Source: an optimization exercise on an open RTL-to-GDS flow (aim: a short achievable clock period and few clock cycles). Production flows keep margins and buffers that such runs may drop. Only simulation tests tie the RTL to the original design; equivalence was not proved. Not every run is shown, and edits may drop behaviour that the tests do not exercise. Power and IR drop assume default switching activity.

==> design.v <==
module nr_mcu(clk, enable, code_addr, code_din, emif_addr, emif_wr_n, emif_rd_n, emif_din, emif_dout);
   parameter        INTER_NUM = 32;
   parameter        INTER_NUM_2 = 5;
   input            clk;
   input            enable;
   output [15:0]    code_addr;
   input [39:0]     code_din;
   output [31:0]    emif_addr;
   reg [31:0]       emif_addr;
   output           emif_wr_n;
   reg              emif_wr_n;
   output           emif_rd_n;
   reg              emif_rd_n;
   output [31:0]    emif_din;
   reg [31:0]       emif_din;
   input [31:0]     emif_dout;
   localparam [7:0]  EMIF_RD_CODE = 8'h01;
   localparam [7:0]  EMIF_WR_CODE = 8'h02;
   localparam [7:0]  JUMP_GO_CODE = 8'h11;
   localparam [7:0]  JUMP_EQ_CODE = 8'h12;
   localparam [7:0]  JUMP_NQ_CODE = 8'h13;
   localparam [7:0]  INTER_RD_CODE = 8'h21;
   localparam [7:0]  INTER_WR_CODE = 8'h22;
   localparam [7:0]  SET_R0_CODE = 8'h23;
   localparam [7:0]  ADD_R0_CODE = 8'h31;
   localparam [7:0]  AND_R0_CODE = 8'h32;
   localparam [7:0]  OR_R0_CODE = 8'h33;
   localparam [7:0]  XOR_R0_CODE = 8'h34;
   localparam [7:0]  SHL_R0_CODE = 8'h35;
   localparam [7:0]  SHR_R0_CODE = 8'h36;
   localparam [7:0]  SHL4_R0_CODE = 8'h37;
   localparam [7:0]  SHR4_R0_CODE = 8'h38;
   localparam [7:0]  DELAY_CODE = 8'h41;
   localparam [7:0]  CALLON_CODE = 8'h51;
   localparam [7:0]  CALLBK_CODE = 8'h52;
   localparam [4:0]  c_idle = 0,
                    c_code = 1,
                    c_read = 2,
                    c_write = 3,
                    c_jump = 4,
                    c_jumpe = 5,
                    c_jumpn = 6,
                    c_callon = 7,
                    c_callbk = 8,
                    c_iread = 9,
                    c_iwrite = 10,
                    c_setR0 = 11,
                    c_addR0 = 12,
                    c_andR0 = 13,
                    c_orR0 = 14,
                    c_xorR0 = 15,
                    c_shl = 16,
                    c_shr = 17,
                    c_shl4 = 18,
                    c_shr4 = 19,
                    c_delay = 20,
                    c_opt1 = 21,
                    c_err = 22;
   reg [4:0]        c_state;
   reg [1:0]        code_cnt;
   reg [7:0]        code_opt;
   reg [31:0]       code_data;
   reg [31:0]       inter_reg[INTER_NUM-1:0];
   reg [31:0]       inter_R0;
   reg [3:0]        emif_read_cnt;
   reg [3:0]        emif_wr_cnt;
   reg [15:0]       code_addr_i;
   reg [15:0]       code_addr_bk1;
   reg [15:0]       code_addr_bk2;
   reg [15:0]       code_addr_bk3;
   reg [15:0]       code_addr_bk4;
   reg [31:0]       delay_cnt;
   always @(posedge clk)
      begin
         if (enable == 1'b0)
            c_state <= c_idle;
         else
            case (c_state)
               (c_idle) :
                  c_state <= c_code;
               (c_code) :
                  if (code_cnt == 2'b11)
                  begin
                     if (code_opt == EMIF_RD_CODE)
                        c_state <= c_read;
                     else if (code_opt == EMIF_WR_CODE)
                        c_state <= c_write;
                     else if (code_opt == JUMP_GO_CODE)
                        c_state <= c_jump;
                     else if (code_opt == JUMP_EQ_CODE)
                        c_state <= c_jumpe;
                     else if (code_opt == JUMP_NQ_CODE)
                        c_state <= c_jumpn;
                     else if (code_opt == CALLON_CODE)
                        c_state <= c_callon;
                     else if (code_opt == CALLBK_CODE)
                        c_state <= c_callbk;
                     else if (code_opt == INTER_RD_CODE)
                        c_state <= c_iread;
                     else if (code_opt == INTER_WR_CODE)
                        c_state <= c_iwrite;
                     else if (code_opt == SET_R0_CODE)
                        c_state <= c_setR0;
                     else if (code_opt == ADD_R0_CODE)
                        c_state <= c_addR0;
                     else if (code_opt == AND_R0_CODE)
                        c_state <= c_andR0;
                     else if (code_opt == OR_R0_CODE)
                        c_state <= c_orR0;
                     else if (code_opt == XOR_R0_CODE)
                        c_state <= c_xorR0;
                     else if (code_opt == SHL_R0_CODE)
                        c_state <= c_shl;
                     else if (code_opt == SHR_R0_CODE)
                        c_state <= c_shr;
                     else if (code_opt == SHL4_R0_CODE)
                        c_state <= c_shl4;
                     else if (code_opt == SHR4_R0_CODE)
                        c_state <= c_shr4;
                     else if (code_opt == DELAY_CODE)
                        c_state <= c_delay;
                     else
                        c_state <= c_err;
                  end
               (c_read) :
                  if (emif_read_cnt == 4'h9)
                     c_state <= c_opt1;
               (c_write) :
                  if (emif_wr_cnt == 4'h5)
                     c_state <= c_opt1;
               (c_jump) :
                  c_state <= c_idle;
               (c_jumpe) :
                  c_state <= c_idle;
               (c_jumpn) :
                  c_state <= c_idle;
               (c_callon) :
                  c_state <= c_idle;
               (c_callbk) :
                  c_state <= c_idle;
               (c_iread) :
                  c_state <= c_opt1;
               (c_iwrite) :
                  c_state <= c_opt1;
               (c_setR0) :
                  c_state <= c_opt1;
               (c_addR0) :
                  c_state <= c_opt1;
               (c_andR0) :
                  c_state <= c_opt1;
               (c_orR0) :
                  c_state <= c_opt1;
               (c_xorR0) :
                  c_state <= c_opt1;
               (c_shl) :
                  c_state <= c_opt1;
               (c_shr) :
                  c_state <= c_opt1;
               (c_shl4) :
                  c_state <= c_opt1;
               (c_shr4) :
                  c_state <= c_opt1;
               (c_delay) :
                  if (delay_cnt == code_data)
                     c_state <= c_opt1;
               (c_opt1) :
                  c_state <= c_idle;
               (c_err) :
                  c_state <= c_err;
               default :
                  c_state <= c_idle;
            endcase
      end
   always @(posedge clk)
      begin
         if (c_state == c_code)
            code_cnt <= code_cnt + 1'b1;
         else
            code_cnt <= {2{1'b0}};
         if (c_state == c_read)
            emif_read_cnt <= emif_read_cnt + 1'b1;
         else
            emif_read_cnt <= {4{1'b0}};
         if (c_state == c_write)
            emif_wr_cnt <= emif_wr_cnt + 1'b1;
         else
            emif_wr_cnt <= {4{1'b0}};
         if (c_state == c_delay)
            delay_cnt <= delay_cnt + 1'b1;
         else
            delay_cnt <= {32{1'b0}};
      end
   always @(posedge clk)
      begin
         if ((c_state == c_code) & (code_cnt == 2'b10))
         begin
            code_opt <= code_din[39:32];
            code_data <= code_din[31:0];
         end
      end
   always @(posedge clk)
      begin
         if (c_state == c_read)
         begin
            if (emif_read_cnt == 4'h0)
            begin
               emif_addr <= code_data;
               emif_wr_n <= 1'b1;
               emif_rd_n <= 1'b1;
               emif_din <= {32{1'b0}};
            end
            else if (emif_read_cnt == 4'h1)
               emif_rd_n <= 1'b0;
            else if (emif_read_cnt == 4'h9)
               emif_rd_n <= 1'b1;
         end
         else if (c_state == c_write)
         begin
            if (emif_wr_cnt == 4'h0)
            begin
               emif_addr <= code_data;
               emif_wr_n <= 1'b1;
               emif_rd_n <= 1'b1;
               emif_din <= inter_R0;
            end
            else if (emif_wr_cnt == 4'h4)
               emif_wr_n <= 1'b0;
            else if (emif_wr_cnt == 4'h5)
               emif_wr_n <= 1'b1;
         end
         else
         begin
            emif_addr <= {32{1'b0}};
            emif_wr_n <= 1'b1;
            emif_rd_n <= 1'b1;
            emif_din <= {32{1'b0}};
         end
      end
   always @(posedge clk)
      begin
         if ((c_state == c_read) & (emif_read_cnt == 4'h9))
            inter_R0 <= emif_dout;
         else if (c_state == c_iread)
            inter_R0 <= inter_reg[(code_data[INTER_NUM_2 - 1:0])];
         else if (c_state == c_setR0)
            inter_R0 <= code_data;
         else if (c_state == c_addR0)
            inter_R0 <= inter_reg[(code_data[INTER_NUM_2 - 1:0])] + inter_R0;
         else if (c_state == c_andR0)
            inter_R0 <= {32{inter_reg[(code_data[INTER_NUM_2 - 1:0])]}} & inter_R0;
         else if (c_state == c_orR0)
            inter_R0 <= {32{inter_reg[(code_data[INTER_NUM_2 - 1:0])]}} | inter_R0;
         else if (c_state == c_xorR0)
            inter_R0 <= {32{inter_reg[(code_data[INTER_NUM_2 - 1:0])]}} ^ inter_R0;
         else if (c_state == c_shl)
            inter_R0 <= {inter_R0[30:0], 1'b0};
         else if (c_state == c_shr)
            inter_R0 <= {1'b0, inter_R0[31:1]};
         else if (c_state == c_shl4)
            inter_R0 <= {inter_R0[27:0], 4'b0000};
         else if (c_state == c_shr4)
            inter_R0 <= {4'b0000, inter_R0[31:4]};
      end
   always @(posedge clk)
      begin
         if (c_state == c_iwrite)
            inter_reg[(code_data[INTER_NUM_2 - 1:0])] <= inter_R0;
      end
   always @(posedge clk)
      begin
         if (enable == 1'b0)
            code_addr_i <= {16{1'b0}};
         else if (c_state == c_opt1)
            code_addr_i <= code_addr_i + 1'b1;
         else if (c_state == c_jump)
            code_addr_i <= code_data[15:0];
         else if (c_state == c_jumpe)
         begin
            if (inter_R0 == 32'h00000000)
               code_addr_i <= code_data[15:0];
            else
               code_addr_i <= code_addr_i + 1'b1;
         end
         else if (c_state == c_jumpn)
         begin
            if (inter_R0 != 32'h00000000)
               code_addr_i <= code_data[15:0];
            else
               code_addr_i <= code_addr_i + 1'b1;
         end
         else if (c_state == c_callon)
         begin
            code_addr_i <= code_data[15:0];
            code_addr_bk1 <= code_addr_i + 1'b1;
            code_addr_bk2 <= code_addr_bk1;
            code_addr_bk3 <= code_addr_bk2;
            code_addr_bk4 <= code_addr_bk3;
         end
         else if (c_state == c_callbk)
         begin
            code_addr_i <= code_addr_bk1;
            code_addr_bk1 <= code_addr_bk2;
            code_addr_bk2 <= code_addr_bk3;
            code_addr_bk3 <= code_addr_bk4;
         end
      end
   assign code_addr = code_addr_i;
endmodule
==> run.sh <==
#!/bin/bash
# synth_recipe.tcl (not shown) runs the flow's synth.tcl, then flattens the netlist and writes it again
# the make line also repeats each setting of config.mk as NAME=value (left out here)
make -C /OpenROAD-flow-scripts/flow DESIGN_CONFIG=/design/flow/config.mk WORK_HOME=/design/flow/orfs CLKGATE_MAP_FILE= SYNTH_SCRIPT=/design/flow/synth_recipe.tcl finish
==> config.mk <==
export PLATFORM = sky130hd
export DESIGN_NAME = nr_mcu
export DESIGN_NICKNAME = nr_mcu
export VERILOG_FILES = /design/flow/design.v
export SDC_FILE = /design/flow/constraint.sdc
export NUM_CORES = 4
export LEC_CHECK = 0
export CAP_MARGIN = 20
export CORE_MARGIN = 2
export CORE_UTILIZATION = 40
export SLEW_MARGIN = 20
==> constraint.sdc <==
create_clock -name core_clock -period 7.0 [get_ports {clk}]
set_input_delay 1.4000 -clock core_clock [delete_from_list [all_inputs] [get_ports {clk}]]
set_output_delay 1.4000 -clock core_clock [all_outputs]
set_load 0.01 [all_outputs]
Run 1, I/O nets highlighted:
Bar = 100 um.
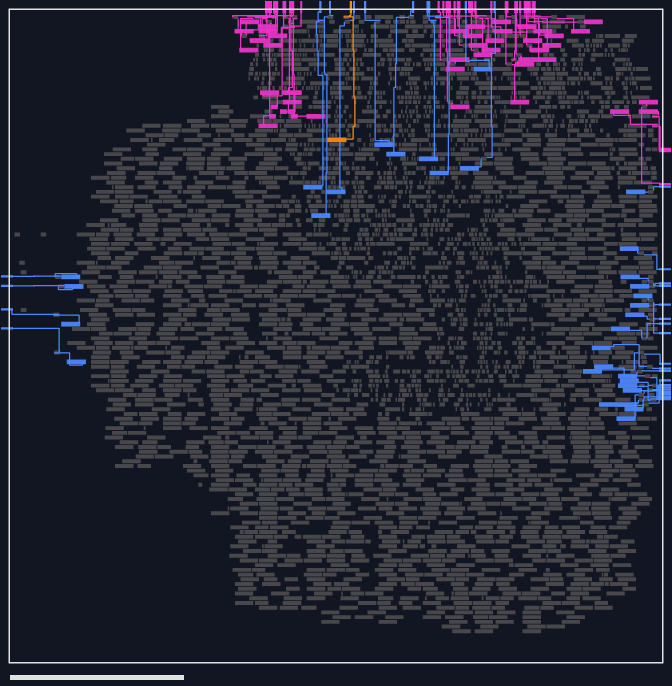
Key: emif_rd_n = orange [bits 1, direction output, edge top, end cells 1, buffers 1, wire 85.9 um]; emif_din = blue [bits 32, direction output, edge 19 right, 9 top, 4 left, end cells 32, buffers 32, wire 1,500 um]; code_din = magenta [bits 40, direction input, edge 37 top, 3 right, end cells 45, buffers 40, wire 1,460 um]

Run 1, met4 routing:
Bar = 100 um. Supply wires on this layer in gray.
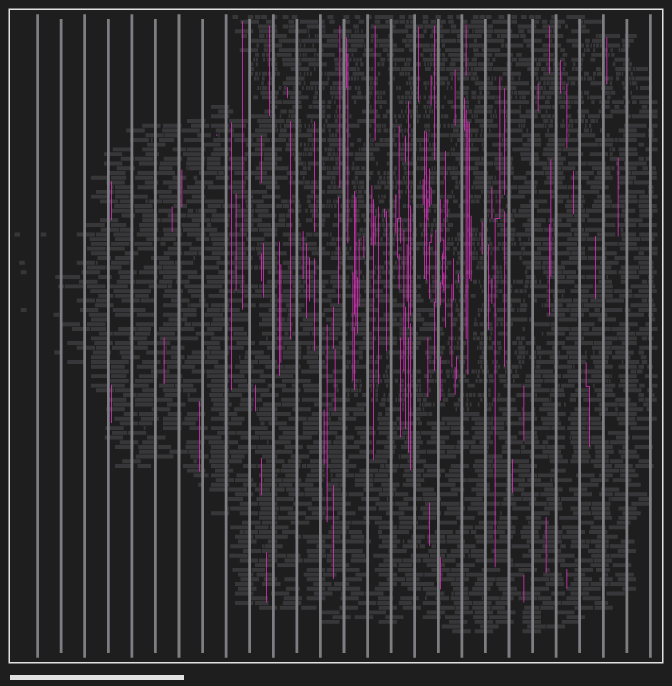
86 nets have wire on it. The layer carries 5,650 um of wire. The wires run mostly vertical. The longest straight run is 201 um. The layer holds 3.5% of the routed length.

Run 1, register map, names as in the netlist:
Other sequential cells in the stronger gray, the rest of the logic in the fainter gray.
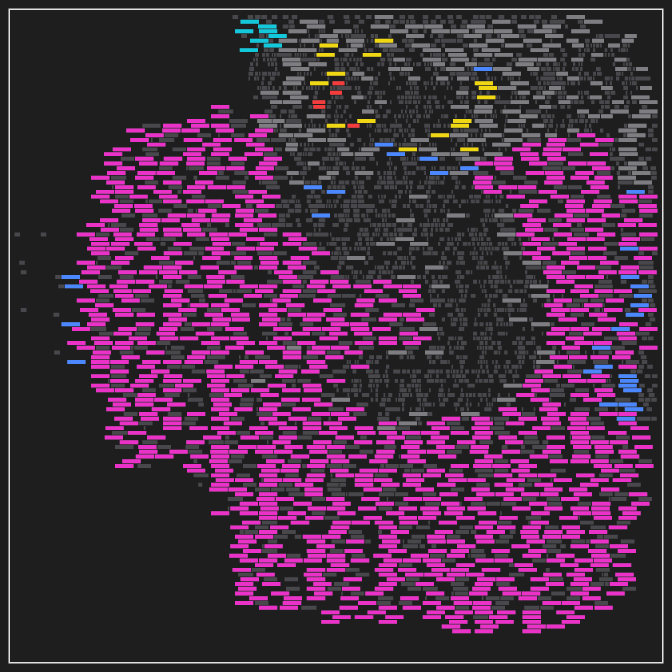
Key: c_state = red [flops 5, where top middle]; inter_reg = magenta [flops 1,024]; code_opt = cyan [flops 8, where top middle]; emif_din = blue [flops 32]; code_addr_bk1 = yellow [flops 16, where top middle]
Another 209 sequential cells are not colored.

==> run 1: per-stage QoR <==
step	hold WS [ps]	std cells	total power [mW]	cell area, um2
2_1_floorplan	417	3271	11.2	55200
3_3_place_gp	427	5151	12.3	59400
3_5_place_dp	442	5154	12.3	59500
4_1_cts	456	5397	19.3	63800
5_1_grt	473	5399	19.9	63800
6_report	454	5401	19.2	63800
==> run 1: path summary, 6_finish.rpt <==
| path | from | to | cells past startpoint |
|---|---|---|---|
| hold / removal | code_addr_bk3[4] | code_addr_bk4[4] | 0 |
| setup / recovery | flop | inter_R0[29] | 16 |
| setup reg to reg | flop | inter_R0[29] | 16 |
| hold reg to reg | code_addr_bk3[4] | code_addr_bk4[4] | 0 |
==> run 1: final cells by class <==
class / count / area (um2) / share of cell area [%]
Antenna cell: 3 / 7.51 / 0.0118
Clock buffer: 184 / 3620 / 5.68
Clock inverter: 59 / 661 / 1.04
Inverter: 90 / 338 / 0.529
Multi-Input combinational cell: 1699 / 16100 / 25.3
Sequential cell: 1294 / 38200 / 59.9
Tap cell: 1794 / 2240 / 3.52
Timing Repair Buffer: 278 / 2600 / 4.07
==> run 1: where the power goes <==
group / internal (mW) / switching, mW
clock: 4.00 / 3.03
combinational: 1.07 / 1.92
sequential: 9.04 / 0.153
total: 14.1 / 5.11
==> run 1: cell families after synthesis <==
group | Yosys count | share of synthesized area (%)
AOI/OAI and AO/OA | 489 | 5.64
xor gates and xnor gates | 98 | 1.56
adders and majority gates | 75 | 1.71
buffers and inverters | 278 | 2.10
DFF | 1294 | 69.2
muxes | 391 | 14.4
and+or+nand+nor | 646 | 5.38
==> run 1: layer usage <==
| metal | GRT usage (%) | wire, um |
|---|---|---|
| met3 | 4.80 | 15000 |
| met5 | 0.206 | 0 |
| met2 | 35.1 | 74800 |
| met1 | 32.9 | 67900 |
| met4 | 8.43 | 5650 |
==> run 1: critical path: cells and delay by family, from the launching register on <==
| kind | cells | cell delay, ps |
|---|---|---|
| fa+ha+maj | 1 | 260 |
| mux | 3 | 1380 |
| compound gates | 7 | 1570 |
| flops | 1 | 630 |
| simple gates | 2 | 560 |
| buf+inv | 3 | 860 |
==> flow_summary_export.csv, run 1 <==
group,metric,value,unit
run_status,outcome,"no timing/DRC/antenna violations",
synth,synth_common_cells,"1,226 x edfxtp_1, 320 x mux4_2, 223 x nor2_1",
placement,dpl.hpwl,98.8,mm
die,num_io_pins,156,
cts,postCtsSetupBuffers,0,
cts,root_buffer,"clkbuf_16",
cts,cts_htree_levels,4,
placement,port_buffers,155,
sta,worst_slew_pin_slew,1170,ps
sta,fin_setup_tns,0,ps
synth,synth_top_flop_cell,"edfxtp_1",
critical_path,crit_chain,"buf_4 > mux4_2 > mux4_2 > mux2_2 > inv_1 > ha_1 > a211oi_1 > o21bai_1 > o21ai_0 > a21boi_1 > buf_4 > a211o_1 > and2_1 > or3b_1 > a31oi_1 > a211oi_1",
critical_path,crit_path_start_kind,"flop",
synth,postSynthCellCount,3271,
final_layout,finish.utilization,46.5,%
synth,syn_avg_cell_area,16.9,um2
drt,first_pass_iters,6,
synth,async_flop_share,0,%
hold_path,hp-class,"reg2reg",
die,initial_core_util,40.2,%
synth,seq_area_frac_synth,69.2,%
sta,maxClockFrequency,180,MHz
synth,yosys.area.top_type,"edfxtp_1",
drt,drc,0,
sta,slew_headroom,21.8,%
cts,cts_tree,"yes",
sta,finalMaxSlewViolations,0,
global_routing,grt_pass1_wl,232,mm
drt,post_drt_wl_per_cell,30.3,um
power,leakagePower,20.9,nW
sta,min_period_over_period,79.2,%
global_routing,antenna_found_initial,7,
die,rows,136,
die,die_h,375,um
cts,cts_made_buffers,134,
drt,drt_iter0_drc,4274,
cts,cts_sinks,1294,
synth,yosysUniqueCellTypes,75,
synth,synthesis.nets,3420,
cts,post_cts_hold_buffer_count,0,
critical_path,path_class,"reg2reg",
final_layout,fillers,11700,
global_routing,first_global_vias,31300,
flow_run,maxCapViolCount,0,
drt,via_per_inst,5.98,
cts,clkLatencyLatePin,780,ps
sta,worst_slack,1460,ps
sta,fin_skew,27.5,ps
critical_path,cp_max_fo,29,
die,coreArea,0.137,mm2
cts,ctsLongestPathBuffers,3,
final_layout,mostFrequentLayoutCells,"1,226 x edfxtp_1, 320 x mux4_2, 196 x nand2_1",
drt,vias,32300,
drt,ant_nets,0,
global_routing,grt_max_degree,72,
power,power.density,301,mW/mm2
final_layout,largest_reg_flops,1024,
critical_path,endpoint_kind,"flop",
drt,drt_wl_total,163,mm
power,worst_ir_drop_vdd,0.000265,V
critical_path,cp_slowest_cell,"dfxtp_4",
final_layout,drive_above_1_share,19.6,%
sta,period_minus_slack,5540,ps
synth,synth_enable_flop_cells,1226,
sta,rsz0062_at_grt,"false",
die,die_w,375,um
sta,finalHoldViolCount,0,
placement,dp_slack,1490,ps
synth,synth_warnings,1,
critical_path,worst_ep_arrival_time,6050,ps
critical_path,r2r_setup_slack,1460,ps
synth,netlist_area,0.0552,mm2
die,die_area,0.141,mm2
final_layout,layout.nets,3646,
critical_path,max_stage_delay,630,ps
cts,cts_resized,0,
sta,setup_viol,0,
final_layout,area_growth,15.7,%
final_layout,layout_commonest_cell,"edfxtp_1",
synth,synth_most_common_cell,"edfxtp_1",
synth,ys_ff_latch,1294,
synth,synth_top_area_share,66.7,%
cts,path_clk_slew,60,ps
synth,ys_top_cells_by_area,"edfxtp_1 67%, mux4_2 13%, dfxtp_1 2.5%, ha_1 1.7%, nor2_1 1.5%",
critical_path,critical_path_required,7510,ps
global_routing,grt_usage,23.1,%
global_routing,overflow,0,
placement,gp_congestion,0.947,
Testbench counts for the RTL of run 1, summed over its fixed seeds: cycles 302,893.
==> run 2: a larger rewrite; changed files in full <==
==> design.v <==
module nr_mcu(clk, enable, code_addr, code_din, emif_addr, emif_wr_n, emif_rd_n, emif_din, emif_dout);
   input            clk;
   input            enable;
   output [15:0]    code_addr;
   input [39:0]     code_din;
   output [31:0]    emif_addr;
   reg [31:0]       emif_addr;
   output           emif_wr_n;
   reg              emif_wr_n;
   output           emif_rd_n;
   reg              emif_rd_n;
   output [31:0]    emif_din;
   reg [31:0]       emif_din;
   input [31:0]     emif_dout;
   localparam K_READ = 0, K_WRITE = 1, K_IREAD = 2, K_IWRITE = 3, K_SET = 4,
              K_ADD = 5, K_AND = 6, K_OR = 7, K_XOR = 8, K_SHL = 9, K_SHR = 10,
              K_SHL4 = 11, K_SHR4 = 12, K_DELAY = 13;
   localparam NK = 14;
   reg [15:0]       pc_f;
   reg              d_v;
   reg [15:0]       d_pc;
   reg              hold;
   reg              hold_jcc;
   reg              halted;
   reg [15:0]       bk1, bk2, bk3, bk4;
   reg              r_v;
   reg [NK-1:0]     r_k;
   reg [31:0]       r_dat;
   reg              e_v;
   reg [NK-1:0]     e_k;
   reg [31:0]       e_dat;
   reg [31:0]       e_opnd;
   reg              e_started;
   reg [31:0]       R0;
   reg [31:0]       regs [0:31];
   reg              b_rd, b_wr;
   reg [3:0]        bc;
   reg [31:0]       dly;
   assign code_addr = pc_f;
   wire [7:0]  op_d = code_din[39:32];
   wire d_jmp  = (op_d == 8'h11);
   wire d_jeq  = (op_d == 8'h12);
   wire d_jne  = (op_d == 8'h13);
   wire d_call = (op_d == 8'h51);
   wire d_ret  = (op_d == 8'h52);
   wire d_jcc  = d_jeq | d_jne;
   wire [NK-1:0] d_k;
   assign d_k[K_READ]   = (op_d == 8'h01);
   assign d_k[K_WRITE]  = (op_d == 8'h02);
   assign d_k[K_IREAD]  = (op_d == 8'h21);
   assign d_k[K_IWRITE] = (op_d == 8'h22);
   assign d_k[K_SET]    = (op_d == 8'h23);
   assign d_k[K_ADD]    = (op_d == 8'h31);
   assign d_k[K_AND]    = (op_d == 8'h32);
   assign d_k[K_OR]     = (op_d == 8'h33);
   assign d_k[K_XOR]    = (op_d == 8'h34);
   assign d_k[K_SHL]    = (op_d == 8'h35);
   assign d_k[K_SHR]    = (op_d == 8'h36);
   assign d_k[K_SHL4]   = (op_d == 8'h37);
   assign d_k[K_SHR4]   = (op_d == 8'h38);
   assign d_k[K_DELAY]  = (op_d == 8'h41);
   wire d_data = |d_k;
   wire d_ctl  = d_jmp | d_jcc | d_call | d_ret;
   wire bus_idle = ~b_rd & ~b_wr;
   wire bus_free = bus_idle | (b_rd & (bc == 4'd9)) | (b_wr & (bc == 4'd5));
   wire dly_ok   = (dly[31:1] == 31'd0);           
   wire dly_zero = dly_ok & ~dly[0];
   wire dly_ok2  = (dly[31:2] == 30'd0) & ~(dly[1] & dly[0]);   
   wire e_acc      = e_k[K_READ] | e_k[K_WRITE];
   wire e_start    = e_v & e_acc & ~e_started & bus_free & dly_ok;
   wire e_rd_done  = e_v & e_k[K_READ] & e_started & b_rd & (bc == 4'd8);
   wire e_dly_go   = e_v & e_k[K_DELAY] & bus_idle & dly_zero;
   wire e_go       = e_v & ((~e_acc & ~e_k[K_DELAY]) |
                            (e_k[K_WRITE] & e_start) |
                            e_rd_done | e_dly_go);
   wire e_free     = ~e_v | e_go;
   wire r_adv      = r_v & e_free;
   wire r_free     = ~r_v | e_free;
   wire gn_e = e_v & ((e_k[K_READ] & e_started & b_rd & (bc == 4'd7)) |
                      (e_acc & ~e_started & dly_ok2 &
                       (bus_free | (b_rd & (bc == 4'd8)) | (b_wr & (bc == 4'd4)))) |
                      (e_k[K_DELAY] & dly_ok &
                       (bus_idle | (b_rd & (bc == 4'd9)) | (b_wr & (bc == 4'd5)))));
   wire r_wr0  = r_k[K_READ] | r_k[K_IREAD] | r_k[K_SET] | r_k[K_ADD] | r_k[K_AND] |
                 r_k[K_OR] | r_k[K_XOR] | r_k[K_SHL] | r_k[K_SHR] | r_k[K_SHL4] | r_k[K_SHR4];
   wire e_wr0  = e_k[K_READ] | e_k[K_IREAD] | e_k[K_SET] | e_k[K_ADD] | e_k[K_AND] |
                 e_k[K_OR] | e_k[K_XOR] | e_k[K_SHL] | e_k[K_SHR] | e_k[K_SHL4] | e_k[K_SHR4];
   wire R0z    = (R0 == 32'd0);
   wire opz    = (e_opnd == 32'd0);
   wire [31:0] a_x = R0 ^ e_opnd;
   wire [31:0] a_o = R0 | e_opnd;
   wire addz   = ~a_x[0] & (a_x[31:1] == a_o[30:0]);
   wire e_z    = (e_k[K_SET]  & (e_dat == 32'd0)) |
                 (e_k[K_IREAD] & opz) |
                 (e_k[K_ADD]  & addz) |
                 (e_k[K_AND]  & ((R0 & e_opnd) == 32'd0)) |
                 (e_k[K_OR]   & R0z & opz) |
                 (e_k[K_XOR]  & (a_x == 32'd0)) |
                 (e_k[K_SHL]  & (R0[30:0] == 31'd0)) |
                 (e_k[K_SHR]  & (R0[31:1] == 31'd0)) |
                 (e_k[K_SHL4] & (R0[27:0] == 28'd0)) |
                 (e_k[K_SHR4] & (R0[31:4] == 28'd0));
   reg zres, zval;
   always @(*) begin
      if (r_v & r_wr0) begin
         zres = r_k[K_SET];
         zval = (r_dat == 32'd0);
      end else if (e_v & e_wr0) begin
         zres = ~e_k[K_READ];
         zval = e_z;
      end else begin
         zres = 1'b1;
         zval = R0z;
      end
   end
   wire d_take  = d_v & (d_jmp | d_call | d_ret | (d_jeq & zres & zval) | (d_jne & zres & ~zval));
   wire d_stall = d_v & ((d_data & ~r_free) | (d_jcc & ~zres));
   wire d_halt  = d_v & ~d_data & ~d_ctl;
   wire d_tor   = d_v & d_data & r_free;       
   wire r_unres = r_k[K_READ] | (r_wr0 & ~r_k[K_SET]);
   wire go_j = r_adv ? ~r_k[K_READ] :
               (~(r_v & r_unres) & ~(e_v & e_k[K_READ] & ~e_go));
   wire go_e = ~r_v | r_adv | gn_e;
   wire go_n = hold_jcc ? go_j : go_e;
   wire [15:0] d_pc1  = d_pc + 16'd1;
   wire [15:0] pc_f1  = pc_f + 16'd1;
   always @(posedge clk) begin
      if (~enable) begin
         pc_f <= 16'd0;
         d_v <= 1'b0;
         hold <= 1'b0;
         hold_jcc <= 1'b0;
         halted <= 1'b0;
      end else if (halted | d_halt) begin
         halted <= 1'b1;
         d_v <= 1'b0;
      end else if (d_take) begin
         pc_f <= d_ret ? bk1 : code_din[15:0];
         d_v <= 1'b0;
         hold <= 1'b0;
      end else if (d_stall) begin
         if (hold) begin
            d_v <= 1'b1;
            d_pc <= pc_f;
            pc_f <= go_n ? pc_f1 : pc_f;
            hold <= ~go_n;
         end else begin
            pc_f <= d_pc;
            d_v <= 1'b0;
            hold <= 1'b1;
            hold_jcc <= d_jcc;
         end
      end else if (d_v) begin
         if (hold) begin
            d_v <= 1'b0;
            pc_f <= d_pc1;
            hold <= 1'b0;
         end else begin
            d_v <= 1'b1;
            d_pc <= pc_f;
            pc_f <= pc_f1;
         end
      end else begin
         d_v <= 1'b1;
         d_pc <= pc_f;
         if (hold) begin
            pc_f <= go_n ? pc_f1 : pc_f;
            hold <= ~go_n;
         end else
            pc_f <= pc_f1;
      end
   end
   always @(posedge clk) begin
      if (enable & ~halted & d_take & d_call) begin
         bk1 <= d_pc1;
         bk2 <= bk1;
         bk3 <= bk2;
         bk4 <= bk3;
      end else if (enable & ~halted & d_take & d_ret) begin
         bk1 <= bk2;
         bk2 <= bk3;
         bk3 <= bk4;
      end
   end
   always @(posedge clk) begin
      if (~enable)
         r_v <= 1'b0;
      else if (r_free)
         r_v <= d_tor & ~halted;
      if (r_free) begin
         r_k <= d_k;
         r_dat <= code_din[31:0];
      end
   end
   wire [4:0]  r_idx = r_dat[4:0];
   wire [31:0] r_opnd = (e_v & e_k[K_IWRITE] & (e_dat[4:0] == r_idx)) ? R0 : regs[r_idx];
   always @(posedge clk) begin
      if (~enable) begin
         e_v <= 1'b0;
         e_started <= 1'b0;
      end else if (e_free) begin
         e_v <= r_v;
         e_started <= 1'b0;
      end else if (e_start)
         e_started <= 1'b1;
      if (e_free) begin
         e_k <= r_k;
         e_dat <= r_dat;
         e_opnd <= r_opnd;
      end
   end
   always @(posedge clk) begin
      if (e_v) begin
         if (e_rd_done)        R0 <= emif_dout;
         else if (e_k[K_SET])  R0 <= e_dat;
         else if (e_k[K_IREAD]) R0 <= e_opnd;
         else if (e_k[K_ADD])  R0 <= R0 + e_opnd;
         else if (e_k[K_AND])  R0 <= R0 & e_opnd;
         else if (e_k[K_OR])   R0 <= R0 | e_opnd;
         else if (e_k[K_XOR])  R0 <= R0 ^ e_opnd;
         else if (e_k[K_SHL])  R0 <= {R0[30:0], 1'b0};
         else if (e_k[K_SHR])  R0 <= {1'b0, R0[31:1]};
         else if (e_k[K_SHL4]) R0 <= {R0[27:0], 4'b0000};
         else if (e_k[K_SHR4]) R0 <= {4'b0000, R0[31:4]};
      end
   end
   always @(posedge clk) begin
      if (e_v & e_k[K_IWRITE])
         regs[e_dat[4:0]] <= R0;
   end
   always @(posedge clk) begin
      if (~enable)
         dly <= 32'd0;
      else if (e_dly_go)
         dly <= e_dat;
      else if (~dly_zero)
         dly <= dly - 32'd1;
   end
   always @(posedge clk) begin
      if (~enable) begin
         b_rd <= 1'b0;
         b_wr <= 1'b0;
         emif_rd_n <= 1'b1;
         emif_wr_n <= 1'b1;
      end else if (e_start) begin
         emif_addr <= e_dat;
         if (e_k[K_WRITE])
            emif_din <= R0;
         b_rd <= e_k[K_READ];
         b_wr <= e_k[K_WRITE];
         bc <= 4'd0;
         emif_rd_n <= 1'b1;
         emif_wr_n <= 1'b1;
      end else if (b_rd) begin
         bc <= bc + 4'd1;
         emif_rd_n <= ~(bc <= 4'd7);
         if (bc == 4'd9)
            b_rd <= 1'b0;
      end else if (b_wr) begin
         bc <= bc + 4'd1;
         emif_wr_n <= ~(bc == 4'd3);
         if (bc == 4'd5)
            b_wr <= 1'b0;
      end
   end
endmodule
Run 2, worst path highlighted:
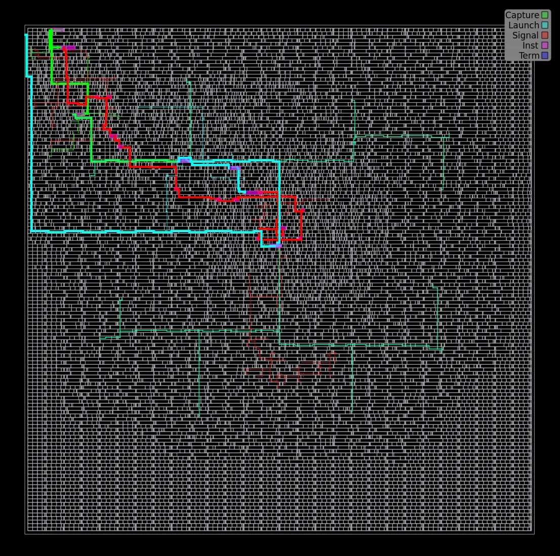
post-layout util: 46.0%
post-layout minimum cycle time: 4550 ps

Run 2, met4 routing:
Bar = 100 um. Supply wires on this layer in gray.
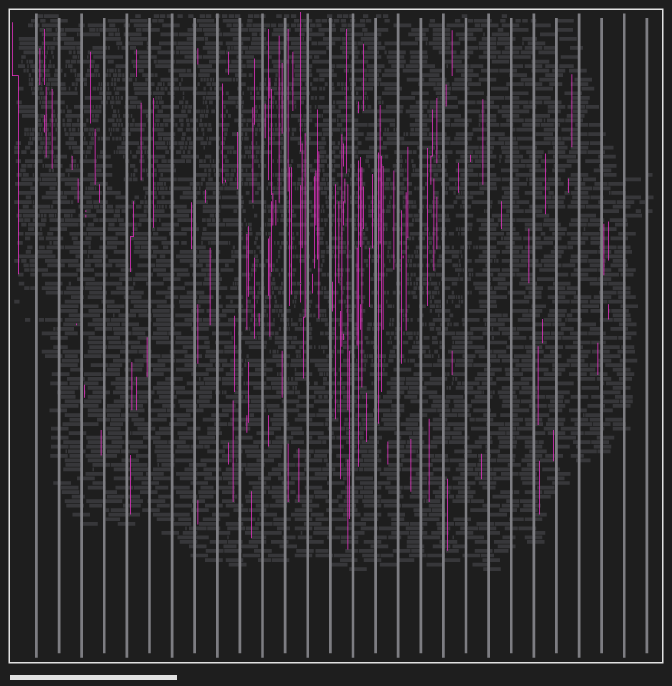
The layer carries 6,110 um of wire. The wires run mostly vertical.

Run 2, M3 wires:
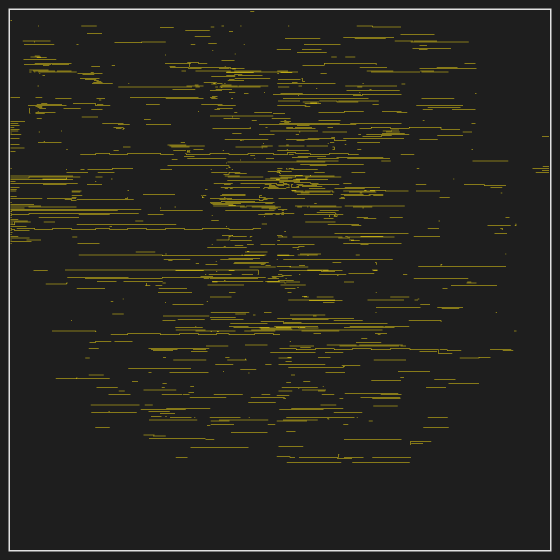
The wires run mostly horizontal. The layer carries 12,800 um of wire.

==> flow_summary_export.csv, run 2 <==
group,metric,value,unit
placement,dpl.hpwl,103,mm
power,leakagePower,22.0,nW
cts,ctsLongestPathBuffers,3,
synth,synth_enable_flop_cells,1328,
final_layout,seq_area,0.0411,mm2
placement,placed_cells,5680,
synth,async_flop_share,0,%
synth,synth-simple-area-share,6.12,%
flow_run,maxCapViolCount,0,
sta,worst_slack,2450,ps
power,power.density,265,mW/mm2
sta,min_period_over_period,65.0,%
synth,seq_area_frac_synth,68.4,%
drt,first_pass_iters,5,
sta,maxClockFrequency,220,MHz
global_routing,antenna_found_initial,10,
final_layout,area_growth,14.5,%
synth,synth_common_cells,"1,328 x edfxtp_1, 320 x mux4_2, 225 x nor2_1",
synth,yosys.area.top_type,"edfxtp_1",
synth,synth_compound_area_share,5.20,%
drt,vias,34900,
global_routing,grt_pass1_wl,247,mm
final_layout,finalNonFillerCells,5928,
synth,synth_top_family_by_area,"multiplexers",
synth,synth_most_common_cell,"edfxtp_1",
critical_path,cp_max_fo,41,
cts,path_clk_slew,60,ps
placement,gp_congestion,0.967,
power,pwr-share-comb,9.3,%
synth,synthesis.nets,3765,
final_layout,fillers,12800,
critical_path,crit_path_start_kind,"flop",
critical_path,r2r_setup_slack,2450,ps
die,die_h,391,um
die,coreArea,0.149,mm2
global_routing,grt_max_degree,117,
placement,port_buffers,155,
final_layout,largest_reg_flops,1024,
synth,synthMuxAreaShare,15.1,%
die,rows,142,
global_routing,grt_usage,22.4,%
synth,synth_top_flop_cell,"edfxtp_1",
critical_path,critical_path_required,7460,ps
synth,postSynthCellCount,3619,
cts,clkLatencyLatePin,790,ps
power,p_sw,4.31,mW
critical_path,endpoint_kind,"flop",
sta,fin_setup_tns,0,ps
synth,netlist_area,0.0600,mm2
drt,post_drt_wl_per_cell,29.1,um
sta,setup_viol,0,
critical_path,worst_ep_arrival_time,5010,ps
synth,synth_top_area_share,66.5,%
cts,postCtsSetupBuffers,0,
power,worst_ir_drop_vdd,0.000176,V
power,switching_share,23.7,%
placement,dp_slack,1750,ps
power,seqPwrFrac,51.3,%
critical_path,path_class,"reg2reg",
cts,cts_sinks,1387,
sta,worst_slew_pin_slew,1190,ps
synth,synthAdderAreaFrac,1.51,%
cts,cts_made_buffers,142,
drt,drt_iter0_drc,4543,
final_layout,multi_input_area,0.0181,mm2
sta,finalHoldViolCount,0,
synth,syn_avg_cell_area,16.6,um2
drt,via_per_inst,5.88,
synth,synth_warnings,1,
die,num_io_pins,156,
global_routing,overflow,0,
die,die_area,0.153,mm2
sta,rsz0062_at_grt,"false",
synth,ys_top_cells_by_area,"edfxtp_1 66%, mux4_2 12%, mux2i_1 2.1%, dfxtp_1 2.0%, ha_1 1.5%",
drt,drc,0,
final_layout,layout_commonest_cell,"edfxtp_1",
die,initial_core_util,40.2,%
cts,cts_htree_levels,4,
global_routing,first_global_vias,33800,
final_layout,drive_above_1_share,18.7,%
cts,post_cts_hold_buffer_count,0,
sta,fin_skew,33.0,ps
cts,cts_tree,"yes",
synth,synth_xor_area_share,1.61,%
placement,dpl_cell_area,0.0644,mm2
cts,root_buffer,"clkbuf_16",
run_status,outcome,"no timing/DRC/antenna violations",
hold_path,hp-class,"reg2reg",
power,power,18.2,mW
final_layout,mostFrequentLayoutCells,"1,328 x edfxtp_1, 320 x mux4_2, 190 x nor2_1",
drt,ant_nets,0,
sta,finalMaxSlewViolations,0,
die,die_w,391,um
power,clock_power_share,39.4,%
final_layout,layout.nets,3955,
sta,whs,422,ps
sta,slew_headroom,20.4,%
synth,yosysUniqueCellTypes,85,
cts,cts_resized,0,
final_layout,finish.instance_area,0.0687,mm2
drt,drt_wl_total,173,mm
power,cell_internal_pwr,13.9,mW
synth,ys_ff_latch,1387,
Testbench counts for the RTL of run 2, summed over its fixed seeds: cycles 65,538.
[run 2: metal layers]
| metal | up-vias | share of wire [%] | global-route usage, % |
|---|---|---|---|
| met2 | 1578 | 47 | 35.2 |
| met5 | - | 0.037 | 0 |
| met3 | 311 | 7.4 | 4.02 |
| met1 | 18200 | 42 | 31.4 |
| met4 | 8 | 3.5 | 8.19 |
| li1 | 14800 | - | - |
[run 2: path summary, 6_finish.rpt]
kind,cells after the start,startpoint,to
worst max-delay path,13,R0[22],d_pc[10]
worst min-delay path,0,r_k[13],e_k[13]
worst max register to register,13,R0[22],d_pc[10]
worst min register to register,0,r_k[13],e_k[13]
[run 2: cells by family (layout without fill, tap and decap cells)]
kind of cell	Yosys count	in the layout
xor+xnor	110	110
compound gates	492	492
mux	500	500
simple gates	745	745
buf+inv	313	604
flops	1387	1387
fa+ha+maj	72	72
other cells	0	2
[run 2: area by class of cell]
class,instances,share of cell area (%)
Clock inverter,67,0.776
Multi-Input combinational cell,1919,26.3
Antenna cell,2,0.00728
Clock buffer,178,5.43
Timing Repair Buffer,263,3.56
Tap cell,2016,3.67
Inverter,96,0.524
Sequential cell,1387,59.8
[run 2: power groups by stage]
stage / registers [mW] / clock network [mW] / logic, mW
after floorplan: 9.41 / 0 / 1.24
after global placement: 9.49 / 0 / 1.67
after detailed placement: 9.49 / 0 / 1.68
after CTS: 9.32 / 7.29 / 1.68
after global routing: 9.34 / 7.58 / 1.83
final: 9.33 / 7.17 / 1.70
[run 2: critical path, stage by stage (launching register included)]
cell and delay (ps):
edfxtp_1 320, buf_4 380, inv_1 90, ha_1 530, nor4_1 150, nand4_1 140
nor4_1 100, or4b_1 550, a2111oi_1 600, buf_4 250, mux2i_1 340, a21oi_4 260
nor3_2 220, buf_4 280
==> run 3: changes to the inputs <==
--- a/design.v
+++ b/design.v
@@ -33,2 +33,4 @@
    reg              e_started;
+   reg              r_started;
+   reg              r0p;              
    reg [31:0]       R0;
@@ -69,8 +71,11 @@
    wire e_acc      = e_k[K_READ] | e_k[K_WRITE];
-   wire e_start    = e_v & e_acc & ~e_started & bus_free & dly_ok;
-   wire e_rd_done  = e_v & e_k[K_READ] & e_started & b_rd & (bc == 4'd8);
+   wire e_needr0   = e_k[K_WRITE] | e_k[K_IWRITE] | e_k[K_ADD] | e_k[K_AND] | e_k[K_OR] |
+                     e_k[K_XOR] | e_k[K_SHL] | e_k[K_SHR] | e_k[K_SHL4] | e_k[K_SHR4];
+   wire e_start    = e_v & e_acc & ~e_started & bus_free & dly_ok & ~(e_k[K_WRITE] & r0p);
+   wire rd_data    = b_rd & (bc == 4'd8);         
    wire e_dly_go   = e_v & e_k[K_DELAY] & bus_idle & dly_zero;
-   wire e_go       = e_v & ((~e_acc & ~e_k[K_DELAY]) |
+   wire e_go       = e_v & ((e_k[K_READ] & (e_started | e_start)) |
                             (e_k[K_WRITE] & e_start) |
-                            e_rd_done | e_dly_go);
+                            e_dly_go |
+                            (~e_acc & ~e_k[K_DELAY] & ~(e_needr0 & r0p)));
    wire e_free     = ~e_v | e_go;
@@ -78,3 +83,6 @@
    wire r_free     = ~r_v | e_free;
-   wire gn_e = e_v & ((e_k[K_READ] & e_started & b_rd & (bc == 4'd7)) |
+   wire r_start    = r_v & r_k[K_READ] & ~r_started & bus_free & dly_ok &
+                     ~(e_v & ((e_acc & ~e_started) | e_k[K_DELAY]));
+   wire e_kill     = e_v & (e_k[K_SET] | e_k[K_IREAD]);
+   wire gn_e = e_v & ((e_needr0 & r0p & rd_data) |
                       (e_acc & ~e_started & dly_ok2 &
@@ -108,6 +116,6 @@
       end else if (e_v & e_wr0) begin
-         zres = ~e_k[K_READ];
+         zres = e_k[K_SET] | e_k[K_IREAD] | (~e_k[K_READ] & ~r0p);
          zval = e_z;
       end else begin
-         zres = 1'b1;
+         zres = ~r0p;
          zval = R0z;
@@ -120,4 +128,5 @@
    wire r_unres = r_k[K_READ] | (r_wr0 & ~r_k[K_SET]);
-   wire go_j = r_adv ? ~r_k[K_READ] :
-               (~(r_v & r_unres) & ~(e_v & e_k[K_READ] & ~e_go));
+   wire r0p_n = (r0p & ~rd_data) | r_start | (e_start & e_k[K_READ]);
+   wire go_j = r_adv ? (r_k[K_SET] | r_k[K_IREAD] | (~r_k[K_READ] & ~r0p_n)) :
+               (~(r_v & r_unres) & ~(e_v & e_k[K_READ] & ~e_go) & ~r0p_n);
    wire go_e = ~r_v | r_adv | gn_e;
@@ -189,2 +198,6 @@
          r_v <= d_tor & ~halted;
+      if (~enable | r_free)
+         r_started <= 1'b0;
+      else if (r_start)
+         r_started <= 1'b1;
       if (r_free) begin
@@ -202,3 +215,3 @@
          e_v <= r_v;
-         e_started <= 1'b0;
+         e_started <= r_started | r_start;
       end else if (e_start)
@@ -212,5 +225,10 @@
    always @(posedge clk) begin
-      if (e_v) begin
-         if (e_rd_done)        R0 <= emif_dout;
-         else if (e_k[K_SET])  R0 <= e_dat;
+      if (~enable)
+         r0p <= 1'b0;
+      else if (r_start | (e_start & e_k[K_READ]))
+         r0p <= 1'b1;
+      else if (rd_data | e_kill)
+         r0p <= 1'b0;
+      if (e_kill | (e_v & e_wr0 & ~e_k[K_READ] & ~r0p)) begin
+         if (e_k[K_SET])  R0 <= e_dat;
          else if (e_k[K_IREAD]) R0 <= e_opnd;
@@ -224,6 +242,7 @@
          else if (e_k[K_SHR4]) R0 <= {4'b0000, R0[31:4]};
-      end
-   end
-   always @(posedge clk) begin
-      if (e_v & e_k[K_IWRITE])
+      end else if (r0p & rd_data)
+         R0 <= emif_dout;
+   end
+   always @(posedge clk) begin
+      if (e_v & e_k[K_IWRITE] & ~r0p)
          regs[e_dat[4:0]] <= R0;
@@ -244,8 +263,8 @@
          emif_wr_n <= 1'b1;
-      end else if (e_start) begin
-         emif_addr <= e_dat;
-         if (e_k[K_WRITE])
+      end else if (e_start | r_start) begin
+         emif_addr <= e_start ? e_dat : r_dat;
+         if (e_start & e_k[K_WRITE])
             emif_din <= R0;
-         b_rd <= e_k[K_READ];
-         b_wr <= e_k[K_WRITE];
+         b_rd <= ~(e_start & e_k[K_WRITE]);
+         b_wr <= e_start & e_k[K_WRITE];
          bc <= 4'd0;
--- a/config.mk
+++ b/config.mk
@@ -7,2 +7,3 @@
 export LEC_CHECK = 0
+export ABC_CLOCK_PERIOD_IN_PS = 2400
 export CAP_MARGIN = 20
@@ -10,2 +11,3 @@
 export CORE_UTILIZATION = 40
+export SETUP_SLACK_MARGIN = 4.6
 export SLEW_MARGIN = 20
Run 3, register map, names as in the netlist:
Other sequential cells in the stronger gray, the rest of the logic in the fainter gray.
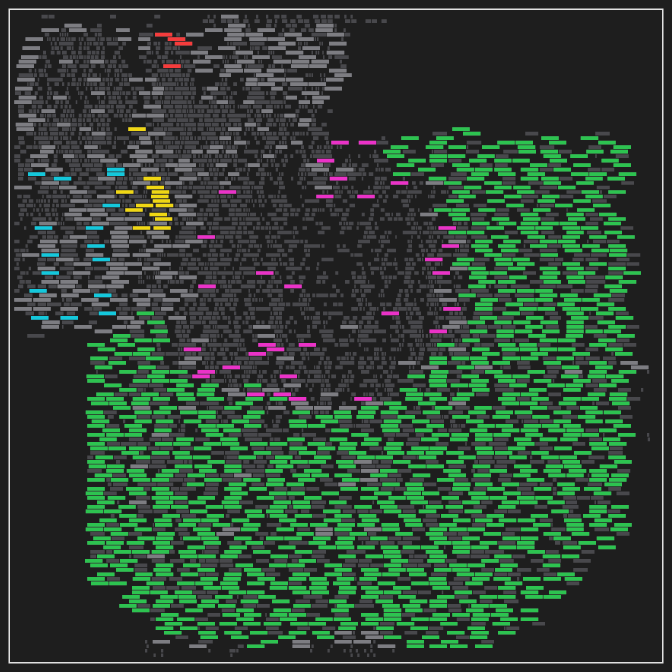
Key: bc = red [flops 4, where top left]; r_k = yellow [flops 14]; regs = green [flops 1,024]; bk2 = cyan [flops 16]; R0 = magenta [flops 32, where middle]
Another 304 sequential cells are not colored.

Run 3, worst path highlighted:
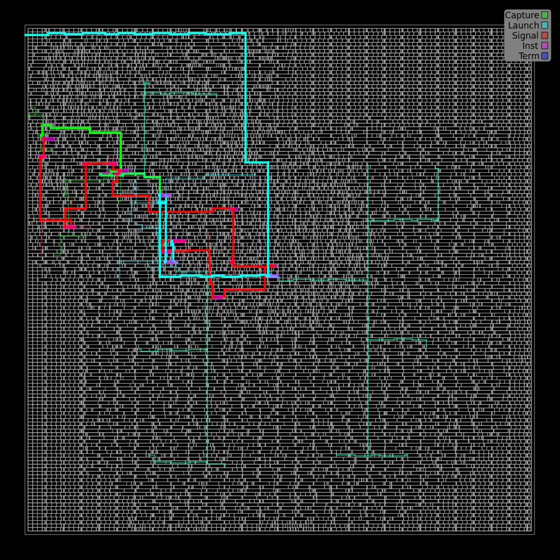
final setup margin: 3080 ps
post-layout minimum cycle time: 3920 ps
non-filler cells, final: 6,639
setup TNS: 0 ps
post-layout util: 53.4%

Run 3, I/O nets highlighted:
Bar = 100 um.
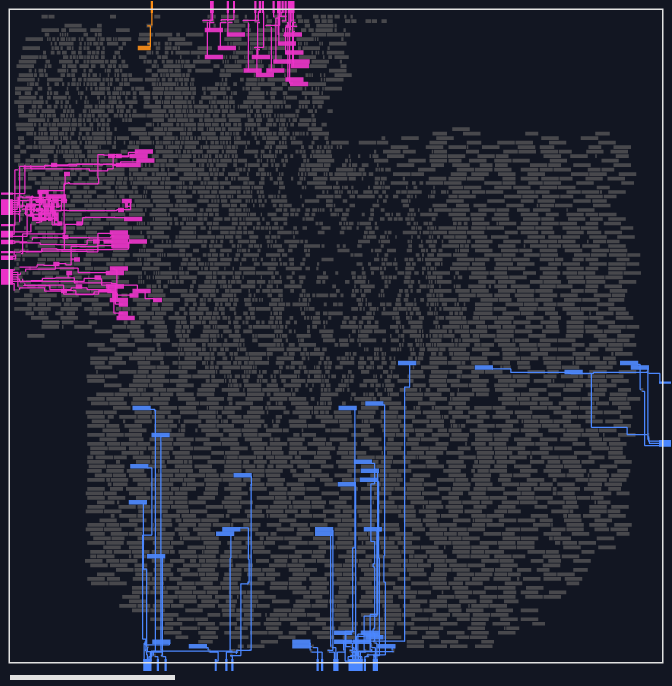
Key: code_din = magenta [bits 40, direction input, edge 24 left, 16 top, end cells 88, buffers 40, wire 2,500 um]; emif_din = blue [bits 32, direction output, edge 28 bottom, 4 right, end cells 32, buffers 32, wire 2,800 um]; emif_rd_n = orange [bits 1, direction output, edge top, end cells 1, buffers 1, wire 25.7 um]

==> flow_summary_export.csv, run 3 <==
group,metric,value,unit
drt,drt_wl_total,224,mm
die,die_h,394,um
sta,worst_slew_pin_slew,1100,ps
power,leakagePower,27.7,nW
sta,fin_skew,79.3,ps
hold_path,hp-class,"reg2reg",
cts,cts_made_buffers,148,
placement,dpl.hpwl,120,mm
critical_path,r2r_setup_slack,3080,ps
power,seqPwrFrac,47.5,%
drt,first_pass_iters,5,
power,power.density,244,mW/mm2
synth,synth_warnings,1,
cts,root_buffer,"clkbuf_16",
critical_path,crit_path_start_kind,"flop",
die,initial_core_util,40.2,%
synth,seq_area_frac_synth,67.6,%
global_routing,first_global_vias,38900,
sta,setup_viol,0,
synth,synthesis.nets,3892,
critical_path,endpoint_kind,"flop",
power,cell_internal_pwr,14.8,mW
synth,synth_common_cells,"1,328 x edfxtp_1, 320 x mux4_2, 249 x nand2_1",
sta,min_period_over_period,56.0,%
run_status,outcome,"no timing/DRC/antenna violations",
final_layout,layout_commonest_cell,"edfxtp_1",
power,clock_power_share,40.2,%
synth,postSynthCellCount,3746,
synth,async_flop_share,0,%
power,pwr-share-comb,12.3,%
synth,syn_avg_cell_area,16.3,um2
synth,yosys.area.top_type,"edfxtp_1",
die,num_io_pins,156,
drt,vias,41000,
drt,drc,0,
placement,gp_congestion,0.994,
critical_path,cp_max_fo,5,
die,die_w,394,um
cts,clkLatencyLatePin,840,ps
power,p_sw,4.95,mW
drt,post_drt_wl_per_cell,33.7,um
global_routing,antenna_found_initial,6,
die,coreArea,0.152,mm2
final_layout,largest_reg_flops,1024,
final_layout,layout.nets,4635,
cts,cts_sinks,1394,
critical_path,worst_ep_arrival_time,4490,ps
placement,placed_cells,5822,
die,rows,143,
critical_path,path_class,"reg2reg",
final_layout,area_growth,32.9,%
synth,synth_top_area_share,65.4,%
synth,ys_ff_latch,1394,
global_routing,grt_max_degree,72,
cts,cts_tree,"yes",
critical_path,critical_path_required,7580,ps
final_layout,mostFrequentLayoutCells,"1,328 x edfxtp_1, 321 x buf_4, 320 x mux4_2",
cts,ctsLongestPathBuffers,3,
flow_run,maxCapViolCount,0,
global_routing,overflow,0,
die,die_area,0.155,mm2
global_routing,grt_usage,27.9,%
cts,cts_htree_levels,4,
final_layout,fillers,11900,
sta,slew_headroom,27.0,%
Testbench counts for the RTL of run 3, summed over its fixed seeds: cycles 60,871.
run 3: area by class of cell:
type | instances | area [um2] | share of cell area, %
flip-flops and latches | 1394 | 41300 | 51.0
multi-input cells | 2043 | 21700 | 26.8
repair buffers | 805 | 10100 | 12.5
clock buffers | 178 | 3830 | 4.73
well taps | 2030 | 2540 | 3.14
clock inverters | 91 | 1080 | 1.34
inverters | 97 | 420 | 0.519
diodes | 1 | 2.50 | 0.00309
run 3: power groups by stage:
stage | sequential (mW) | combinational (mW) | clock [mW]
6_report | 9.38 | 2.43 | 7.94
5_1_grt | 9.39 | 2.54 | 8.33
4_1_cts | 9.34 | 2.02 | 8.02
3_5_place_dp | 9.52 | 1.50 | 0
3_3_place_gp | 9.52 | 1.50 | 0
2_1_floorplan | 9.42 | 1.11 | 0
run 3: timing repair:
action / in CTS / in global routing
hold buffers: 0 / 0
gates cloned: 81 / 20
endpoints found under the setup margin: 1591 / 1108
gates resized for setup: 1003 / 251
setup buffers: 331 / 115
pin swaps: 142 / 108
run 3: stage by stage:
step | worst slack [ps] | instance area [um2] | utilization, % | hold slack, ps | power, mW
floorplan | 3090 | 61900 | - | 400 | 10.5
global placement | 1510 | 65800 | 43.4 | 404 | 11.0
detailed placement | 1500 | 65900 | 43.5 | 411 | 11.0
CTS | 3120 | 78400 | 51.7 | 421 | 19.4
global route | 3060 | 81000 | 53.4 | 430 | 20.3
finish | 3080 | 81000 | 53.4 | 418 | 19.8
run 3: worst paths after layout:
kind / endpoint / cells after the start / start
min: e_k[3] / 0 / r_k[3]
max: bk3[7] / 11 / R0[26]
min reg2reg: e_k[3] / 0 / r_k[3]
max reg2reg: bk3[7] / 11 / R0[26]
run 3: critical path, cell delays in order (launching register included):
cell and delay, ps:
edfxtp_1 440, buf_12 170, nor4_4 360, nand4_1 280
o21ai_2 300, a21oi_4 140, or4_4 540, mux2i_4 190
o21ai_4 90, or4_4 620, clkbuf_16 220, mux2_4 290
run 3: logic make-up after synthesis:
family	synth area share [%]
DFF	67.6
and+or+nand+nor	6.61
AOI/OAI and AO/OA	5.83
muxes	15.1
buffers and inverters	2.04
xor gates and xnor gates	1.34
adders and majority gates	1.49
run 3: metal layers:
layer | routed length, um | global-route usage [%] | up-vias
met5 | 61 | 0 | -
met4 | 12700 | 13.2 | 8
met3 | 21000 | 5.12 | 541
met2 | 104000 | 43.6 | 2492
met1 | 86300 | 37.9 | 21400
li1 | - | - | 16600
## Run 4: files that changed since run 3, shown whole
==> design.v <==
module nr_mcu(clk, enable, code_addr, code_din, emif_addr, emif_wr_n, emif_rd_n, emif_din, emif_dout);
   input            clk;
   input            enable;
   output [15:0]    code_addr;
   input [39:0]     code_din;
   output [31:0]    emif_addr;
   reg [31:0]       emif_addr;
   output           emif_wr_n;
   reg              emif_wr_n;
   output           emif_rd_n;
   reg              emif_rd_n;
   output [31:0]    emif_din;
   reg [31:0]       emif_din;
   input [31:0]     emif_dout;
   localparam K_READ = 0, K_WRITE = 1, K_IREAD = 2, K_IWRITE = 3, K_SET = 4,
              K_ADD = 5, K_AND = 6, K_OR = 7, K_XOR = 8, K_SHL = 9, K_SHR = 10,
              K_SHL4 = 11, K_SHR4 = 12, K_DELAY = 13;
   localparam NK = 14;
   reg [15:0]       pc_f;
   reg              d_v;
   reg [15:0]       d_pc;
   reg [15:0]       d_pc1;
   reg              hold;
   reg              hold_jcc;
   reg              halted;
   reg [15:0]       bk1, bk2, bk3, bk4;
   reg              push_p, pop_p;
   reg [15:0]       push_v;
   reg              r_v;
   reg [NK-1:0]     r_k;
   reg [31:0]       r_dat;
   reg              r_datz;
   reg [31:0]       r_sel;           
   reg              r_started;
   reg              e_v;
   reg [NK-1:0]     e_k;
   reg [31:0]       e_dat;
   reg              e_datz;
   reg [31:0]       e_sel;
   reg [31:0]       e_opnd;
   reg              e_opz;
   reg              e_started;
   reg [31:0]       R0;
   reg              R0z;              
   reg              r0p;              
   reg [31:0]       regs [0:31];
   reg              b_rd, b_wr;
   reg [3:0]        bc;
   reg              f_idle;           
   reg              f_free;           
   reg              f_rdd;            
   reg              f_free1;          
   reg              f_idle1;          
   reg [31:0]       dly;
   reg              dly0, dly1, dly2, dly3;    
   assign code_addr = pc_f;
   wire [7:0]  op_d = code_din[39:32];
   wire d_jmp  = (op_d == 8'h11);
   wire d_jeq  = (op_d == 8'h12);
   wire d_jne  = (op_d == 8'h13);
   wire d_call = (op_d == 8'h51);
   wire d_ret  = (op_d == 8'h52);
   wire d_jcc  = d_jeq | d_jne;
   wire [NK-1:0] d_k;
   assign d_k[K_READ]   = (op_d == 8'h01);
   assign d_k[K_WRITE]  = (op_d == 8'h02);
   assign d_k[K_IREAD]  = (op_d == 8'h21);
   assign d_k[K_IWRITE] = (op_d == 8'h22);
   assign d_k[K_SET]    = (op_d == 8'h23);
   assign d_k[K_ADD]    = (op_d == 8'h31);
   assign d_k[K_AND]    = (op_d == 8'h32);
   assign d_k[K_OR]     = (op_d == 8'h33);
   assign d_k[K_XOR]    = (op_d == 8'h34);
   assign d_k[K_SHL]    = (op_d == 8'h35);
   assign d_k[K_SHR]    = (op_d == 8'h36);
   assign d_k[K_SHL4]   = (op_d == 8'h37);
   assign d_k[K_SHR4]   = (op_d == 8'h38);
   assign d_k[K_DELAY]  = (op_d == 8'h41);
   wire d_data = |d_k;
   wire d_ctl  = d_jmp | d_jcc | d_call | d_ret;
   wire e_acc      = e_k[K_READ] | e_k[K_WRITE];
   wire e_alu      = e_k[K_ADD] | e_k[K_AND] | e_k[K_OR] | e_k[K_XOR] |
                     e_k[K_SHL] | e_k[K_SHR] | e_k[K_SHL4] | e_k[K_SHR4];
   wire e_needr0   = e_k[K_WRITE] | e_k[K_IWRITE] | e_alu;
   wire e_start    = e_v & e_acc & ~e_started & f_free & dly1 & ~(e_k[K_WRITE] & r0p);
   wire e_dly_go   = e_v & e_k[K_DELAY] & f_idle & dly0;
   wire e_go       = e_v & ((e_k[K_READ] & (e_started | e_start)) |
                            (e_k[K_WRITE] & e_start) |
                            e_dly_go |
                            (~e_acc & ~e_k[K_DELAY] & ~(e_needr0 & r0p)));
   wire e_free     = ~e_v | e_go;
   wire r_adv      = r_v & e_free;
   wire r_free     = ~r_v | e_free;
   wire e_kill     = e_v & (e_k[K_SET] | e_k[K_IREAD]);
   wire e_rdfin    = e_v & e_k[K_READ] & (e_started | e_start);
   wire r_acc      = r_k[K_READ] | r_k[K_WRITE];
   wire e_wait     = e_v & ((e_acc & ~e_started) | e_k[K_DELAY]);
   wire r_start    = r_v & r_k[K_READ] & ~r_started & f_free & dly1 & ~e_wait;
   wire older_wait = (r_v & ((r_acc & ~r_started) | r_k[K_DELAY])) | e_wait;
   wire d_start_ok = f_free & dly1 & ~older_wait & ~halted;
   wire gn_e = e_v & ((e_needr0 & r0p & f_rdd) |
                      (e_acc & ~e_started & dly2 & f_free1) |
                      (e_k[K_DELAY] & dly1 & f_idle1));
   wire r_wr0  = r_k[K_READ] | r_k[K_IREAD] | r_k[K_SET] | r_k[K_ADD] | r_k[K_AND] |
                 r_k[K_OR] | r_k[K_XOR] | r_k[K_SHL] | r_k[K_SHR] | r_k[K_SHL4] | r_k[K_SHR4];
   wire [31:0] a_x = R0 ^ e_opnd;
   wire [31:0] a_o = R0 | e_opnd;
   wire addz   = ~a_x[0] & (a_x[31:1] == a_o[30:0]);
   wire e_z    = (e_k[K_SET]  & e_datz) |
                 (e_k[K_IREAD] & e_opz) |
                 (e_k[K_ADD]  & addz) |
                 (e_k[K_AND]  & ((R0 & e_opnd) == 32'd0)) |
                 (e_k[K_OR]   & R0z & e_opz) |
                 (e_k[K_XOR]  & (a_x == 32'd0)) |
                 (e_k[K_SHL]  & (R0[30:0] == 31'd0)) |
                 (e_k[K_SHR]  & (R0[31:1] == 31'd0)) |
                 (e_k[K_SHL4] & (R0[27:0] == 28'd0)) |
                 (e_k[K_SHR4] & (R0[31:4] == 28'd0));
   wire sel_r  = r_v & r_wr0;
   wire sel_e  = ~sel_r & e_v & (e_k[K_SET] | e_k[K_IREAD] | e_alu | e_k[K_READ]);
   wire sel_n  = ~sel_r & ~sel_e;
   wire zres   = (sel_r & r_k[K_SET]) |
                 (sel_e & (e_k[K_SET] | e_k[K_IREAD] | (e_alu & ~r0p))) |
                 (sel_n & ~r0p);
   wire zval   = (sel_r & r_datz) | (sel_e & e_z) | (sel_n & R0z);
   wire d_take  = d_v & (d_jmp | d_call | d_ret | (d_jeq & zres & zval) | (d_jne & zres & ~zval));
   wire d_stall = d_v & ((d_data & ~r_free) | (d_jcc & ~zres));
   wire d_halt  = d_v & ~d_data & ~d_ctl;
   wire d_tor   = d_v & d_data & r_free;       
   wire d_start = d_tor & d_k[K_READ] & d_start_ok;
   wire r_unres = r_k[K_READ] | (r_wr0 & ~r_k[K_SET]);
   wire r0p_n = (r0p & ~f_rdd) | e_rdfin;
   wire go_j = r_adv ? (r_k[K_SET] | r_k[K_IREAD] | (~r_k[K_READ] & ~r0p_n)) :
               (~(r_v & r_unres) & ~(e_v & e_k[K_READ] & ~e_go) & ~r0p_n);
   wire go_e = ~r_v | r_adv | gn_e;
   wire go_n = hold_jcc ? go_j : go_e;
   wire [15:0] pc_f1  = pc_f + 16'd1;
   always @(posedge clk) begin
      d_pc <= pc_f;
      d_pc1 <= pc_f1;
   end
   always @(posedge clk) begin
      if (~enable) begin
         pc_f <= 16'd0;
         d_v <= 1'b0;
         hold <= 1'b0;
         hold_jcc <= 1'b0;
         halted <= 1'b0;
      end else if (halted | d_halt) begin
         halted <= 1'b1;
         d_v <= 1'b0;
      end else if (d_take) begin
         pc_f <= d_ret ? bk1 : code_din[15:0];
         d_v <= 1'b0;
         hold <= 1'b0;
      end else if (d_stall) begin
         if (hold) begin
            d_v <= 1'b1;
            pc_f <= go_n ? pc_f1 : pc_f;
            hold <= ~go_n;
         end else begin
            pc_f <= d_pc;
            d_v <= 1'b0;
            hold <= 1'b1;
            hold_jcc <= d_jcc;
         end
      end else if (d_v) begin
         if (hold) begin
            d_v <= 1'b0;
            pc_f <= d_pc1;
            hold <= 1'b0;
         end else begin
            d_v <= 1'b1;
            pc_f <= pc_f1;
         end
      end else begin
         d_v <= 1'b1;
         if (hold) begin
            pc_f <= go_n ? pc_f1 : pc_f;
            hold <= ~go_n;
         end else
            pc_f <= pc_f1;
      end
   end
   always @(posedge clk) begin
      push_p <= enable & ~halted & d_take & d_call;
      pop_p  <= enable & ~halted & d_take & d_ret;
      push_v <= d_pc1;
      if (push_p) begin
         bk1 <= push_v;
         bk2 <= bk1;
         bk3 <= bk2;
         bk4 <= bk3;
      end else if (pop_p) begin
         bk1 <= bk2;
         bk2 <= bk3;
         bk3 <= bk4;
      end
   end
   integer i;
   always @(posedge clk) begin
      if (~enable)
         r_v <= 1'b0;
      else if (r_free)
         r_v <= d_tor & ~halted;
      if (~enable)
         r_started <= 1'b0;
      else if (r_free)
         r_started <= d_start;
      else if (r_start)
         r_started <= 1'b1;
      if (r_free) begin
         r_k <= d_k;
         r_dat <= code_din[31:0];
         r_datz <= (code_din[31:0] == 32'd0);
         for (i = 0; i < 32; i = i + 1)
            r_sel[i] <= (code_din[4:0] == i);
      end
   end
   reg [31:0] r_rd;
   always @(*) begin
      r_rd = 32'd0;
      for (i = 0; i < 32; i = i + 1)
         r_rd = r_rd | ({32{r_sel[i]}} & regs[i]);
   end
   wire r_fwd = e_v & e_k[K_IWRITE] & (e_dat[4:0] == r_dat[4:0]);
   wire [31:0] r_opnd = r_fwd ? R0 : r_rd;
   always @(posedge clk) begin
      if (~enable) begin
         e_v <= 1'b0;
         e_started <= 1'b0;
      end else if (e_free) begin
         e_v <= r_v;
         e_started <= r_started | r_start;
      end else if (e_start)
         e_started <= 1'b1;
      if (e_free) begin
         e_k <= r_k;
         e_dat <= r_dat;
         e_datz <= r_datz;
         e_sel <= r_sel;
         e_opnd <= r_opnd;
         e_opz <= (r_opnd == 32'd0);
      end
   end
   wire e_w = e_kill | (e_v & e_alu & ~r0p);
   always @(posedge clk) begin
      if (~enable)
         r0p <= 1'b0;
      else if (e_rdfin)
         r0p <= 1'b1;
      else if (f_rdd | e_kill)
         r0p <= 1'b0;
      if (e_w) begin
         R0z <= e_z;
         if (e_k[K_SET])  R0 <= e_dat;
         else if (e_k[K_IREAD]) R0 <= e_opnd;
         else if (e_k[K_ADD])  R0 <= R0 + e_opnd;
         else if (e_k[K_AND])  R0 <= R0 & e_opnd;
         else if (e_k[K_OR])   R0 <= R0 | e_opnd;
         else if (e_k[K_XOR])  R0 <= R0 ^ e_opnd;
         else if (e_k[K_SHL])  R0 <= {R0[30:0], 1'b0};
         else if (e_k[K_SHR])  R0 <= {1'b0, R0[31:1]};
         else if (e_k[K_SHL4]) R0 <= {R0[27:0], 4'b0000};
         else                  R0 <= {4'b0000, R0[31:4]};
      end else if (r0p & f_rdd) begin
         R0 <= emif_dout;
         R0z <= (emif_dout == 32'd0);
      end
   end
   always @(posedge clk) begin
      for (i = 0; i < 32; i = i + 1)
         if (e_v & e_k[K_IWRITE] & ~r0p & e_sel[i])
            regs[i] <= R0;
   end
   always @(posedge clk) begin
      if (~enable) begin
         dly <= 32'd0;
         dly0 <= 1'b1;
         dly1 <= 1'b1;
         dly2 <= 1'b1;
         dly3 <= 1'b1;
      end else if (e_dly_go) begin
         dly <= e_dat;
         dly0 <= e_datz;
         dly1 <= (e_dat[31:1] == 31'd0);
         dly2 <= (e_dat[31:2] == 30'd0) & ~(e_dat[1] & e_dat[0]);
         dly3 <= (e_dat[31:2] == 30'd0);
      end else if (~dly0) begin
         dly <= dly - 32'd1;
         dly0 <= dly1;
         dly1 <= dly2;
         dly2 <= dly3;
         dly3 <= (dly[31:3] == 29'd0) & ~(dly[2] & (dly[1] | dly[0]));    
      end
   end
   wire b_start = e_start | r_start | d_start;
   always @(posedge clk) begin
      if (~enable) begin
         b_rd <= 1'b0;
         b_wr <= 1'b0;
         emif_rd_n <= 1'b1;
         emif_wr_n <= 1'b1;
         f_idle <= 1'b1;
         f_free <= 1'b1;
         f_rdd <= 1'b0;
         f_free1 <= 1'b1;
         f_idle1 <= 1'b1;
      end else if (b_start) begin
         emif_addr <= e_start ? e_dat : r_start ? r_dat : code_din[31:0];
         if (e_start & e_k[K_WRITE])
            emif_din <= R0;
         b_rd <= ~(e_start & e_k[K_WRITE]);
         b_wr <= e_start & e_k[K_WRITE];
         bc <= 4'd0;
         emif_rd_n <= 1'b1;
         emif_wr_n <= 1'b1;
         f_idle <= 1'b0;
         f_free <= 1'b0;
         f_rdd <= 1'b0;
         f_free1 <= 1'b0;
         f_idle1 <= 1'b0;
      end else if (b_rd) begin
         bc <= bc + 4'd1;
         emif_rd_n <= ~(bc <= 4'd7);
         if (bc == 4'd9)
            b_rd <= 1'b0;
         f_idle <= (bc == 4'd9);
         f_free <= (bc >= 4'd8);
         f_rdd <= (bc == 4'd7);
         f_free1 <= (bc >= 4'd7);
         f_idle1 <= (bc >= 4'd8);
      end else if (b_wr) begin
         bc <= bc + 4'd1;
         emif_wr_n <= ~(bc == 4'd3);
         if (bc == 4'd5)
            b_wr <= 1'b0;
         f_idle <= (bc == 4'd5);
         f_free <= (bc >= 4'd4);
         f_rdd <= 1'b0;
         f_free1 <= (bc >= 4'd3);
         f_idle1 <= (bc >= 4'd4);
      end else begin
         f_idle <= 1'b1;
         f_free <= 1'b1;
         f_rdd <= 1'b0;
         f_free1 <= 1'b1;
         f_idle1 <= 1'b1;
      end
   end
endmodule
Run 4, worst path highlighted:
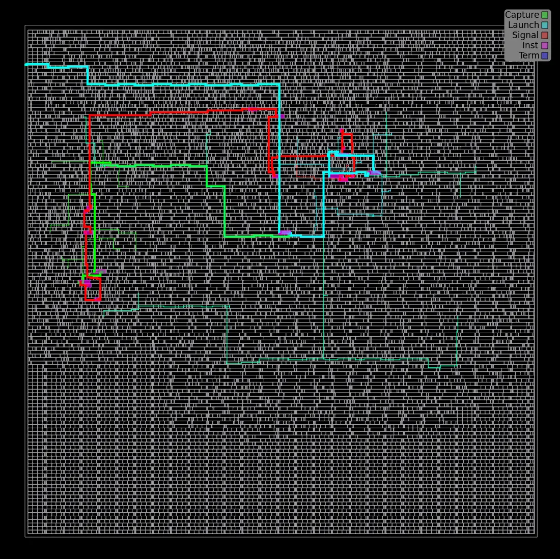
non-filler cells, final: 6,994
final setup margin: 3550 ps
post-layout minimum cycle time: 3450 ps

Run 4, register map, names as in the netlist:
Other sequential cells in the stronger gray, the rest of the logic in the fainter gray.
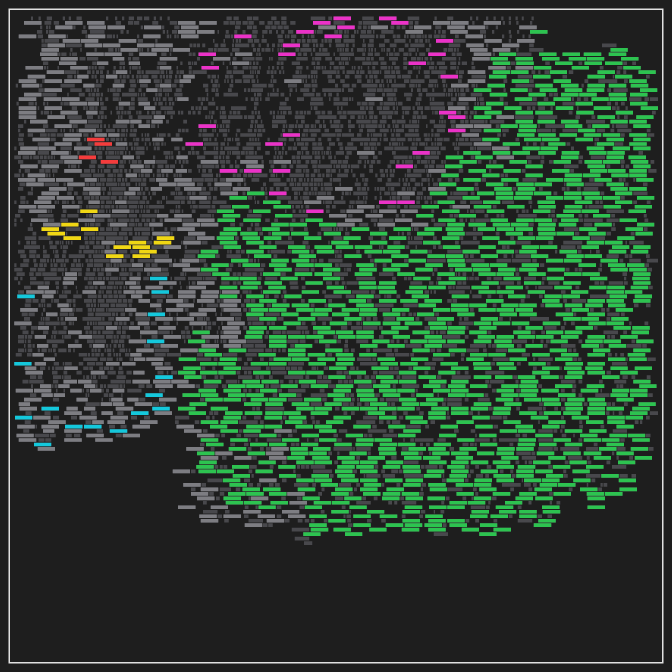
Key: bk2 = cyan [flops 16, where left middle]; bc = red [flops 4, where top left]; R0 = magenta [flops 32, where top middle]; regs = green [flops 1,024]; r_k = yellow [flops 14]
Another 409 sequential cells are not colored.

Run 4, I/O nets highlighted:
Bar = 100 um.
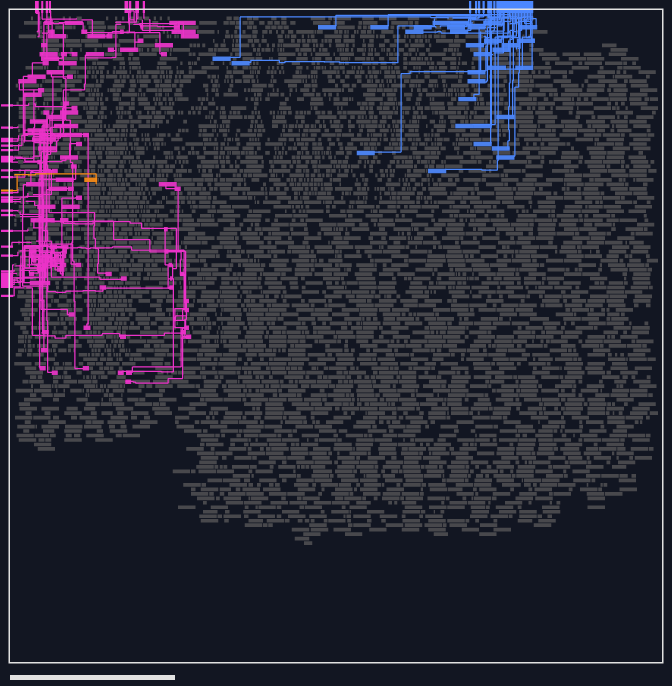
Key: code_din = magenta [bits 40, direction input, edge 29 left, 11 top, end cells 126, buffers 42, wire 4,700 um]; emif_din = blue [bits 32, direction output, edge top, end cells 32, buffers 32, wire 2,070 um]; emif_rd_n = orange [bits 1, direction output, edge left, end cells 1, buffers 1, wire 69.3 um]

==> flow_summary_export.csv, run 4 <==
group,metric,value,unit
sta,min_period_over_period,49.3,%
placement,dpl.hpwl,120,mm
critical_path,reg2reg_from,"R0[5]",
cts,path_clk_slew,70,ps
die,die_h,395,um
die,initial_core_util,40.3,%
final_layout,area_growth,29.3,%
global_routing,overflow,0,
synth,synth-simple-area-share,7.60,%
sta,worst_slew_pin_slew,1120,ps
die,die_w,395,um
hold_path,worstHoldPathCells,0,
global_routing,grt_usage,31.2,%
global_routing,grt_pass1_wl,342,mm
synth,async_flop_share,0,%
die,num_io_pins,156,
critical_path,r2r_setup_slack,3550,ps
synth,synth_compound_area_share,12.6,%
synth,ys_ff_latch,1499,
sta,rsz0062_at_grt,"true",
cts,ctsLongestPathBuffers,3,
critical_path,endpoint_kind,"flop",
sta,slew_headroom,25.2,%
sta,setup_viol,0,
critical_path,r2r_end,"pc_f[7]",
die,coreArea,0.152,mm2
cts,root_buffer,"clkbuf_16",
drt,first_pass_iters,8,
critical_path,worst_ep_arrival_time,4180,ps
sta,maxClockFrequency,290,MHz
critical_path,path_buf_inv,2,
final_layout,finish.utilization,52.1,%
hold_path,hp-class,"reg2reg",
hold_path,min_from,"d_pc1[8]",
cts,cts_htree_levels,4,
synth,syn_avg_cell_area,14.5,um2
run_status,outcome,"no timing/DRC/antenna violations",
flow_run,maxCapViolCount,0,
synth,synthesis.nets,4366,
critical_path,r2r_cells,12,
synth,netlist_area,0.0613,mm2
drt,drc,0,
critical_path,crit_chain,"buf_12 > buf_4 > nor4_1 > nand4_1 > a211oi_2 > a41oi_2 > nand3_4 > nor3_2 > a21o_1 > o31a_4 > or4_4 > o22ai_2",
placement,dp_slack,1760,ps
synth,synthAdderAreaFrac,1.46,%
cts,cts_made_buffers,146,
critical_path,critical_path_required,7720,ps
sta,fin_skew,32.4,ps
synth,synth_enable_flop_cells,1380,
critical_path,cp_max_fo,5,
critical_path,cp_slowest_cell,"or4_4",
placement,dpl_cell_area,0.0658,mm2
synth,synth_most_common_cell,"edfxtp_1",
drt,via_per_inst,6.60,
hold_path,holdPathEnd,"push_v[8]",
final_layout,layout_commonest_cell,"edfxtp_1",
cts,clkLatencyLatePin,800,ps
sta,finalMaxSlewViolations,0,
synth,ys_top_cells_by_area,"edfxtp_1 68%, a22oi_1 4.7%, dfxtp_1 3.9%, mux2i_1 2.0%, mux2_2 1.5%",
global_routing,grt_max_degree,66,
synth,synth_common_cells,"1,380 x edfxtp_1, 384 x a22oi_1, 213 x clkbuf_1",
synth,synth_top_family_by_area,"compound AO/OA/AOI/OAI gates",
final_layout,mostFrequentLayoutCells,"1,380 x edfxtp_1, 381 x a22oi_1, 286 x buf_4",
synth,seq_area_frac_synth,71.5,%
synth,yosys.area.top_type,"edfxtp_1",
critical_path,path_class,"reg2reg",
power,power.density,240,mW/mm2
critical_path,cp_top_family,"simple AND/OR/NAND/NOR gates",
synth,synth_warnings,2,
placement,gp_congestion,0.953,
sta,fin_setup_tns,0,ps
power,worst_ir_drop_vdd,0.000264,V
drt,ant_nets,0,
cts,cts_sinks,1499,
synth,synthMuxAreaShare,3.57,%
synth,yosysUniqueCellTypes,89,
global_routing,antenna_found_initial,11,
synth,synth_top_flop_cell,"edfxtp_1",
final_layout,largest_reg_flops,1024,
synth,postSynthCellCount,4221,
drt,post_drt_wl_per_cell,36.5,um
global_routing,first_global_vias,42600,
drt,vias,46200,
final_layout,finish.instance_area,0.0792,mm2
placement,port_buffers,155,
critical_path,max_stage_delay,560,ps
drt,drt_wl_total,255,mm
die,die_area,0.156,mm2
cts,cts_tree,"yes",
synth,synth_top_area_share,67.6,%
die,rows,143,
cts,post_cts_hold_buffer_count,0,
final_layout,drive_above_1_share,28.3,%
drt,drt_iter0_drc,8213,
power,leakagePower,27.1,nW
sta,finalHoldViolCount,0,
final_layout,layout.nets,4989,
critical_path,crit_path_start_kind,"flop",
synth,synth_xor_area_share,0.972,%
power,power,19.0,mW
Testbench counts for the RTL of run 4, summed over its fixed seeds: cycles 60,100.
[run 4: through the flow]
step	instances	hold WS (ps)
floorplan	4221	331
global placement	6272	337
detailed placement	6273	338
CTS	6889	350
global route	6989	364
finish	6994	349
[run 4: how the worst max path moves through the flow]
stage                            start      endpoint  slack (ps)  cells after the start
after floorplan           code_din[33]  emif_addr[0]        3040                      9
after global placement    code_din[32]       pc_f[7]        1800                     12
after detailed placement  code_din[32]       pc_f[7]        1760                     12
after CTS                       R0[17]       pc_f[7]        3720                     13
after global routing            R0[29]       pc_f[7]        3560                     13
final                            R0[5]       pc_f[7]        3550                     12
[run 4: worst reg2reg max path: stages, from the launching register on]
cell	delay [ps]
edfxtp_1	430
buf_12	160
buf_4	130
nor4_1	310
nand4_1	290
a211oi_2	410
a41oi_2	120
nand3_4	210
nor3_2	60
a21o_1	190
o31a_4	390
or4_4	560
o22ai_2	120
[run 4: repair_timing]
item                                    in CTS  in global routing
buffers inserted                           258                 82
endpoints found under the setup margin    1531                601
pin swaps                                  196                119
resized for setup                         1059                244
cloned                                      95                 18
[run 4: routing by layer]
layer | vias to the layer above | part of all wire, % | global-route usage [%]
met2 | 3951 | 43 | 46.2
met4 | 10 | 6.9 | 16.6
li1 | 18100 | - | -
met3 | 851 | 14 | 8.79
met5 | - | 0.023 | 0
met1 | 23200 | 36 | 41.5
[run 4: cell families after synthesis]
group           count (synthesis)
compound gates               1102
xor+xnor                       68
fa+ha+maj                      71
buf+inv                       362
flops                        1499
mux                           208
simple gates                  911
[run 4: power by group]
part	switching [mW]	internal [mW]	total [mW]
Sequential	0.102	9.73	9.83
Combinational	0.777	0.581	1.36
Clock	3.52	4.32	7.84
[run 4: area by class of cell]
class	count	area, um2
Antenna cell	5	12.5
Clock buffer	185	3880
Clock inverter	78	732
Fill cell	12400	72900
Inverter	105	452
Multi-Input combinational cell	2403	19300
Sequential cell	1499	43900
Tap cell	2030	2540
Timing Repair Buffer	674	8080
Timing Repair inverter	15	297
==> run 5: changes to the inputs <==
--- a/config.mk
+++ b/config.mk
@@ -7,7 +7,7 @@
 export LEC_CHECK = 0
-export ABC_CLOCK_PERIOD_IN_PS = 2400
+export ABC_CLOCK_PERIOD_IN_PS = 1500
 export CAP_MARGIN = 20
 export CORE_MARGIN = 2
-export CORE_UTILIZATION = 40
-export SETUP_SLACK_MARGIN = 4.6
+export CORE_UTILIZATION = 35
+export SETUP_SLACK_MARGIN = 4.4
 export SLEW_MARGIN = 20
Run 5, I/O nets highlighted:
Bar = 100 um.
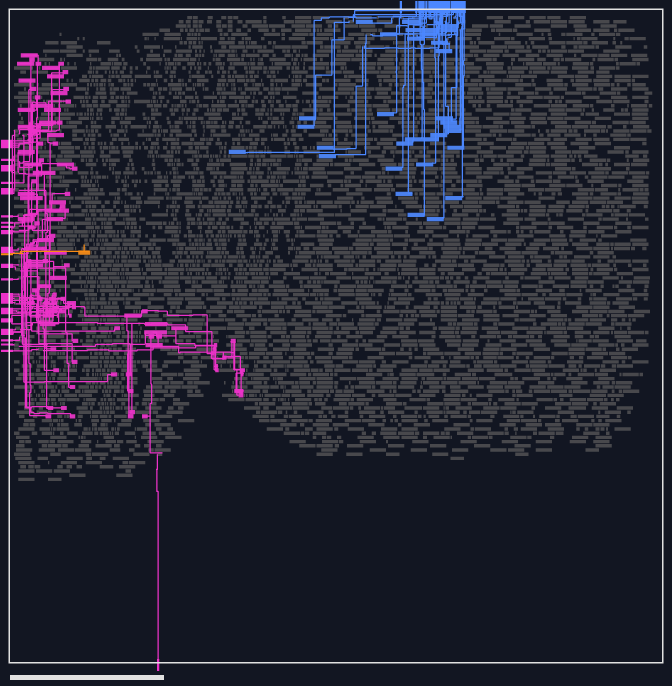
Key: emif_rd_n = orange [bits 1, direction output, edge left, end cells 1, buffers 1, wire 58.6 um]; code_din = magenta [bits 40, direction input, edge 39 left, 1 bottom, end cells 126, buffers 41, wire 4,890 um]; emif_din = blue [bits 32, direction output, edge top, end cells 32, buffers 32, wire 2,710 um]

Run 5, met4 routing:
Bar = 100 um. Supply wires on this layer in gray.
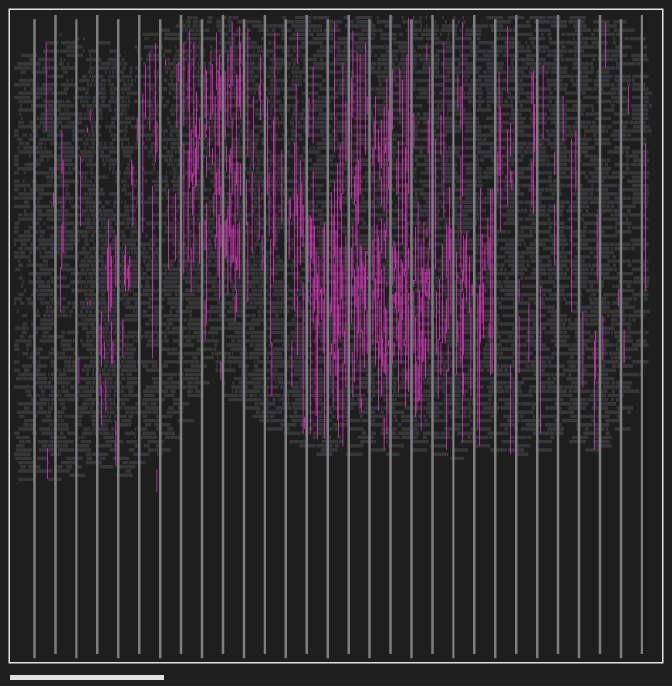
The longest straight run is 199 um. The layer holds 6.1% of the routed length. The wires run mostly vertical. 240 nets have wire on it. The layer carries 15,700 um of wire.

Run 5, register map, names as in the netlist:
Other sequential cells in the stronger gray, the rest of the logic in the fainter gray.
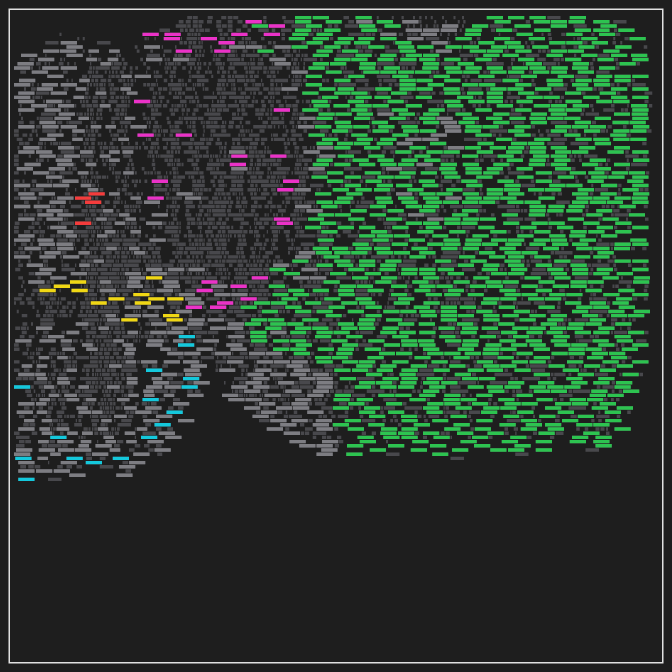
Key: regs = green [flops 1,024]; r_k = yellow [flops 14, where left middle]; bc = red [flops 4]; R0 = magenta [flops 32]; bk2 = cyan [flops 16]
Another 409 sequential cells are not colored.

==> flow_summary_export.csv, run 5 <==
group,metric,value,unit
run_status,outcome,"no timing/DRC/antenna violations",
cts,clkLatencyLatePin,830,ps
sta,setup_viol,0,
final_layout,fillers,15100,
sta,finalHoldViolCount,0,
sta,finalMaxSlewViolations,0,
sta,fin_setup_tns,0,ps
placement,dpl.hpwl,117,mm
synth,netlist_area,0.0613,mm2
cts,cts_made_buffers,145,
drt,vias,46100,
synth,seq_area_frac_synth,71.5,%
final_layout,drive_above_1_share,27.0,%
final_layout,mostFrequentLayoutCells,"1,380 x edfxtp_1, 382 x a22oi_1, 275 x buf_4",
drt,drt_wl_total,256,mm
global_routing,grt_pass1_wl,340,mm
synth,synth_enable_flop_cells,1380,
critical_path,r2r_cells,13,
critical_path,crit_chain,"buf_12 > inv_4 > ha_4 > xnor2_4 > nor4_4 > o2111a_1 > a41oi_2 > nand3_4 > nor3_2 > a21o_1 > o31a_4 > or4_1 > o22ai_1",
die,die_h,422,um
sta,maxClockFrequency,296,MHz
final_layout,layout.nets,4941,
synth,ys_ff_latch,1499,
die,rows,153,
synth,syn_avg_cell_area,14.5,um2
final_layout,finalNonFillerCells,7246,
die,coreArea,0.174,mm2
synth,async_flop_share,0,%
synth,yosys.area.top_type,"edfxtp_1",
synth,postSynthCellCount,4221,
final_layout,layout_commonest_cell,"edfxtp_1",
synth,synth_common_cells,"1,380 x edfxtp_1, 384 x a22oi_1, 213 x clkbuf_1",
cts,cts_sinks,1499,
power,worst_ir_drop_vdd,0.000292,V
sta,period_minus_slack,3380,ps
sta,min_period_over_period,48.3,%
power,power.density,243,mW/mm2
synth,synth_top_area_share,67.6,%
power,leakagePower,26.9,nW
global_routing,grt_usage,27.1,%
drt,drc,0,
hold_path,hp-class,"reg2reg",
die,die_w,422,um
drt,first_pass_iters,10,
die,die_area,0.178,mm2
cts,path_clk_slew,60,ps
critical_path,max_stage_delay,540,ps
final_layout,finish.utilization,45.4,%
critical_path,critical_path_required,7700,ps
final_layout,seq_area,0.0439,mm2
placement,dp_slack,1740,ps
final_layout,area_growth,28.7,%
global_routing,grt_max_degree,66,
cts,cts_htree_levels,4,
placement,placed_cells,6559,
global_routing,overflow,0,
synth,yosysUniqueCellTypes,89,
synth,synthesis.nets,4366,
global_routing,antenna_found_initial,20,
critical_path,cp.depth,13,
cts,post_cts_hold_buffer_count,0,
drt,post_drt_wl_per_cell,35.4,um
critical_path,cp_top_family,"compound AO/OA/AOI/OAI gates",
cts,root_buffer,"clkbuf_16",
sta,fin_skew,51.7,ps
placement,gp_congestion,0.911,
critical_path,path_buf_inv,2,
final_layout,largest_reg_flops,1024,
die,initial_core_util,35.3,%
cts,cts_tree,"yes",
placement,port_buffers,155,
critical_path,worst_ep_arrival_time,4080,ps
die,num_io_pins,156,
sta,slew_headroom,37.9,%
drt,ant_nets,0,
sta,worst_slew_pin_slew,930,ps
sta,rsz0062_at_grt,"true",
synth,synth_warnings,2,
flow_run,maxCapViolCount,0,
final_layout,multi_input_area,0.0190,mm2
cts,ctsLongestPathBuffers,3,
hold_path,worstHoldPathCells,0,
==> run 5: cell counts after synthesis <==
Identical to the previous run, type by type.
==> run 5: final timing paths <==
| check | from | to | slack [ps] |
|---|---|---|---|
| setup / recovery | R0[4] | pc_f[7] | 3620 |
| setup reg to reg | R0[4] | pc_f[7] | 3620 |
| hold / removal | d_pc1[6] | push_v[6] | 350 |
| hold reg to reg | d_pc1[6] | push_v[6] | 350 |
==> run 5: worst register-to-register path, stage by stage, from the launching register on <==
cell,delay [ps]
edfxtp_1,440
buf_12,170
inv_4,60
ha_4,230
xnor2_4,150
nor4_4,310
o2111a_1,260
a41oi_2,190
nand3_4,180
nor3_2,60
a21o_1,190
o31a_4,380
or4_1,540
o22ai_1,110
==> run 5: kinds of logic after synthesis <==
logic type	count (synthesis)	share of synthesized area, %
flops	1499	71.5
simple gates	911	7.60
xor+xnor	68	0.972
buf+inv	362	2.26
mux	208	3.57
compound gates	1102	12.6
fa+ha+maj	71	1.46
==> run 5: cell type report <==
cell class                      count  share of cell area, %
Antenna cell                        5                 0.0159
Clock buffer                      182                   4.85
Clock inverter                     85                   1.10
Inverter                          105                  0.565
Multi-Input combinational cell   2393                   24.1
Sequential cell                  1499                   55.6
Tap cell                         2325                   3.69
Timing Repair Buffer              642                   9.75
Timing Repair inverter             10                  0.301
==> run 5: routing by layer <==
| layer | share of wire (%) | GRT usage, % |
|---|---|---|
| met1 | 36 | 36.4 |
| met2 | 43 | 39.8 |
| met3 | 15 | 8.63 |
| met4 | 6.1 | 13.2 |
| met5 | 0.045 | 0 |
==> run 5: what timing repair did <==
item                                     CTS  global route
endpoints found under the setup margin  1488          1078
cloned                                    81            25
pin swaps                                175           127
resized for setup                        989           248
setup buffers                            244            65
==> run 5: power by group <==
group | leakage, nW | total, mW | internal [mW] | switching, mW
clock | 2.27 | 7.94 | 4.34 | 3.61
sequential | 13.9 | 9.82 | 9.72 | 0.0949
combinational | 10.8 | 1.37 | 0.575 | 0.798
==> run 5: stage by stage <==
step           hold WS [ps]  power, mW  area, um2
6_report                349       19.1      78900
5_1_grt                 358       19.5      78900
4_1_cts                 346       19.0      76900
3_5_place_dp            337       10.9      66000
3_3_place_gp            341       10.9      66000
2_1_floorplan           331       10.5      61600
## Run 6: files that changed since run 5, shown whole
==> design.v <==
module nr_mcu(clk, enable, code_addr, code_din, emif_addr, emif_wr_n, emif_rd_n, emif_din, emif_dout);
   input            clk;
   input            enable;
   output [15:0]    code_addr;
   input [39:0]     code_din;
   output [31:0]    emif_addr;
   reg [31:0]       emif_addr;
   output           emif_wr_n;
   reg              emif_wr_n;
   output           emif_rd_n;
   reg              emif_rd_n;
   output [31:0]    emif_din;
   reg [31:0]       emif_din;
   input [31:0]     emif_dout;
   localparam K_READ = 0, K_WRITE = 1, K_IREAD = 2, K_IWRITE = 3, K_SET = 4,
              K_ADD = 5, K_AND = 6, K_OR = 7, K_XOR = 8, K_SHL = 9, K_SHR = 10,
              K_SHL4 = 11, K_SHR4 = 12, K_DELAY = 13;
   localparam NK = 14;
   integer i;
   reg [15:0]       pc_f;
   reg              d_v;
   reg [15:0]       d_pc1;
   reg              sk_v;
   reg [39:0]       sk_w;
   reg [15:0]       sk_pc1;
   reg              halted;
   reg [15:0]       bk1, bk2, bk3, bk4;
   reg              push_p, pop_p;
   reg [15:0]       push_v;
   reg              r_v;
   reg [NK-1:0]     r_k;
   reg [31:0]       r_dat;
   reg              r_datz;
   reg [31:0]       r_sel;           
   reg              r_started;       
   reg              e_v;
   reg [NK-1:0]     e_k;
   reg              e_alu;           
   reg              e_nr0;           
   reg              e_simp;          
   reg              e_acw;           
   reg              e_rds;           
   reg [31:0]       e_dat;
   reg              e_datz;
   reg [31:0]       e_sel;
   reg [31:0]       e_opnd;
   reg [31:0]       R0;
   reg              r0p;              
   reg [31:0]       regs [0:31];
   reg              b_rd, b_wr;
   reg [3:0]        bc;
   reg              f_idle;           
   reg              f_free;           
   reg              f_rdd;            
   reg [31:0]       dly;
   reg              dly0, dly1;       
   assign code_addr = pc_f;
   wire        dv   = d_v | sk_v;
   wire [39:0] dw   = sk_v ? sk_w : code_din;
   wire [15:0] dpc1 = sk_v ? sk_pc1 : d_pc1;
   wire [7:0]  op_d = dw[39:32];
   wire d_jmp  = (op_d == 8'h11);
   wire d_jeq  = (op_d == 8'h12);
   wire d_jne  = (op_d == 8'h13);
   wire d_call = (op_d == 8'h51);
   wire d_ret  = (op_d == 8'h52);
   wire d_jcc  = d_jeq | d_jne;
   wire [NK-1:0] d_k;
   assign d_k[K_READ]   = (op_d == 8'h01);
   assign d_k[K_WRITE]  = (op_d == 8'h02);
   assign d_k[K_IREAD]  = (op_d == 8'h21);
   assign d_k[K_IWRITE] = (op_d == 8'h22);
   assign d_k[K_SET]    = (op_d == 8'h23);
   assign d_k[K_ADD]    = (op_d == 8'h31);
   assign d_k[K_AND]    = (op_d == 8'h32);
   assign d_k[K_OR]     = (op_d == 8'h33);
   assign d_k[K_XOR]    = (op_d == 8'h34);
   assign d_k[K_SHL]    = (op_d == 8'h35);
   assign d_k[K_SHR]    = (op_d == 8'h36);
   assign d_k[K_SHL4]   = (op_d == 8'h37);
   assign d_k[K_SHR4]   = (op_d == 8'h38);
   assign d_k[K_DELAY]  = (op_d == 8'h41);
   wire d_data = |d_k;
   wire d_ctl  = d_jmp | d_jcc | d_call | d_ret;
   wire r_alu   = r_k[K_ADD] | r_k[K_AND] | r_k[K_OR] | r_k[K_XOR] |
                  r_k[K_SHL] | r_k[K_SHR] | r_k[K_SHL4] | r_k[K_SHR4];
   wire r_acc   = r_k[K_READ] | r_k[K_WRITE];
   wire r_wr0   = r_k[K_READ] | r_k[K_IREAD] | r_k[K_SET] | r_alu;
   wire e_start = e_acw & f_free & dly1 & ~(e_k[K_WRITE] & r0p);
   wire e_dlygo = e_k[K_DELAY] & f_idle & dly0;
   wire e_go    = e_start | e_rds | e_dlygo | (e_simp & ~(e_nr0 & r0p));
   wire e_free  = ~e_v | e_go;
   wire r_free  = ~r_v | e_free;
   wire e_kill  = e_k[K_SET] | e_k[K_IREAD];
   wire e_rdfin = e_rds | (e_start & e_k[K_READ]);
   wire e_wait  = e_acw | e_k[K_DELAY];
   wire r_start = r_k[K_READ] & ~r_started & f_free & dly1 & ~e_wait;
   wire r_wait  = (r_acc & ~r_started) | r_k[K_DELAY];
   wire d_start_ok = f_free & dly1 & ~r_wait & ~e_wait & ~halted;
   wire [31:0] a_x = R0 ^ e_opnd;
   wire [31:0] a_o = R0 | e_opnd;
   wire addz    = ~a_x[0] & (a_x[31:1] == a_o[30:0]);    
   wire opz     = (e_opnd == 32'd0);
   wire R0z     = (R0 == 32'd0);
   wire e_any0  = e_k[K_SET] | e_k[K_IREAD] | e_alu | e_k[K_READ];
   wire zres    = r_wr0 ? r_k[K_SET] :
                  e_any0 ? (e_k[K_SET] | e_k[K_IREAD] | (e_k[K_ADD] & ~r0p)) :
                  ~r0p;
   wire use_add = ~r_wr0 & e_k[K_ADD];
   wire z_fast  = r_wr0 ? r_datz :
                  e_k[K_SET] ? e_datz :
                  e_k[K_IREAD] ? opz : R0z;
   wire zval    = use_add ? addz : z_fast;
   wire d_halt  = dv & ~d_data & ~d_ctl;
   wire halt_c  = halted | d_halt;
   wire d_stall = dv & ((d_data & ~r_free) | (d_jcc & ~zres));
   wire d_tor   = dv & d_data & r_free;       
   wire d_start = d_tor & d_k[K_READ] & d_start_ok;
   wire t_unc   = dv & (d_jmp | d_call | d_ret);
   wire t_ok    = dv & zres;
   wire take1   = ~halt_c & (t_unc | (t_ok & d_jeq));   
   wire take0   = ~halt_c & (t_unc | (t_ok & d_jne));   
   wire [15:0] pc_f1  = pc_f + 16'd1;
   wire [15:0] tgt    = d_ret ? bk1 : dw[15:0];
   wire [15:0] pc_o   = (halt_c | d_stall) ? pc_f : pc_f1;
   wire [15:0] pc_n1  = take1 ? tgt : pc_o;
   wire [15:0] pc_n0  = take0 ? tgt : pc_o;
   wire        dv_o   = ~halt_c & ~d_stall;
   wire        dv_n1  = dv_o & ~take1;
   wire        dv_n0  = dv_o & ~take0;
   always @(posedge clk) begin
      d_pc1 <= pc_f1;
      if (~enable) begin
         pc_f <= 16'd0;
         d_v <= 1'b0;
         sk_v <= 1'b0;
         halted <= 1'b0;
      end else begin
         pc_f <= zval ? pc_n1 : pc_n0;
         d_v <= zval ? dv_n1 : dv_n0;
         sk_v <= ~halt_c & d_stall;
         halted <= halt_c;
      end
      if (~sk_v) begin
         sk_w <= code_din;
         sk_pc1 <= d_pc1;
      end
   end
   always @(posedge clk) begin
      push_p <= enable & ~halted & dv & d_call;
      pop_p  <= enable & ~halted & dv & d_ret;
      push_v <= dpc1;
      if (push_p) begin
         bk1 <= push_v;
         bk2 <= bk1;
         bk3 <= bk2;
         bk4 <= bk3;
      end else if (pop_p) begin
         bk1 <= bk2;
         bk2 <= bk3;
         bk3 <= bk4;
      end
   end
   wire d_go_r = d_tor & ~halted;
   always @(posedge clk) begin
      if (~enable) begin
         r_v <= 1'b0;
         r_k <= {NK{1'b0}};
         r_started <= 1'b0;
      end else if (r_free) begin
         r_v <= d_go_r;
         r_k <= d_go_r ? d_k : {NK{1'b0}};
         r_started <= d_start;
      end else if (r_start)
         r_started <= 1'b1;
      if (r_free) begin
         r_dat <= dw[31:0];
         r_datz <= (dw[31:0] == 32'd0);
         for (i = 0; i < 32; i = i + 1)
            r_sel[i] <= (dw[4:0] == i);
      end
   end
   reg [31:0] r_rd;
   always @(*) begin
      r_rd = 32'd0;
      for (i = 0; i < 32; i = i + 1)
         r_rd = r_rd | ({32{r_sel[i]}} & regs[i]);
   end
   wire r_fwd = e_k[K_IWRITE] & (e_dat[4:0] == r_dat[4:0]);
   wire [31:0] r_opnd = r_fwd ? R0 : r_rd;
   wire r_st = r_started | r_start;
   always @(posedge clk) begin
      if (~enable) begin
         e_v <= 1'b0;
         e_k <= {NK{1'b0}};
         e_alu <= 1'b0;
         e_nr0 <= 1'b0;
         e_simp <= 1'b0;
         e_acw <= 1'b0;
         e_rds <= 1'b0;
      end else if (e_free) begin
         e_v <= r_v;
         e_k <= r_k;
         e_alu <= r_alu;
         e_nr0 <= r_alu | r_k[K_WRITE] | r_k[K_IWRITE];
         e_simp <= r_v & ~r_acc & ~r_k[K_DELAY];
         e_acw <= r_acc & ~(r_k[K_READ] & r_st);
         e_rds <= r_k[K_READ] & r_st;
      end
      if (e_free) begin
         e_dat <= r_dat;
         e_datz <= r_datz;
         e_sel <= r_sel;
         e_opnd <= r_opnd;
      end
   end
   wire e_w = e_kill | (e_alu & ~r0p);
   reg [31:0] e_res;
   always @(*) begin
      e_res = ({32{e_k[K_SET]}}   & e_dat) |
              ({32{e_k[K_IREAD]}} & e_opnd) |
              ({32{e_k[K_ADD]}}   & (R0 + e_opnd)) |
              ({32{e_k[K_AND]}}   & (R0 & e_opnd)) |
              ({32{e_k[K_OR]}}    & (R0 | e_opnd)) |
              ({32{e_k[K_XOR]}}   & (R0 ^ e_opnd)) |
              ({32{e_k[K_SHL]}}   & {R0[30:0], 1'b0}) |
              ({32{e_k[K_SHR]}}   & {1'b0, R0[31:1]}) |
              ({32{e_k[K_SHL4]}}  & {R0[27:0], 4'b0000}) |
              ({32{e_k[K_SHR4]}}  & {4'b0000, R0[31:4]});
   end
   always @(posedge clk) begin
      if (~enable)
         r0p <= 1'b0;
      else if (e_rdfin)
         r0p <= 1'b1;
      else if (f_rdd | e_kill)
         r0p <= 1'b0;
      if (e_w)
         R0 <= e_res;
      else if (r0p & f_rdd)
         R0 <= emif_dout;
   end
   always @(posedge clk) begin
      for (i = 0; i < 32; i = i + 1)
         if (e_k[K_IWRITE] & ~r0p & e_sel[i])
            regs[i] <= R0;
   end
   always @(posedge clk) begin
      if (~enable) begin
         dly <= 32'd0;
         dly0 <= 1'b1;
         dly1 <= 1'b1;
      end else if (e_dlygo) begin
         dly <= e_dat;
         dly0 <= e_datz;
         dly1 <= (e_dat[31:1] == 31'd0);
      end else if (~dly0) begin
         dly <= dly - 32'd1;
         dly0 <= dly1;
         dly1 <= (dly[31:2] == 30'd0) & ~(dly[1] & dly[0]);    
      end
   end
   wire b_start = e_start | r_start | d_start;
   always @(posedge clk) begin
      if (~enable) begin
         b_rd <= 1'b0;
         b_wr <= 1'b0;
         emif_rd_n <= 1'b1;
         emif_wr_n <= 1'b1;
         f_idle <= 1'b1;
         f_free <= 1'b1;
         f_rdd <= 1'b0;
      end else if (b_start) begin
         emif_addr <= e_start ? e_dat : r_start ? r_dat : dw[31:0];
         if (e_start & e_k[K_WRITE])
            emif_din <= R0;
         b_rd <= ~(e_start & e_k[K_WRITE]);
         b_wr <= e_start & e_k[K_WRITE];
         bc <= 4'd0;
         emif_rd_n <= 1'b1;
         emif_wr_n <= 1'b1;
         f_idle <= 1'b0;
         f_free <= 1'b0;
         f_rdd <= 1'b0;
      end else if (b_rd) begin
         bc <= bc + 4'd1;
         emif_rd_n <= ~(bc <= 4'd7);
         if (bc == 4'd9)
            b_rd <= 1'b0;
         f_idle <= (bc == 4'd9);
         f_free <= (bc >= 4'd8);
         f_rdd <= (bc == 4'd7);
      end else if (b_wr) begin
         bc <= bc + 4'd1;
         emif_wr_n <= ~(bc == 4'd3);
         if (bc == 4'd5)
            b_wr <= 1'b0;
         f_idle <= (bc == 4'd5);
         f_free <= (bc >= 4'd4);
         f_rdd <= 1'b0;
      end else begin
         f_idle <= 1'b1;
         f_free <= 1'b1;
         f_rdd <= 1'b0;
      end
   end
endmodule
Run 6, register map, names as in the netlist:
Other sequential cells in the stronger gray, the rest of the logic in the fainter gray.
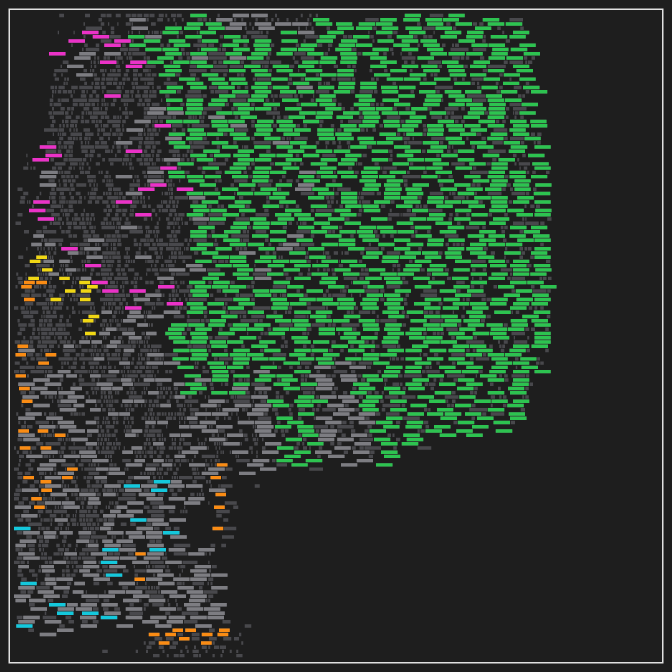
Key: bk2 = cyan [flops 16, where bottom left]; regs = green [flops 1,024]; R0 = magenta [flops 32]; r_k = yellow [flops 14, where left middle]; sk_w = orange [flops 40]
Another 395 sequential cells are not colored.

Run 6, met4 routing:
Bar = 100 um. Supply wires on this layer in gray.
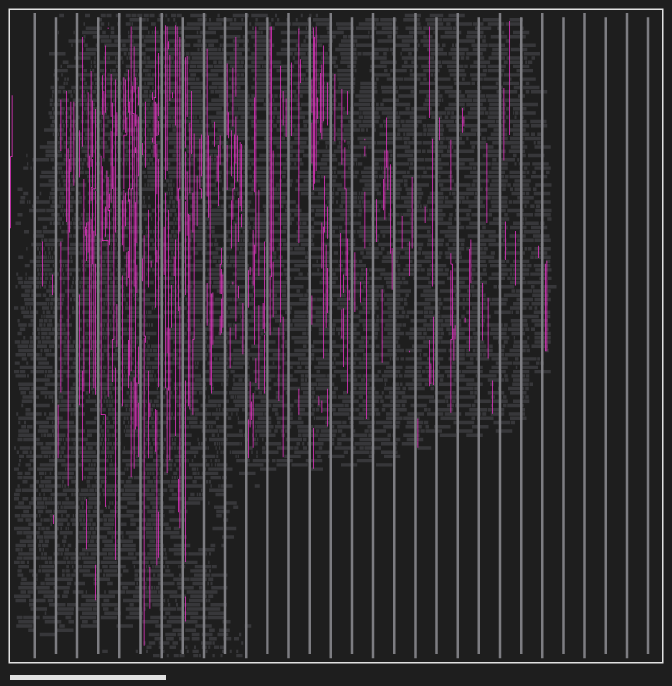
The longest straight run is 216 um. The layer holds 6.1% of the routed length. 187 nets have wire on it.

Run 6, I/O nets highlighted:
Bar = 100 um.
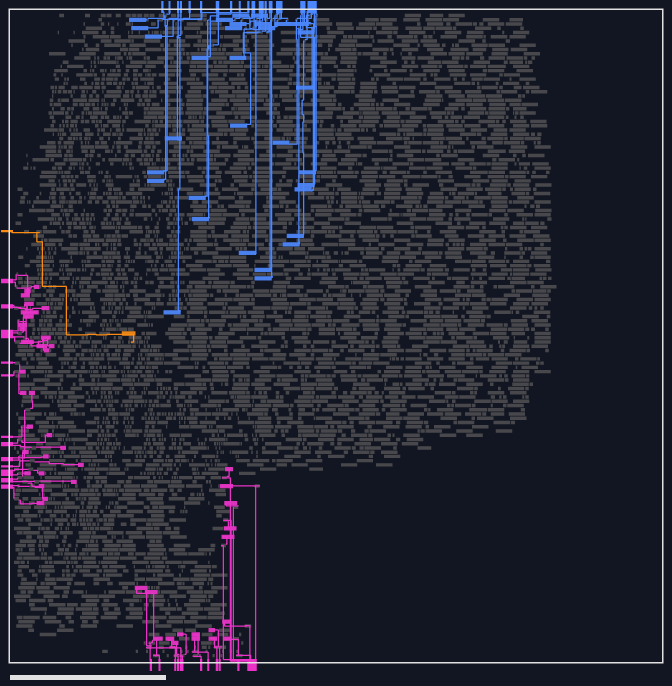
Key: emif_din = blue [bits 32, direction output, edge top, end cells 32, buffers 32, wire 2,540 um]; code_din = magenta [bits 40, direction input, edge 23 left, 17 bottom, end cells 50, buffers 40, wire 1,600 um]; emif_rd_n = orange [bits 1, direction output, edge left, end cells 1, buffers 1, wire 156 um]

==> flow_summary_export.csv, run 6 <==
group,metric,value,unit
synth,synth_most_common_cell,"edfxtp_1",
sta,slew_headroom,28.6,%
cts,ctsLongestPathBuffers,3,
sta,setup_viol,0,
power,power.group.top,"registers",
drt,ant_nets,0,
cts,cts_sinks,1521,
cts,cts_tree,"yes",
drt,vias,41900,
placement,port_buffers,155,
final_layout,fillers,15100,
synth,synth_enable_flop_cells,1366,
synth,synth_xor_area_share,1.15,%
final_layout,area_growth,23.3,%
sta,finalMaxSlewViolations,0,
synth,synth_top_family_by_area,"compound AO/OA/AOI/OAI gates",
global_routing,first_global_vias,39900,
power,p_sw,4.49,mW
sta,worst_slew_pin_slew,1070,ps
final_layout,drive_above_1_share,22.2,%
placement,gp_congestion,0.908,
critical_path,crit_path_start_kind,"flop",
global_routing,grt_pass1_wl,311,mm
drt,drc,0,
die,die_h,418,um
drt,drt_iter0_drc,7176,
die,die_area,0.175,mm2
power,clock_power_share,42.6,%
power,power,19.4,mW
final_layout,layout.nets,4574,
critical_path,endpoint_kind,"flop",
synth,ys_top_cells_by_area,"edfxtp_1 68%, a22oi_1 5.2%, dfxtp_1 5.2%, a221oi_1 1.5%, nor2_1 1.5%",
power,worst_ir_drop_vdd,0.000285,V
synth,synthesis.nets,4168,
power,p_clk,8.26,mW
sta,finalHoldViolCount,0,
cts,cts_made_buffers,150,
synth,seq_area_frac_synth,73.4,%
synth,ys_ff_latch,1521,
die,coreArea,0.171,mm2
synth,synth_compound_area_share,12.8,%
cts,cts_htree_levels,4,
sta,fin_setup_tns,0,ps
drt,post_drt_wl_per_cell,33.5,um
sta,period_minus_slack,3200,ps
drt,first_pass_iters,7,
critical_path,path_buf_inv,3,
run_status,outcome,"no timing/DRC/antenna violations",
critical_path,cp_max_fo,8,
global_routing,antenna_found_initial,14,
sta,maxClockFrequency,312,MHz
drt,drt_wl_total,227,mm
drt,via_per_inst,6.18,
critical_path,cp_top_family,"simple AND/OR/NAND/NOR gates",
final_layout,largest_reg_flops,1024,
power,power.density,262,mW/mm2
critical_path,crit_chain,"buf_12 > clkinv_4 > ha_4 > a22o_1 > or4_1 > or4_4 > nor4_4 > buf_4 > o31ai_2 > o21ai_2 > or2_4 > nand2_4 > o22ai_2",
global_routing,grt_usage,25.2,%
synth,yosysUniqueCellTypes,88,
die,die_w,418,um
hold_path,hp-class,"reg2reg",
sta,min_period_over_period,45.8,%
cts,clkLatencyLatePin,830,ps
cts,root_buffer,"clkbuf_16",
power,cell_internal_pwr,14.9,mW
critical_path,max_stage_delay,440,ps
power,powerSeq,9.97,mW
global_routing,overflow,0,
critical_path,path_class,"reg2reg",
synth,synth_top_flop_cell,"edfxtp_1",
flow_run,maxCapViolCount,0,
sta,fin_skew,84.2,ps
power,p_comb,1.17,mW
final_layout,finish.utilization,43.3,%
final_layout,mostFrequentLayoutCells,"1,366 x edfxtp_1, 418 x a22oi_1, 225 x nor2_1",
power,pwr-share-comb,6.0,%
die,num_io_pins,156,
synth,async_flop_share,0,%
synth,synth_common_cells,"1,366 x edfxtp_1, 418 x a22oi_1, 238 x nor2_1",
critical_path,critical_path_required,7720,ps
power,seqPwrFrac,51.4,%
final_layout,largestRegisters,"regs (1024), sk_w (40)",
synth,synth_warnings,2,
synth,syn_avg_cell_area,14.9,um2
synth,synth_top_area_share,68.3,%
synth,synthMuxAreaShare,1.97,%
die,rows,152,
synth,yosys.area.top_type,"edfxtp_1",
final_layout,layout_commonest_cell,"edfxtp_1",
critical_path,worst_ep_arrival_time,3920,ps
power,leakagePower,25.2,nW
die,initial_core_util,35.1,%
synth,synthAdderAreaFrac,1.49,%
synth,postSynthCellCount,4023,
power,switching_share,23.1,%
synth,synth-simple-area-share,6.90,%
cts,path_clk_slew,60,ps
placement,dpl.hpwl,118,mm
global_routing,grt_max_degree,95,
sta,rsz0062_at_grt,"true",
critical_path,cp_slowest_cell,"or4_4",
synth,netlist_area,0.0601,mm2
Testbench counts for the RTL of run 6, summed over its fixed seeds: cycles 59,949.
run 6: cell count changes in the layout (fill, tap and decap cells not counted), sizes merged, moves of 30 or more:
cell   delta
nor2     +30
o21ai    -56
dfxtp    +36
a22oi    +34
nand2    -32
mux2i    -85
buf     -149
run 6: cell type report:
cell class | instances | area [um2] | area share [%]
Timing Repair inverter | 1 | 16.3 | 0.0219
Antenna cell | 3 | 7.51 | 0.0101
Inverter | 111 | 458 | 0.618
Clock inverter | 90 | 1090 | 1.48
Multi-Input combinational cell | 2170 | 16500 | 22.3
Tap cell | 2233 | 2790 | 3.77
Timing Repair Buffer | 474 | 5090 | 6.87
Clock buffer | 184 | 3910 | 5.28
Sequential cell | 1521 | 44200 | 59.6
run 6: repair_timing:
item                                    CTS  global route
endpoints found under the hold margin     0             0
hold buffers                              0             0
resized for setup                       691           128
endpoints found under the setup margin  457           263
pin swaps                                87            75
setup buffers                           126            32
gates cloned                             38             3
run 6: cells by family after synthesis:
| family | Yosys count |
|---|---|
| AO/OA/AOI/OAI | 1068 |
| XOR/XNOR | 79 |
| adder cells (fa/ha/maj) | 71 |
| buffers and inverters | 336 |
| flip-flops | 1521 |
| multiplexers | 109 |
| AND/OR/NAND/NOR | 839 |
run 6: through the flow:
stage                     setup slack, ps  cell area (um2)  instances  hold WS, ps
final                                3800            74100       6787          392
after detailed placement             2610            64900       6311          389
after global placement               2640            64900       6309          387
after floorplan                      3460            60500       4023          386
after global routing                 3740            74100       6784          400
after CTS                            3850            73200       6749          392
run 6: worst register-to-register path, cell delays in order, from the launching register on:
cell	delay [ps]
edfxtp_1	420
buf_12	160
clkinv_4	40
ha_4	190
a22o_1	210
or4_1	400
or4_4	440
nor4_4	160
buf_4	200
o31ai_2	70
o21ai_2	220
or2_4	300
nand2_4	130
o22ai_2	160
run 6: worst paths after layout:
path                            startpoint         to  slack, ps  cells past startpoint
worst max-delay path                R0[19]    pc_f[9]       3800                     13
worst min-delay path              d_pc1[5]  sk_pc1[5]        390                      0
worst max register to register      R0[19]    pc_f[9]       3800                     13
worst min register to register    d_pc1[5]  sk_pc1[5]        390                      0
run 6: layer usage:
layer | GRT usage, % | share of wire, % | wire [um]
met5 | 0 | 0.058 | 133
met3 | 5.79 | 12 | 27700
met2 | 39.7 | 46 | 104000
met4 | 12.6 | 6.1 | 13800
met1 | 32.8 | 36 | 82300
==> run 7: changes to the inputs <==
--- a/config.mk
+++ b/config.mk
@@ -11,2 +11,3 @@
 export CORE_UTILIZATION = 35
+export PLACE_DENSITY = 0.75
 export SETUP_SLACK_MARGIN = 4.4
Run 7, worst path highlighted:
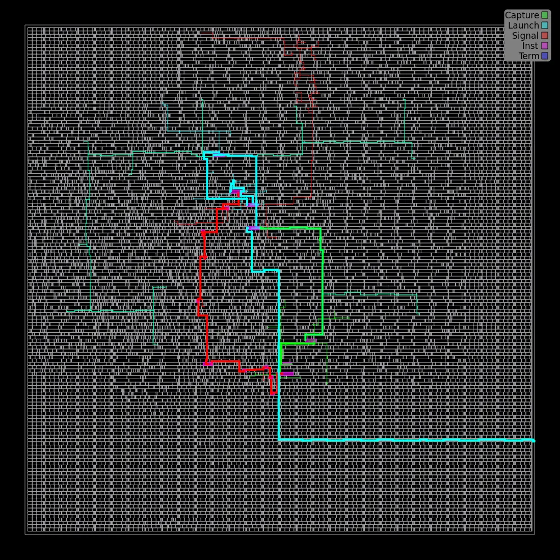
final setup margin: 3830 ps
non-filler cells, final: 6,758
post-layout util: 43.0%
post-layout minimum cycle time: 3170 ps

Run 7, M3 wires:
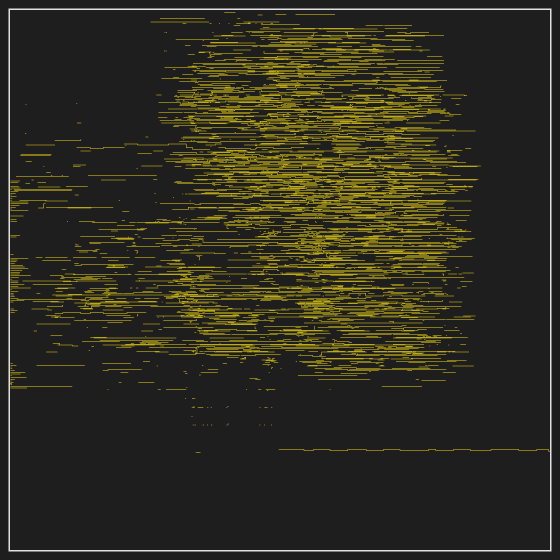
The layer holds 16% of the routed length. 804 nets have wire on it.

Run 7, I/O nets highlighted:
Bar = 100 um.
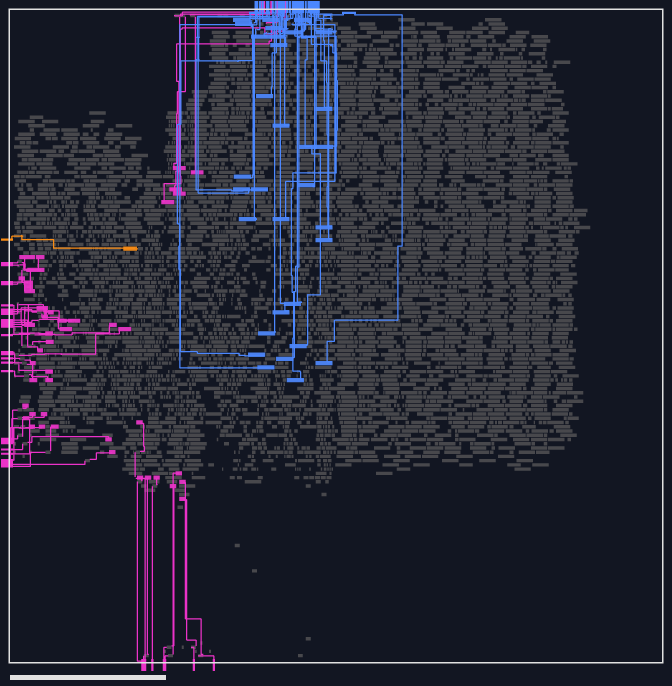
Key: emif_din = blue [bits 32, direction output, edge top, end cells 32, buffers 32, wire 4,340 um]; emif_rd_n = orange [bits 1, direction output, edge left, end cells 1, buffers 1, wire 92.0 um]; code_din = magenta [bits 40, direction input, edge 27 left, 8 bottom, 5 top, end cells 50, buffers 40, wire 2,980 um]

==> flow_summary_export.csv, run 7 <==
group,metric,value,unit
run_status,outcome,"no timing/DRC/antenna violations",
power,pwr-share-comb,6.0,%
final_layout,drive_above_1_share,21.4,%
final_layout,mostFrequentLayoutCells,"1,366 x edfxtp_1, 418 x a22oi_1, 227 x nor2_1",
hold_path,hp-class,"reg2reg",
final_layout,largestRegisters,"regs (1024), sk_w (40)",
placement,dpl.hpwl,114,mm
global_routing,first_global_vias,39900,
final_layout,finish.instance_area,0.0736,mm2
synth,synth_top_flop_cell,"edfxtp_1",
synth,synth_common_cells,"1,366 x edfxtp_1, 418 x a22oi_1, 238 x nor2_1",
cts,cts_made_buffers,147,
synth,yosysUniqueCellTypes,88,
sta,fin_setup_tns,0,ps
global_routing,grt_pass1_wl,297,mm
synth,synth_warnings,2,
drt,drt_wl_total,218,mm
die,die_h,418,um
critical_path,crit_path_start_kind,"flop",
synth,ys_ff_latch,1521,
synth,synth_top_area_share,68.3,%
placement,port_buffers,155,
final_layout,layout.nets,4548,
drt,ant_nets,0,
sta,worst_slew_pin_slew,1000,ps
cts,cts_htree_levels,4,
power,worst_ir_drop_vdd,0.000197,V
synth,async_flop_share,0,%
power,power.density,261,mW/mm2
global_routing,grt_max_degree,68,
final_layout,multi_input_area,0.0165,mm2
cts,path_clk_slew,70,ps
power,clock_power_share,42.1,%
global_routing,grt_usage,23.8,%
drt,via_per_inst,6.29,
drt,drc,0,
global_routing,antenna_found_initial,28,
synth,synth_most_common_cell,"edfxtp_1",
flow_run,maxCapViolCount,0,
power,switching_share,22.6,%
critical_path,critical_path_required,7650,ps
placement,dpl_cell_area,0.0648,mm2
synth,synthesis.nets,4168,
critical_path,path_class,"reg2reg",
sta,rsz0062_at_grt,"true",
power,cell_internal_pwr,14.9,mW
synth,ys_top_cells_by_area,"edfxtp_1 68%, a22oi_1 5.2%, dfxtp_1 5.2%, a221oi_1 1.5%, nor2_1 1.5%",
power,p_sw,4.34,mW
placement,placed_cells,6304,
cts,cts_sinks,1521,
critical_path,endpoint_kind,"flop",
final_layout,fillers,14700,
cts,ctsLongestPathBuffers,3,
final_layout,layout_commonest_cell,"edfxtp_1",
placement,gp_congestion,0.937,
sta,setup_viol,0,
hold_path,worstHoldPathCells,0,
synth,seq_area_frac_synth,73.4,%
power,seqPwrFrac,51.9,%
die,die_w,418,um
critical_path,r2r_cells,11,
final_layout,area_growth,22.4,%
synth,netlist_area,0.0601,mm2
cts,clkLatencyLatePin,810,ps
critical_path,cp_max_fo,40,
power,power,19.2,mW
power,leakagePower,24.8,nW
synth,syn_avg_cell_area,14.9,um2
sta,slew_headroom,33.2,%
cts,root_buffer,"clkbuf_16",
die,rows,152,
drt,post_drt_wl_per_cell,32.3,um
synth,postSynthCellCount,4023,
sta,finalHoldViolCount,0,
final_layout,seq_area,0.0442,mm2
synth,synth_enable_flop_cells,1366,
die,num_io_pins,156,
drt,drt_iter0_drc,8567,
sta,min_period_over_period,45.3,%
die,coreArea,0.171,mm2
final_layout,largest_reg_flops,1024,
critical_path,worst_ep_arrival_time,3820,ps
cts,cts_tree,"yes",
sta,maxClockFrequency,315,MHz
die,initial_core_util,35.1,%
drt,vias,42500,
drt,first_pass_iters,9,
sta,fin_skew,40.9,ps
sta,finalMaxSlewViolations,0,
global_routing,overflow,0,
synth,yosys.area.top_type,"edfxtp_1",
die,die_area,0.175,mm2
[run 7: cell types whose count changed in the layout (fill, tap and decap cells not counted), sizes merged, moves of 3 or more]
cell and change:
bufbuf -10, dlymetal6s2s -7, inv +3, buf -22, clkinv -9, clkbuf +14, clkdlybuf4s50 +7
[run 7: worst paths after layout]
kind | from | to | slack [ps]
worst max-delay path | R0[8] | R0[30] | 3830
worst min-delay path | d_pc1[11] | sk_pc1[11] | 400
worst max register to register | R0[8] | R0[30] | 3830
worst min register to register | d_pc1[11] | sk_pc1[11] | 400
[run 7: metrics by stage]
stage | setup slack (ps) | hold slack [ps]
after floorplan | 3460 | 386
after CTS | 3830 | 404
final | 3830 | 402
after global placement | 2590 | 387
after detailed placement | 2640 | 389
after global routing | 3670 | 410
[run 7: repair_timing]
item | 4_1_cts | 5_1_grt
hold buffers | 0 | 0
cloned | 24 | 9
pin swaps | 54 | 78
setup buffers | 104 | 46
endpoints found under the setup margin | 373 | 294
resized for setup | 648 | 164
hold endpoints to repair | 0 | 0
[run 7: per-layer routing]
metal / wire (um) / vias up / global-route usage, % / share of wire, %
met4: 15300 / 16 / 13.8 / 7.0
met2: 96300 / 4097 / 36.7 / 44
li1: - / 16800 / - / -
met3: 35000 / 863 / 7.74 / 16
met1: 71500 / 20700 / 29.3 / 33
met5: 92 / - / 0 / 0.042
[run 7: area by class of cell]
type,instances,share of cell area [%]
diodes,3,0.0102
repair buffers,453,6.43
clock buffers,186,5.37
inverters,111,0.616
flip-flops and latches,1521,60.1
repair inverters,1,0.0221
multi-input cells,2168,22.4
well taps,2233,3.80
clock inverters,82,1.24
[run 7: cells by family after synthesis]
family / synth area share (%)
xor gates and xnor gates: 1.15
DFF: 73.4
adders and majority gates: 1.49
buffers and inverters: 2.21
and+or+nand+nor: 6.90
muxes: 1.97
AOI/OAI and AO/OA: 12.8
[run 7: power by group through the flow]
stage	clock, mW	combinational [mW]	sequential [mW]
after floorplan	0	0.531	10.1
after global placement	0	0.837	10.2
after detailed placement	0	0.843	10.2
after CTS	8.06	0.994	9.96
after global routing	8.42	1.19	9.96
final	8.09	1.15	9.97
[run 7: critical path: stages, from the launching register on]
cell and delay (ps):
edfxtp_1 360, buf_4 440, ha_2 390, a211oi_1 100, o21ai_0 280, nand3_1 270, nand4_1 310, a31oi_4 140
o21ai_2 190, o21ai_2 90, o41ai_1 300, a21o_1 140

==> notes/layouts.md <==
Pictures saved along the way, in no particular order.

M3 wires.
image #1
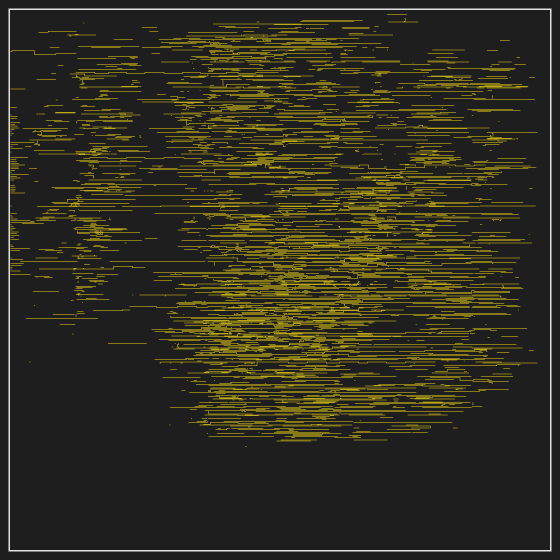
image #2
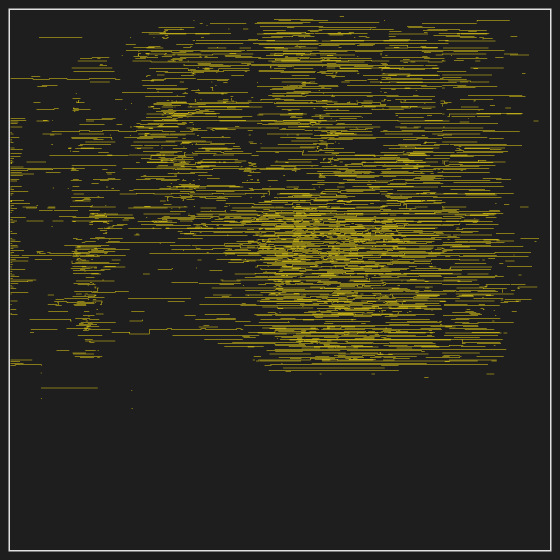
image #3
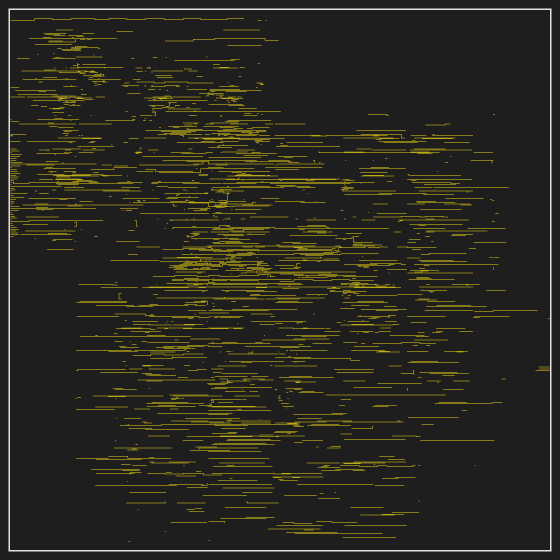
image #4
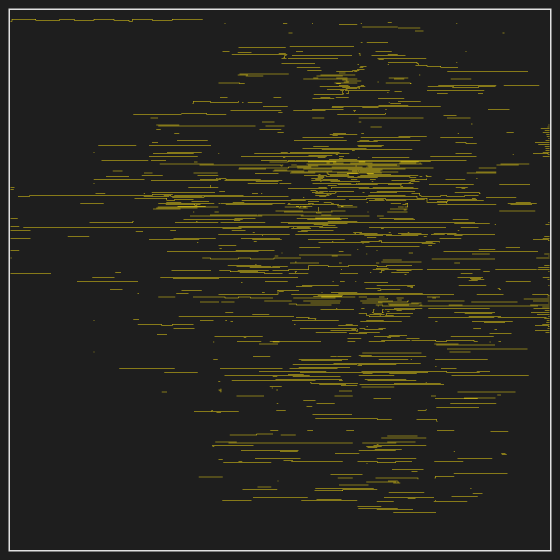
image #5
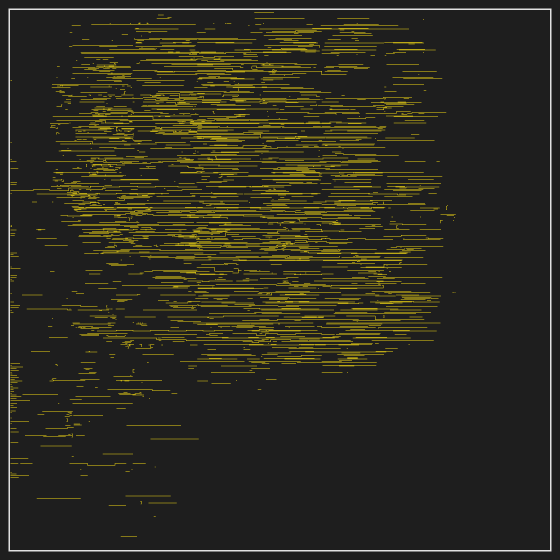
- image #3 = run 3
- image #2 = run 5
- image #5 = run 6
- image #4 = run 1
- image #1 = run 4

Key to image #3:
730 nets have wire on it. The longest straight run is 180 um. The wires run mostly horizontal. The layer holds 9.4% of the routed length.

-- what the ideal ports hide --
Ports are ideal in the flow. The routed layouts listed here were re-timed in OpenROAD.
Step 1 assumes that a clkbuf_16 drives the clock port and a buf_2 every other input.
Step 2 moves the port delays by t, midway between the first and last clock arrival at a register: inputs arrive t later, outputs are due t later. That takes back most of the time a late clock gives input paths.
Three values: ideal, step 1, step 2; two values: the first two.
run | t (ns) | slack for setup (ns) | hold WS [ns] | worst setup path after step 2 | worst data-port slew with drivers (ns)
run 1 | 0.843 | 1.455 / 1.455 / 1.455 | 0.454 / 0.454 / 0.454 | register to register | 0.09
run 2 | 0.853 | 2.448 / 2.448 / 1.758 | 0.422 / 0.422 / 0.422 | input to register | 0.10
run 3 | 0.887 | 3.081 / 3.081 / 2.309 | 0.418 / 0.418 / 0.418 | input to register | 0.13
run 4 | 0.867 | 3.549 / 3.549 / 2.773 | 0.349 / 0.349 / 0.349 | input to register | 0.07
run 5 | 0.879 | 3.616 / 3.616 / 2.804 | 0.349 / 0.349 / 0.349 | input to register | 0.09
run 6 | 0.866 | 3.797 / 3.797 / 3.156 | 0.392 / 0.392 / 0.392 | input to register | 0.11
run 7 | 0.867 | 3.829 / 3.761 / 3.260 | 0.402 / 0.402 / 0.402 | input to register | 0.11
After both steps setup and hold are still met in every run listed. For run 5, which loses most, drivers alone change the setup slack by 0.000 ns; drivers and shift together by -0.812 ns.
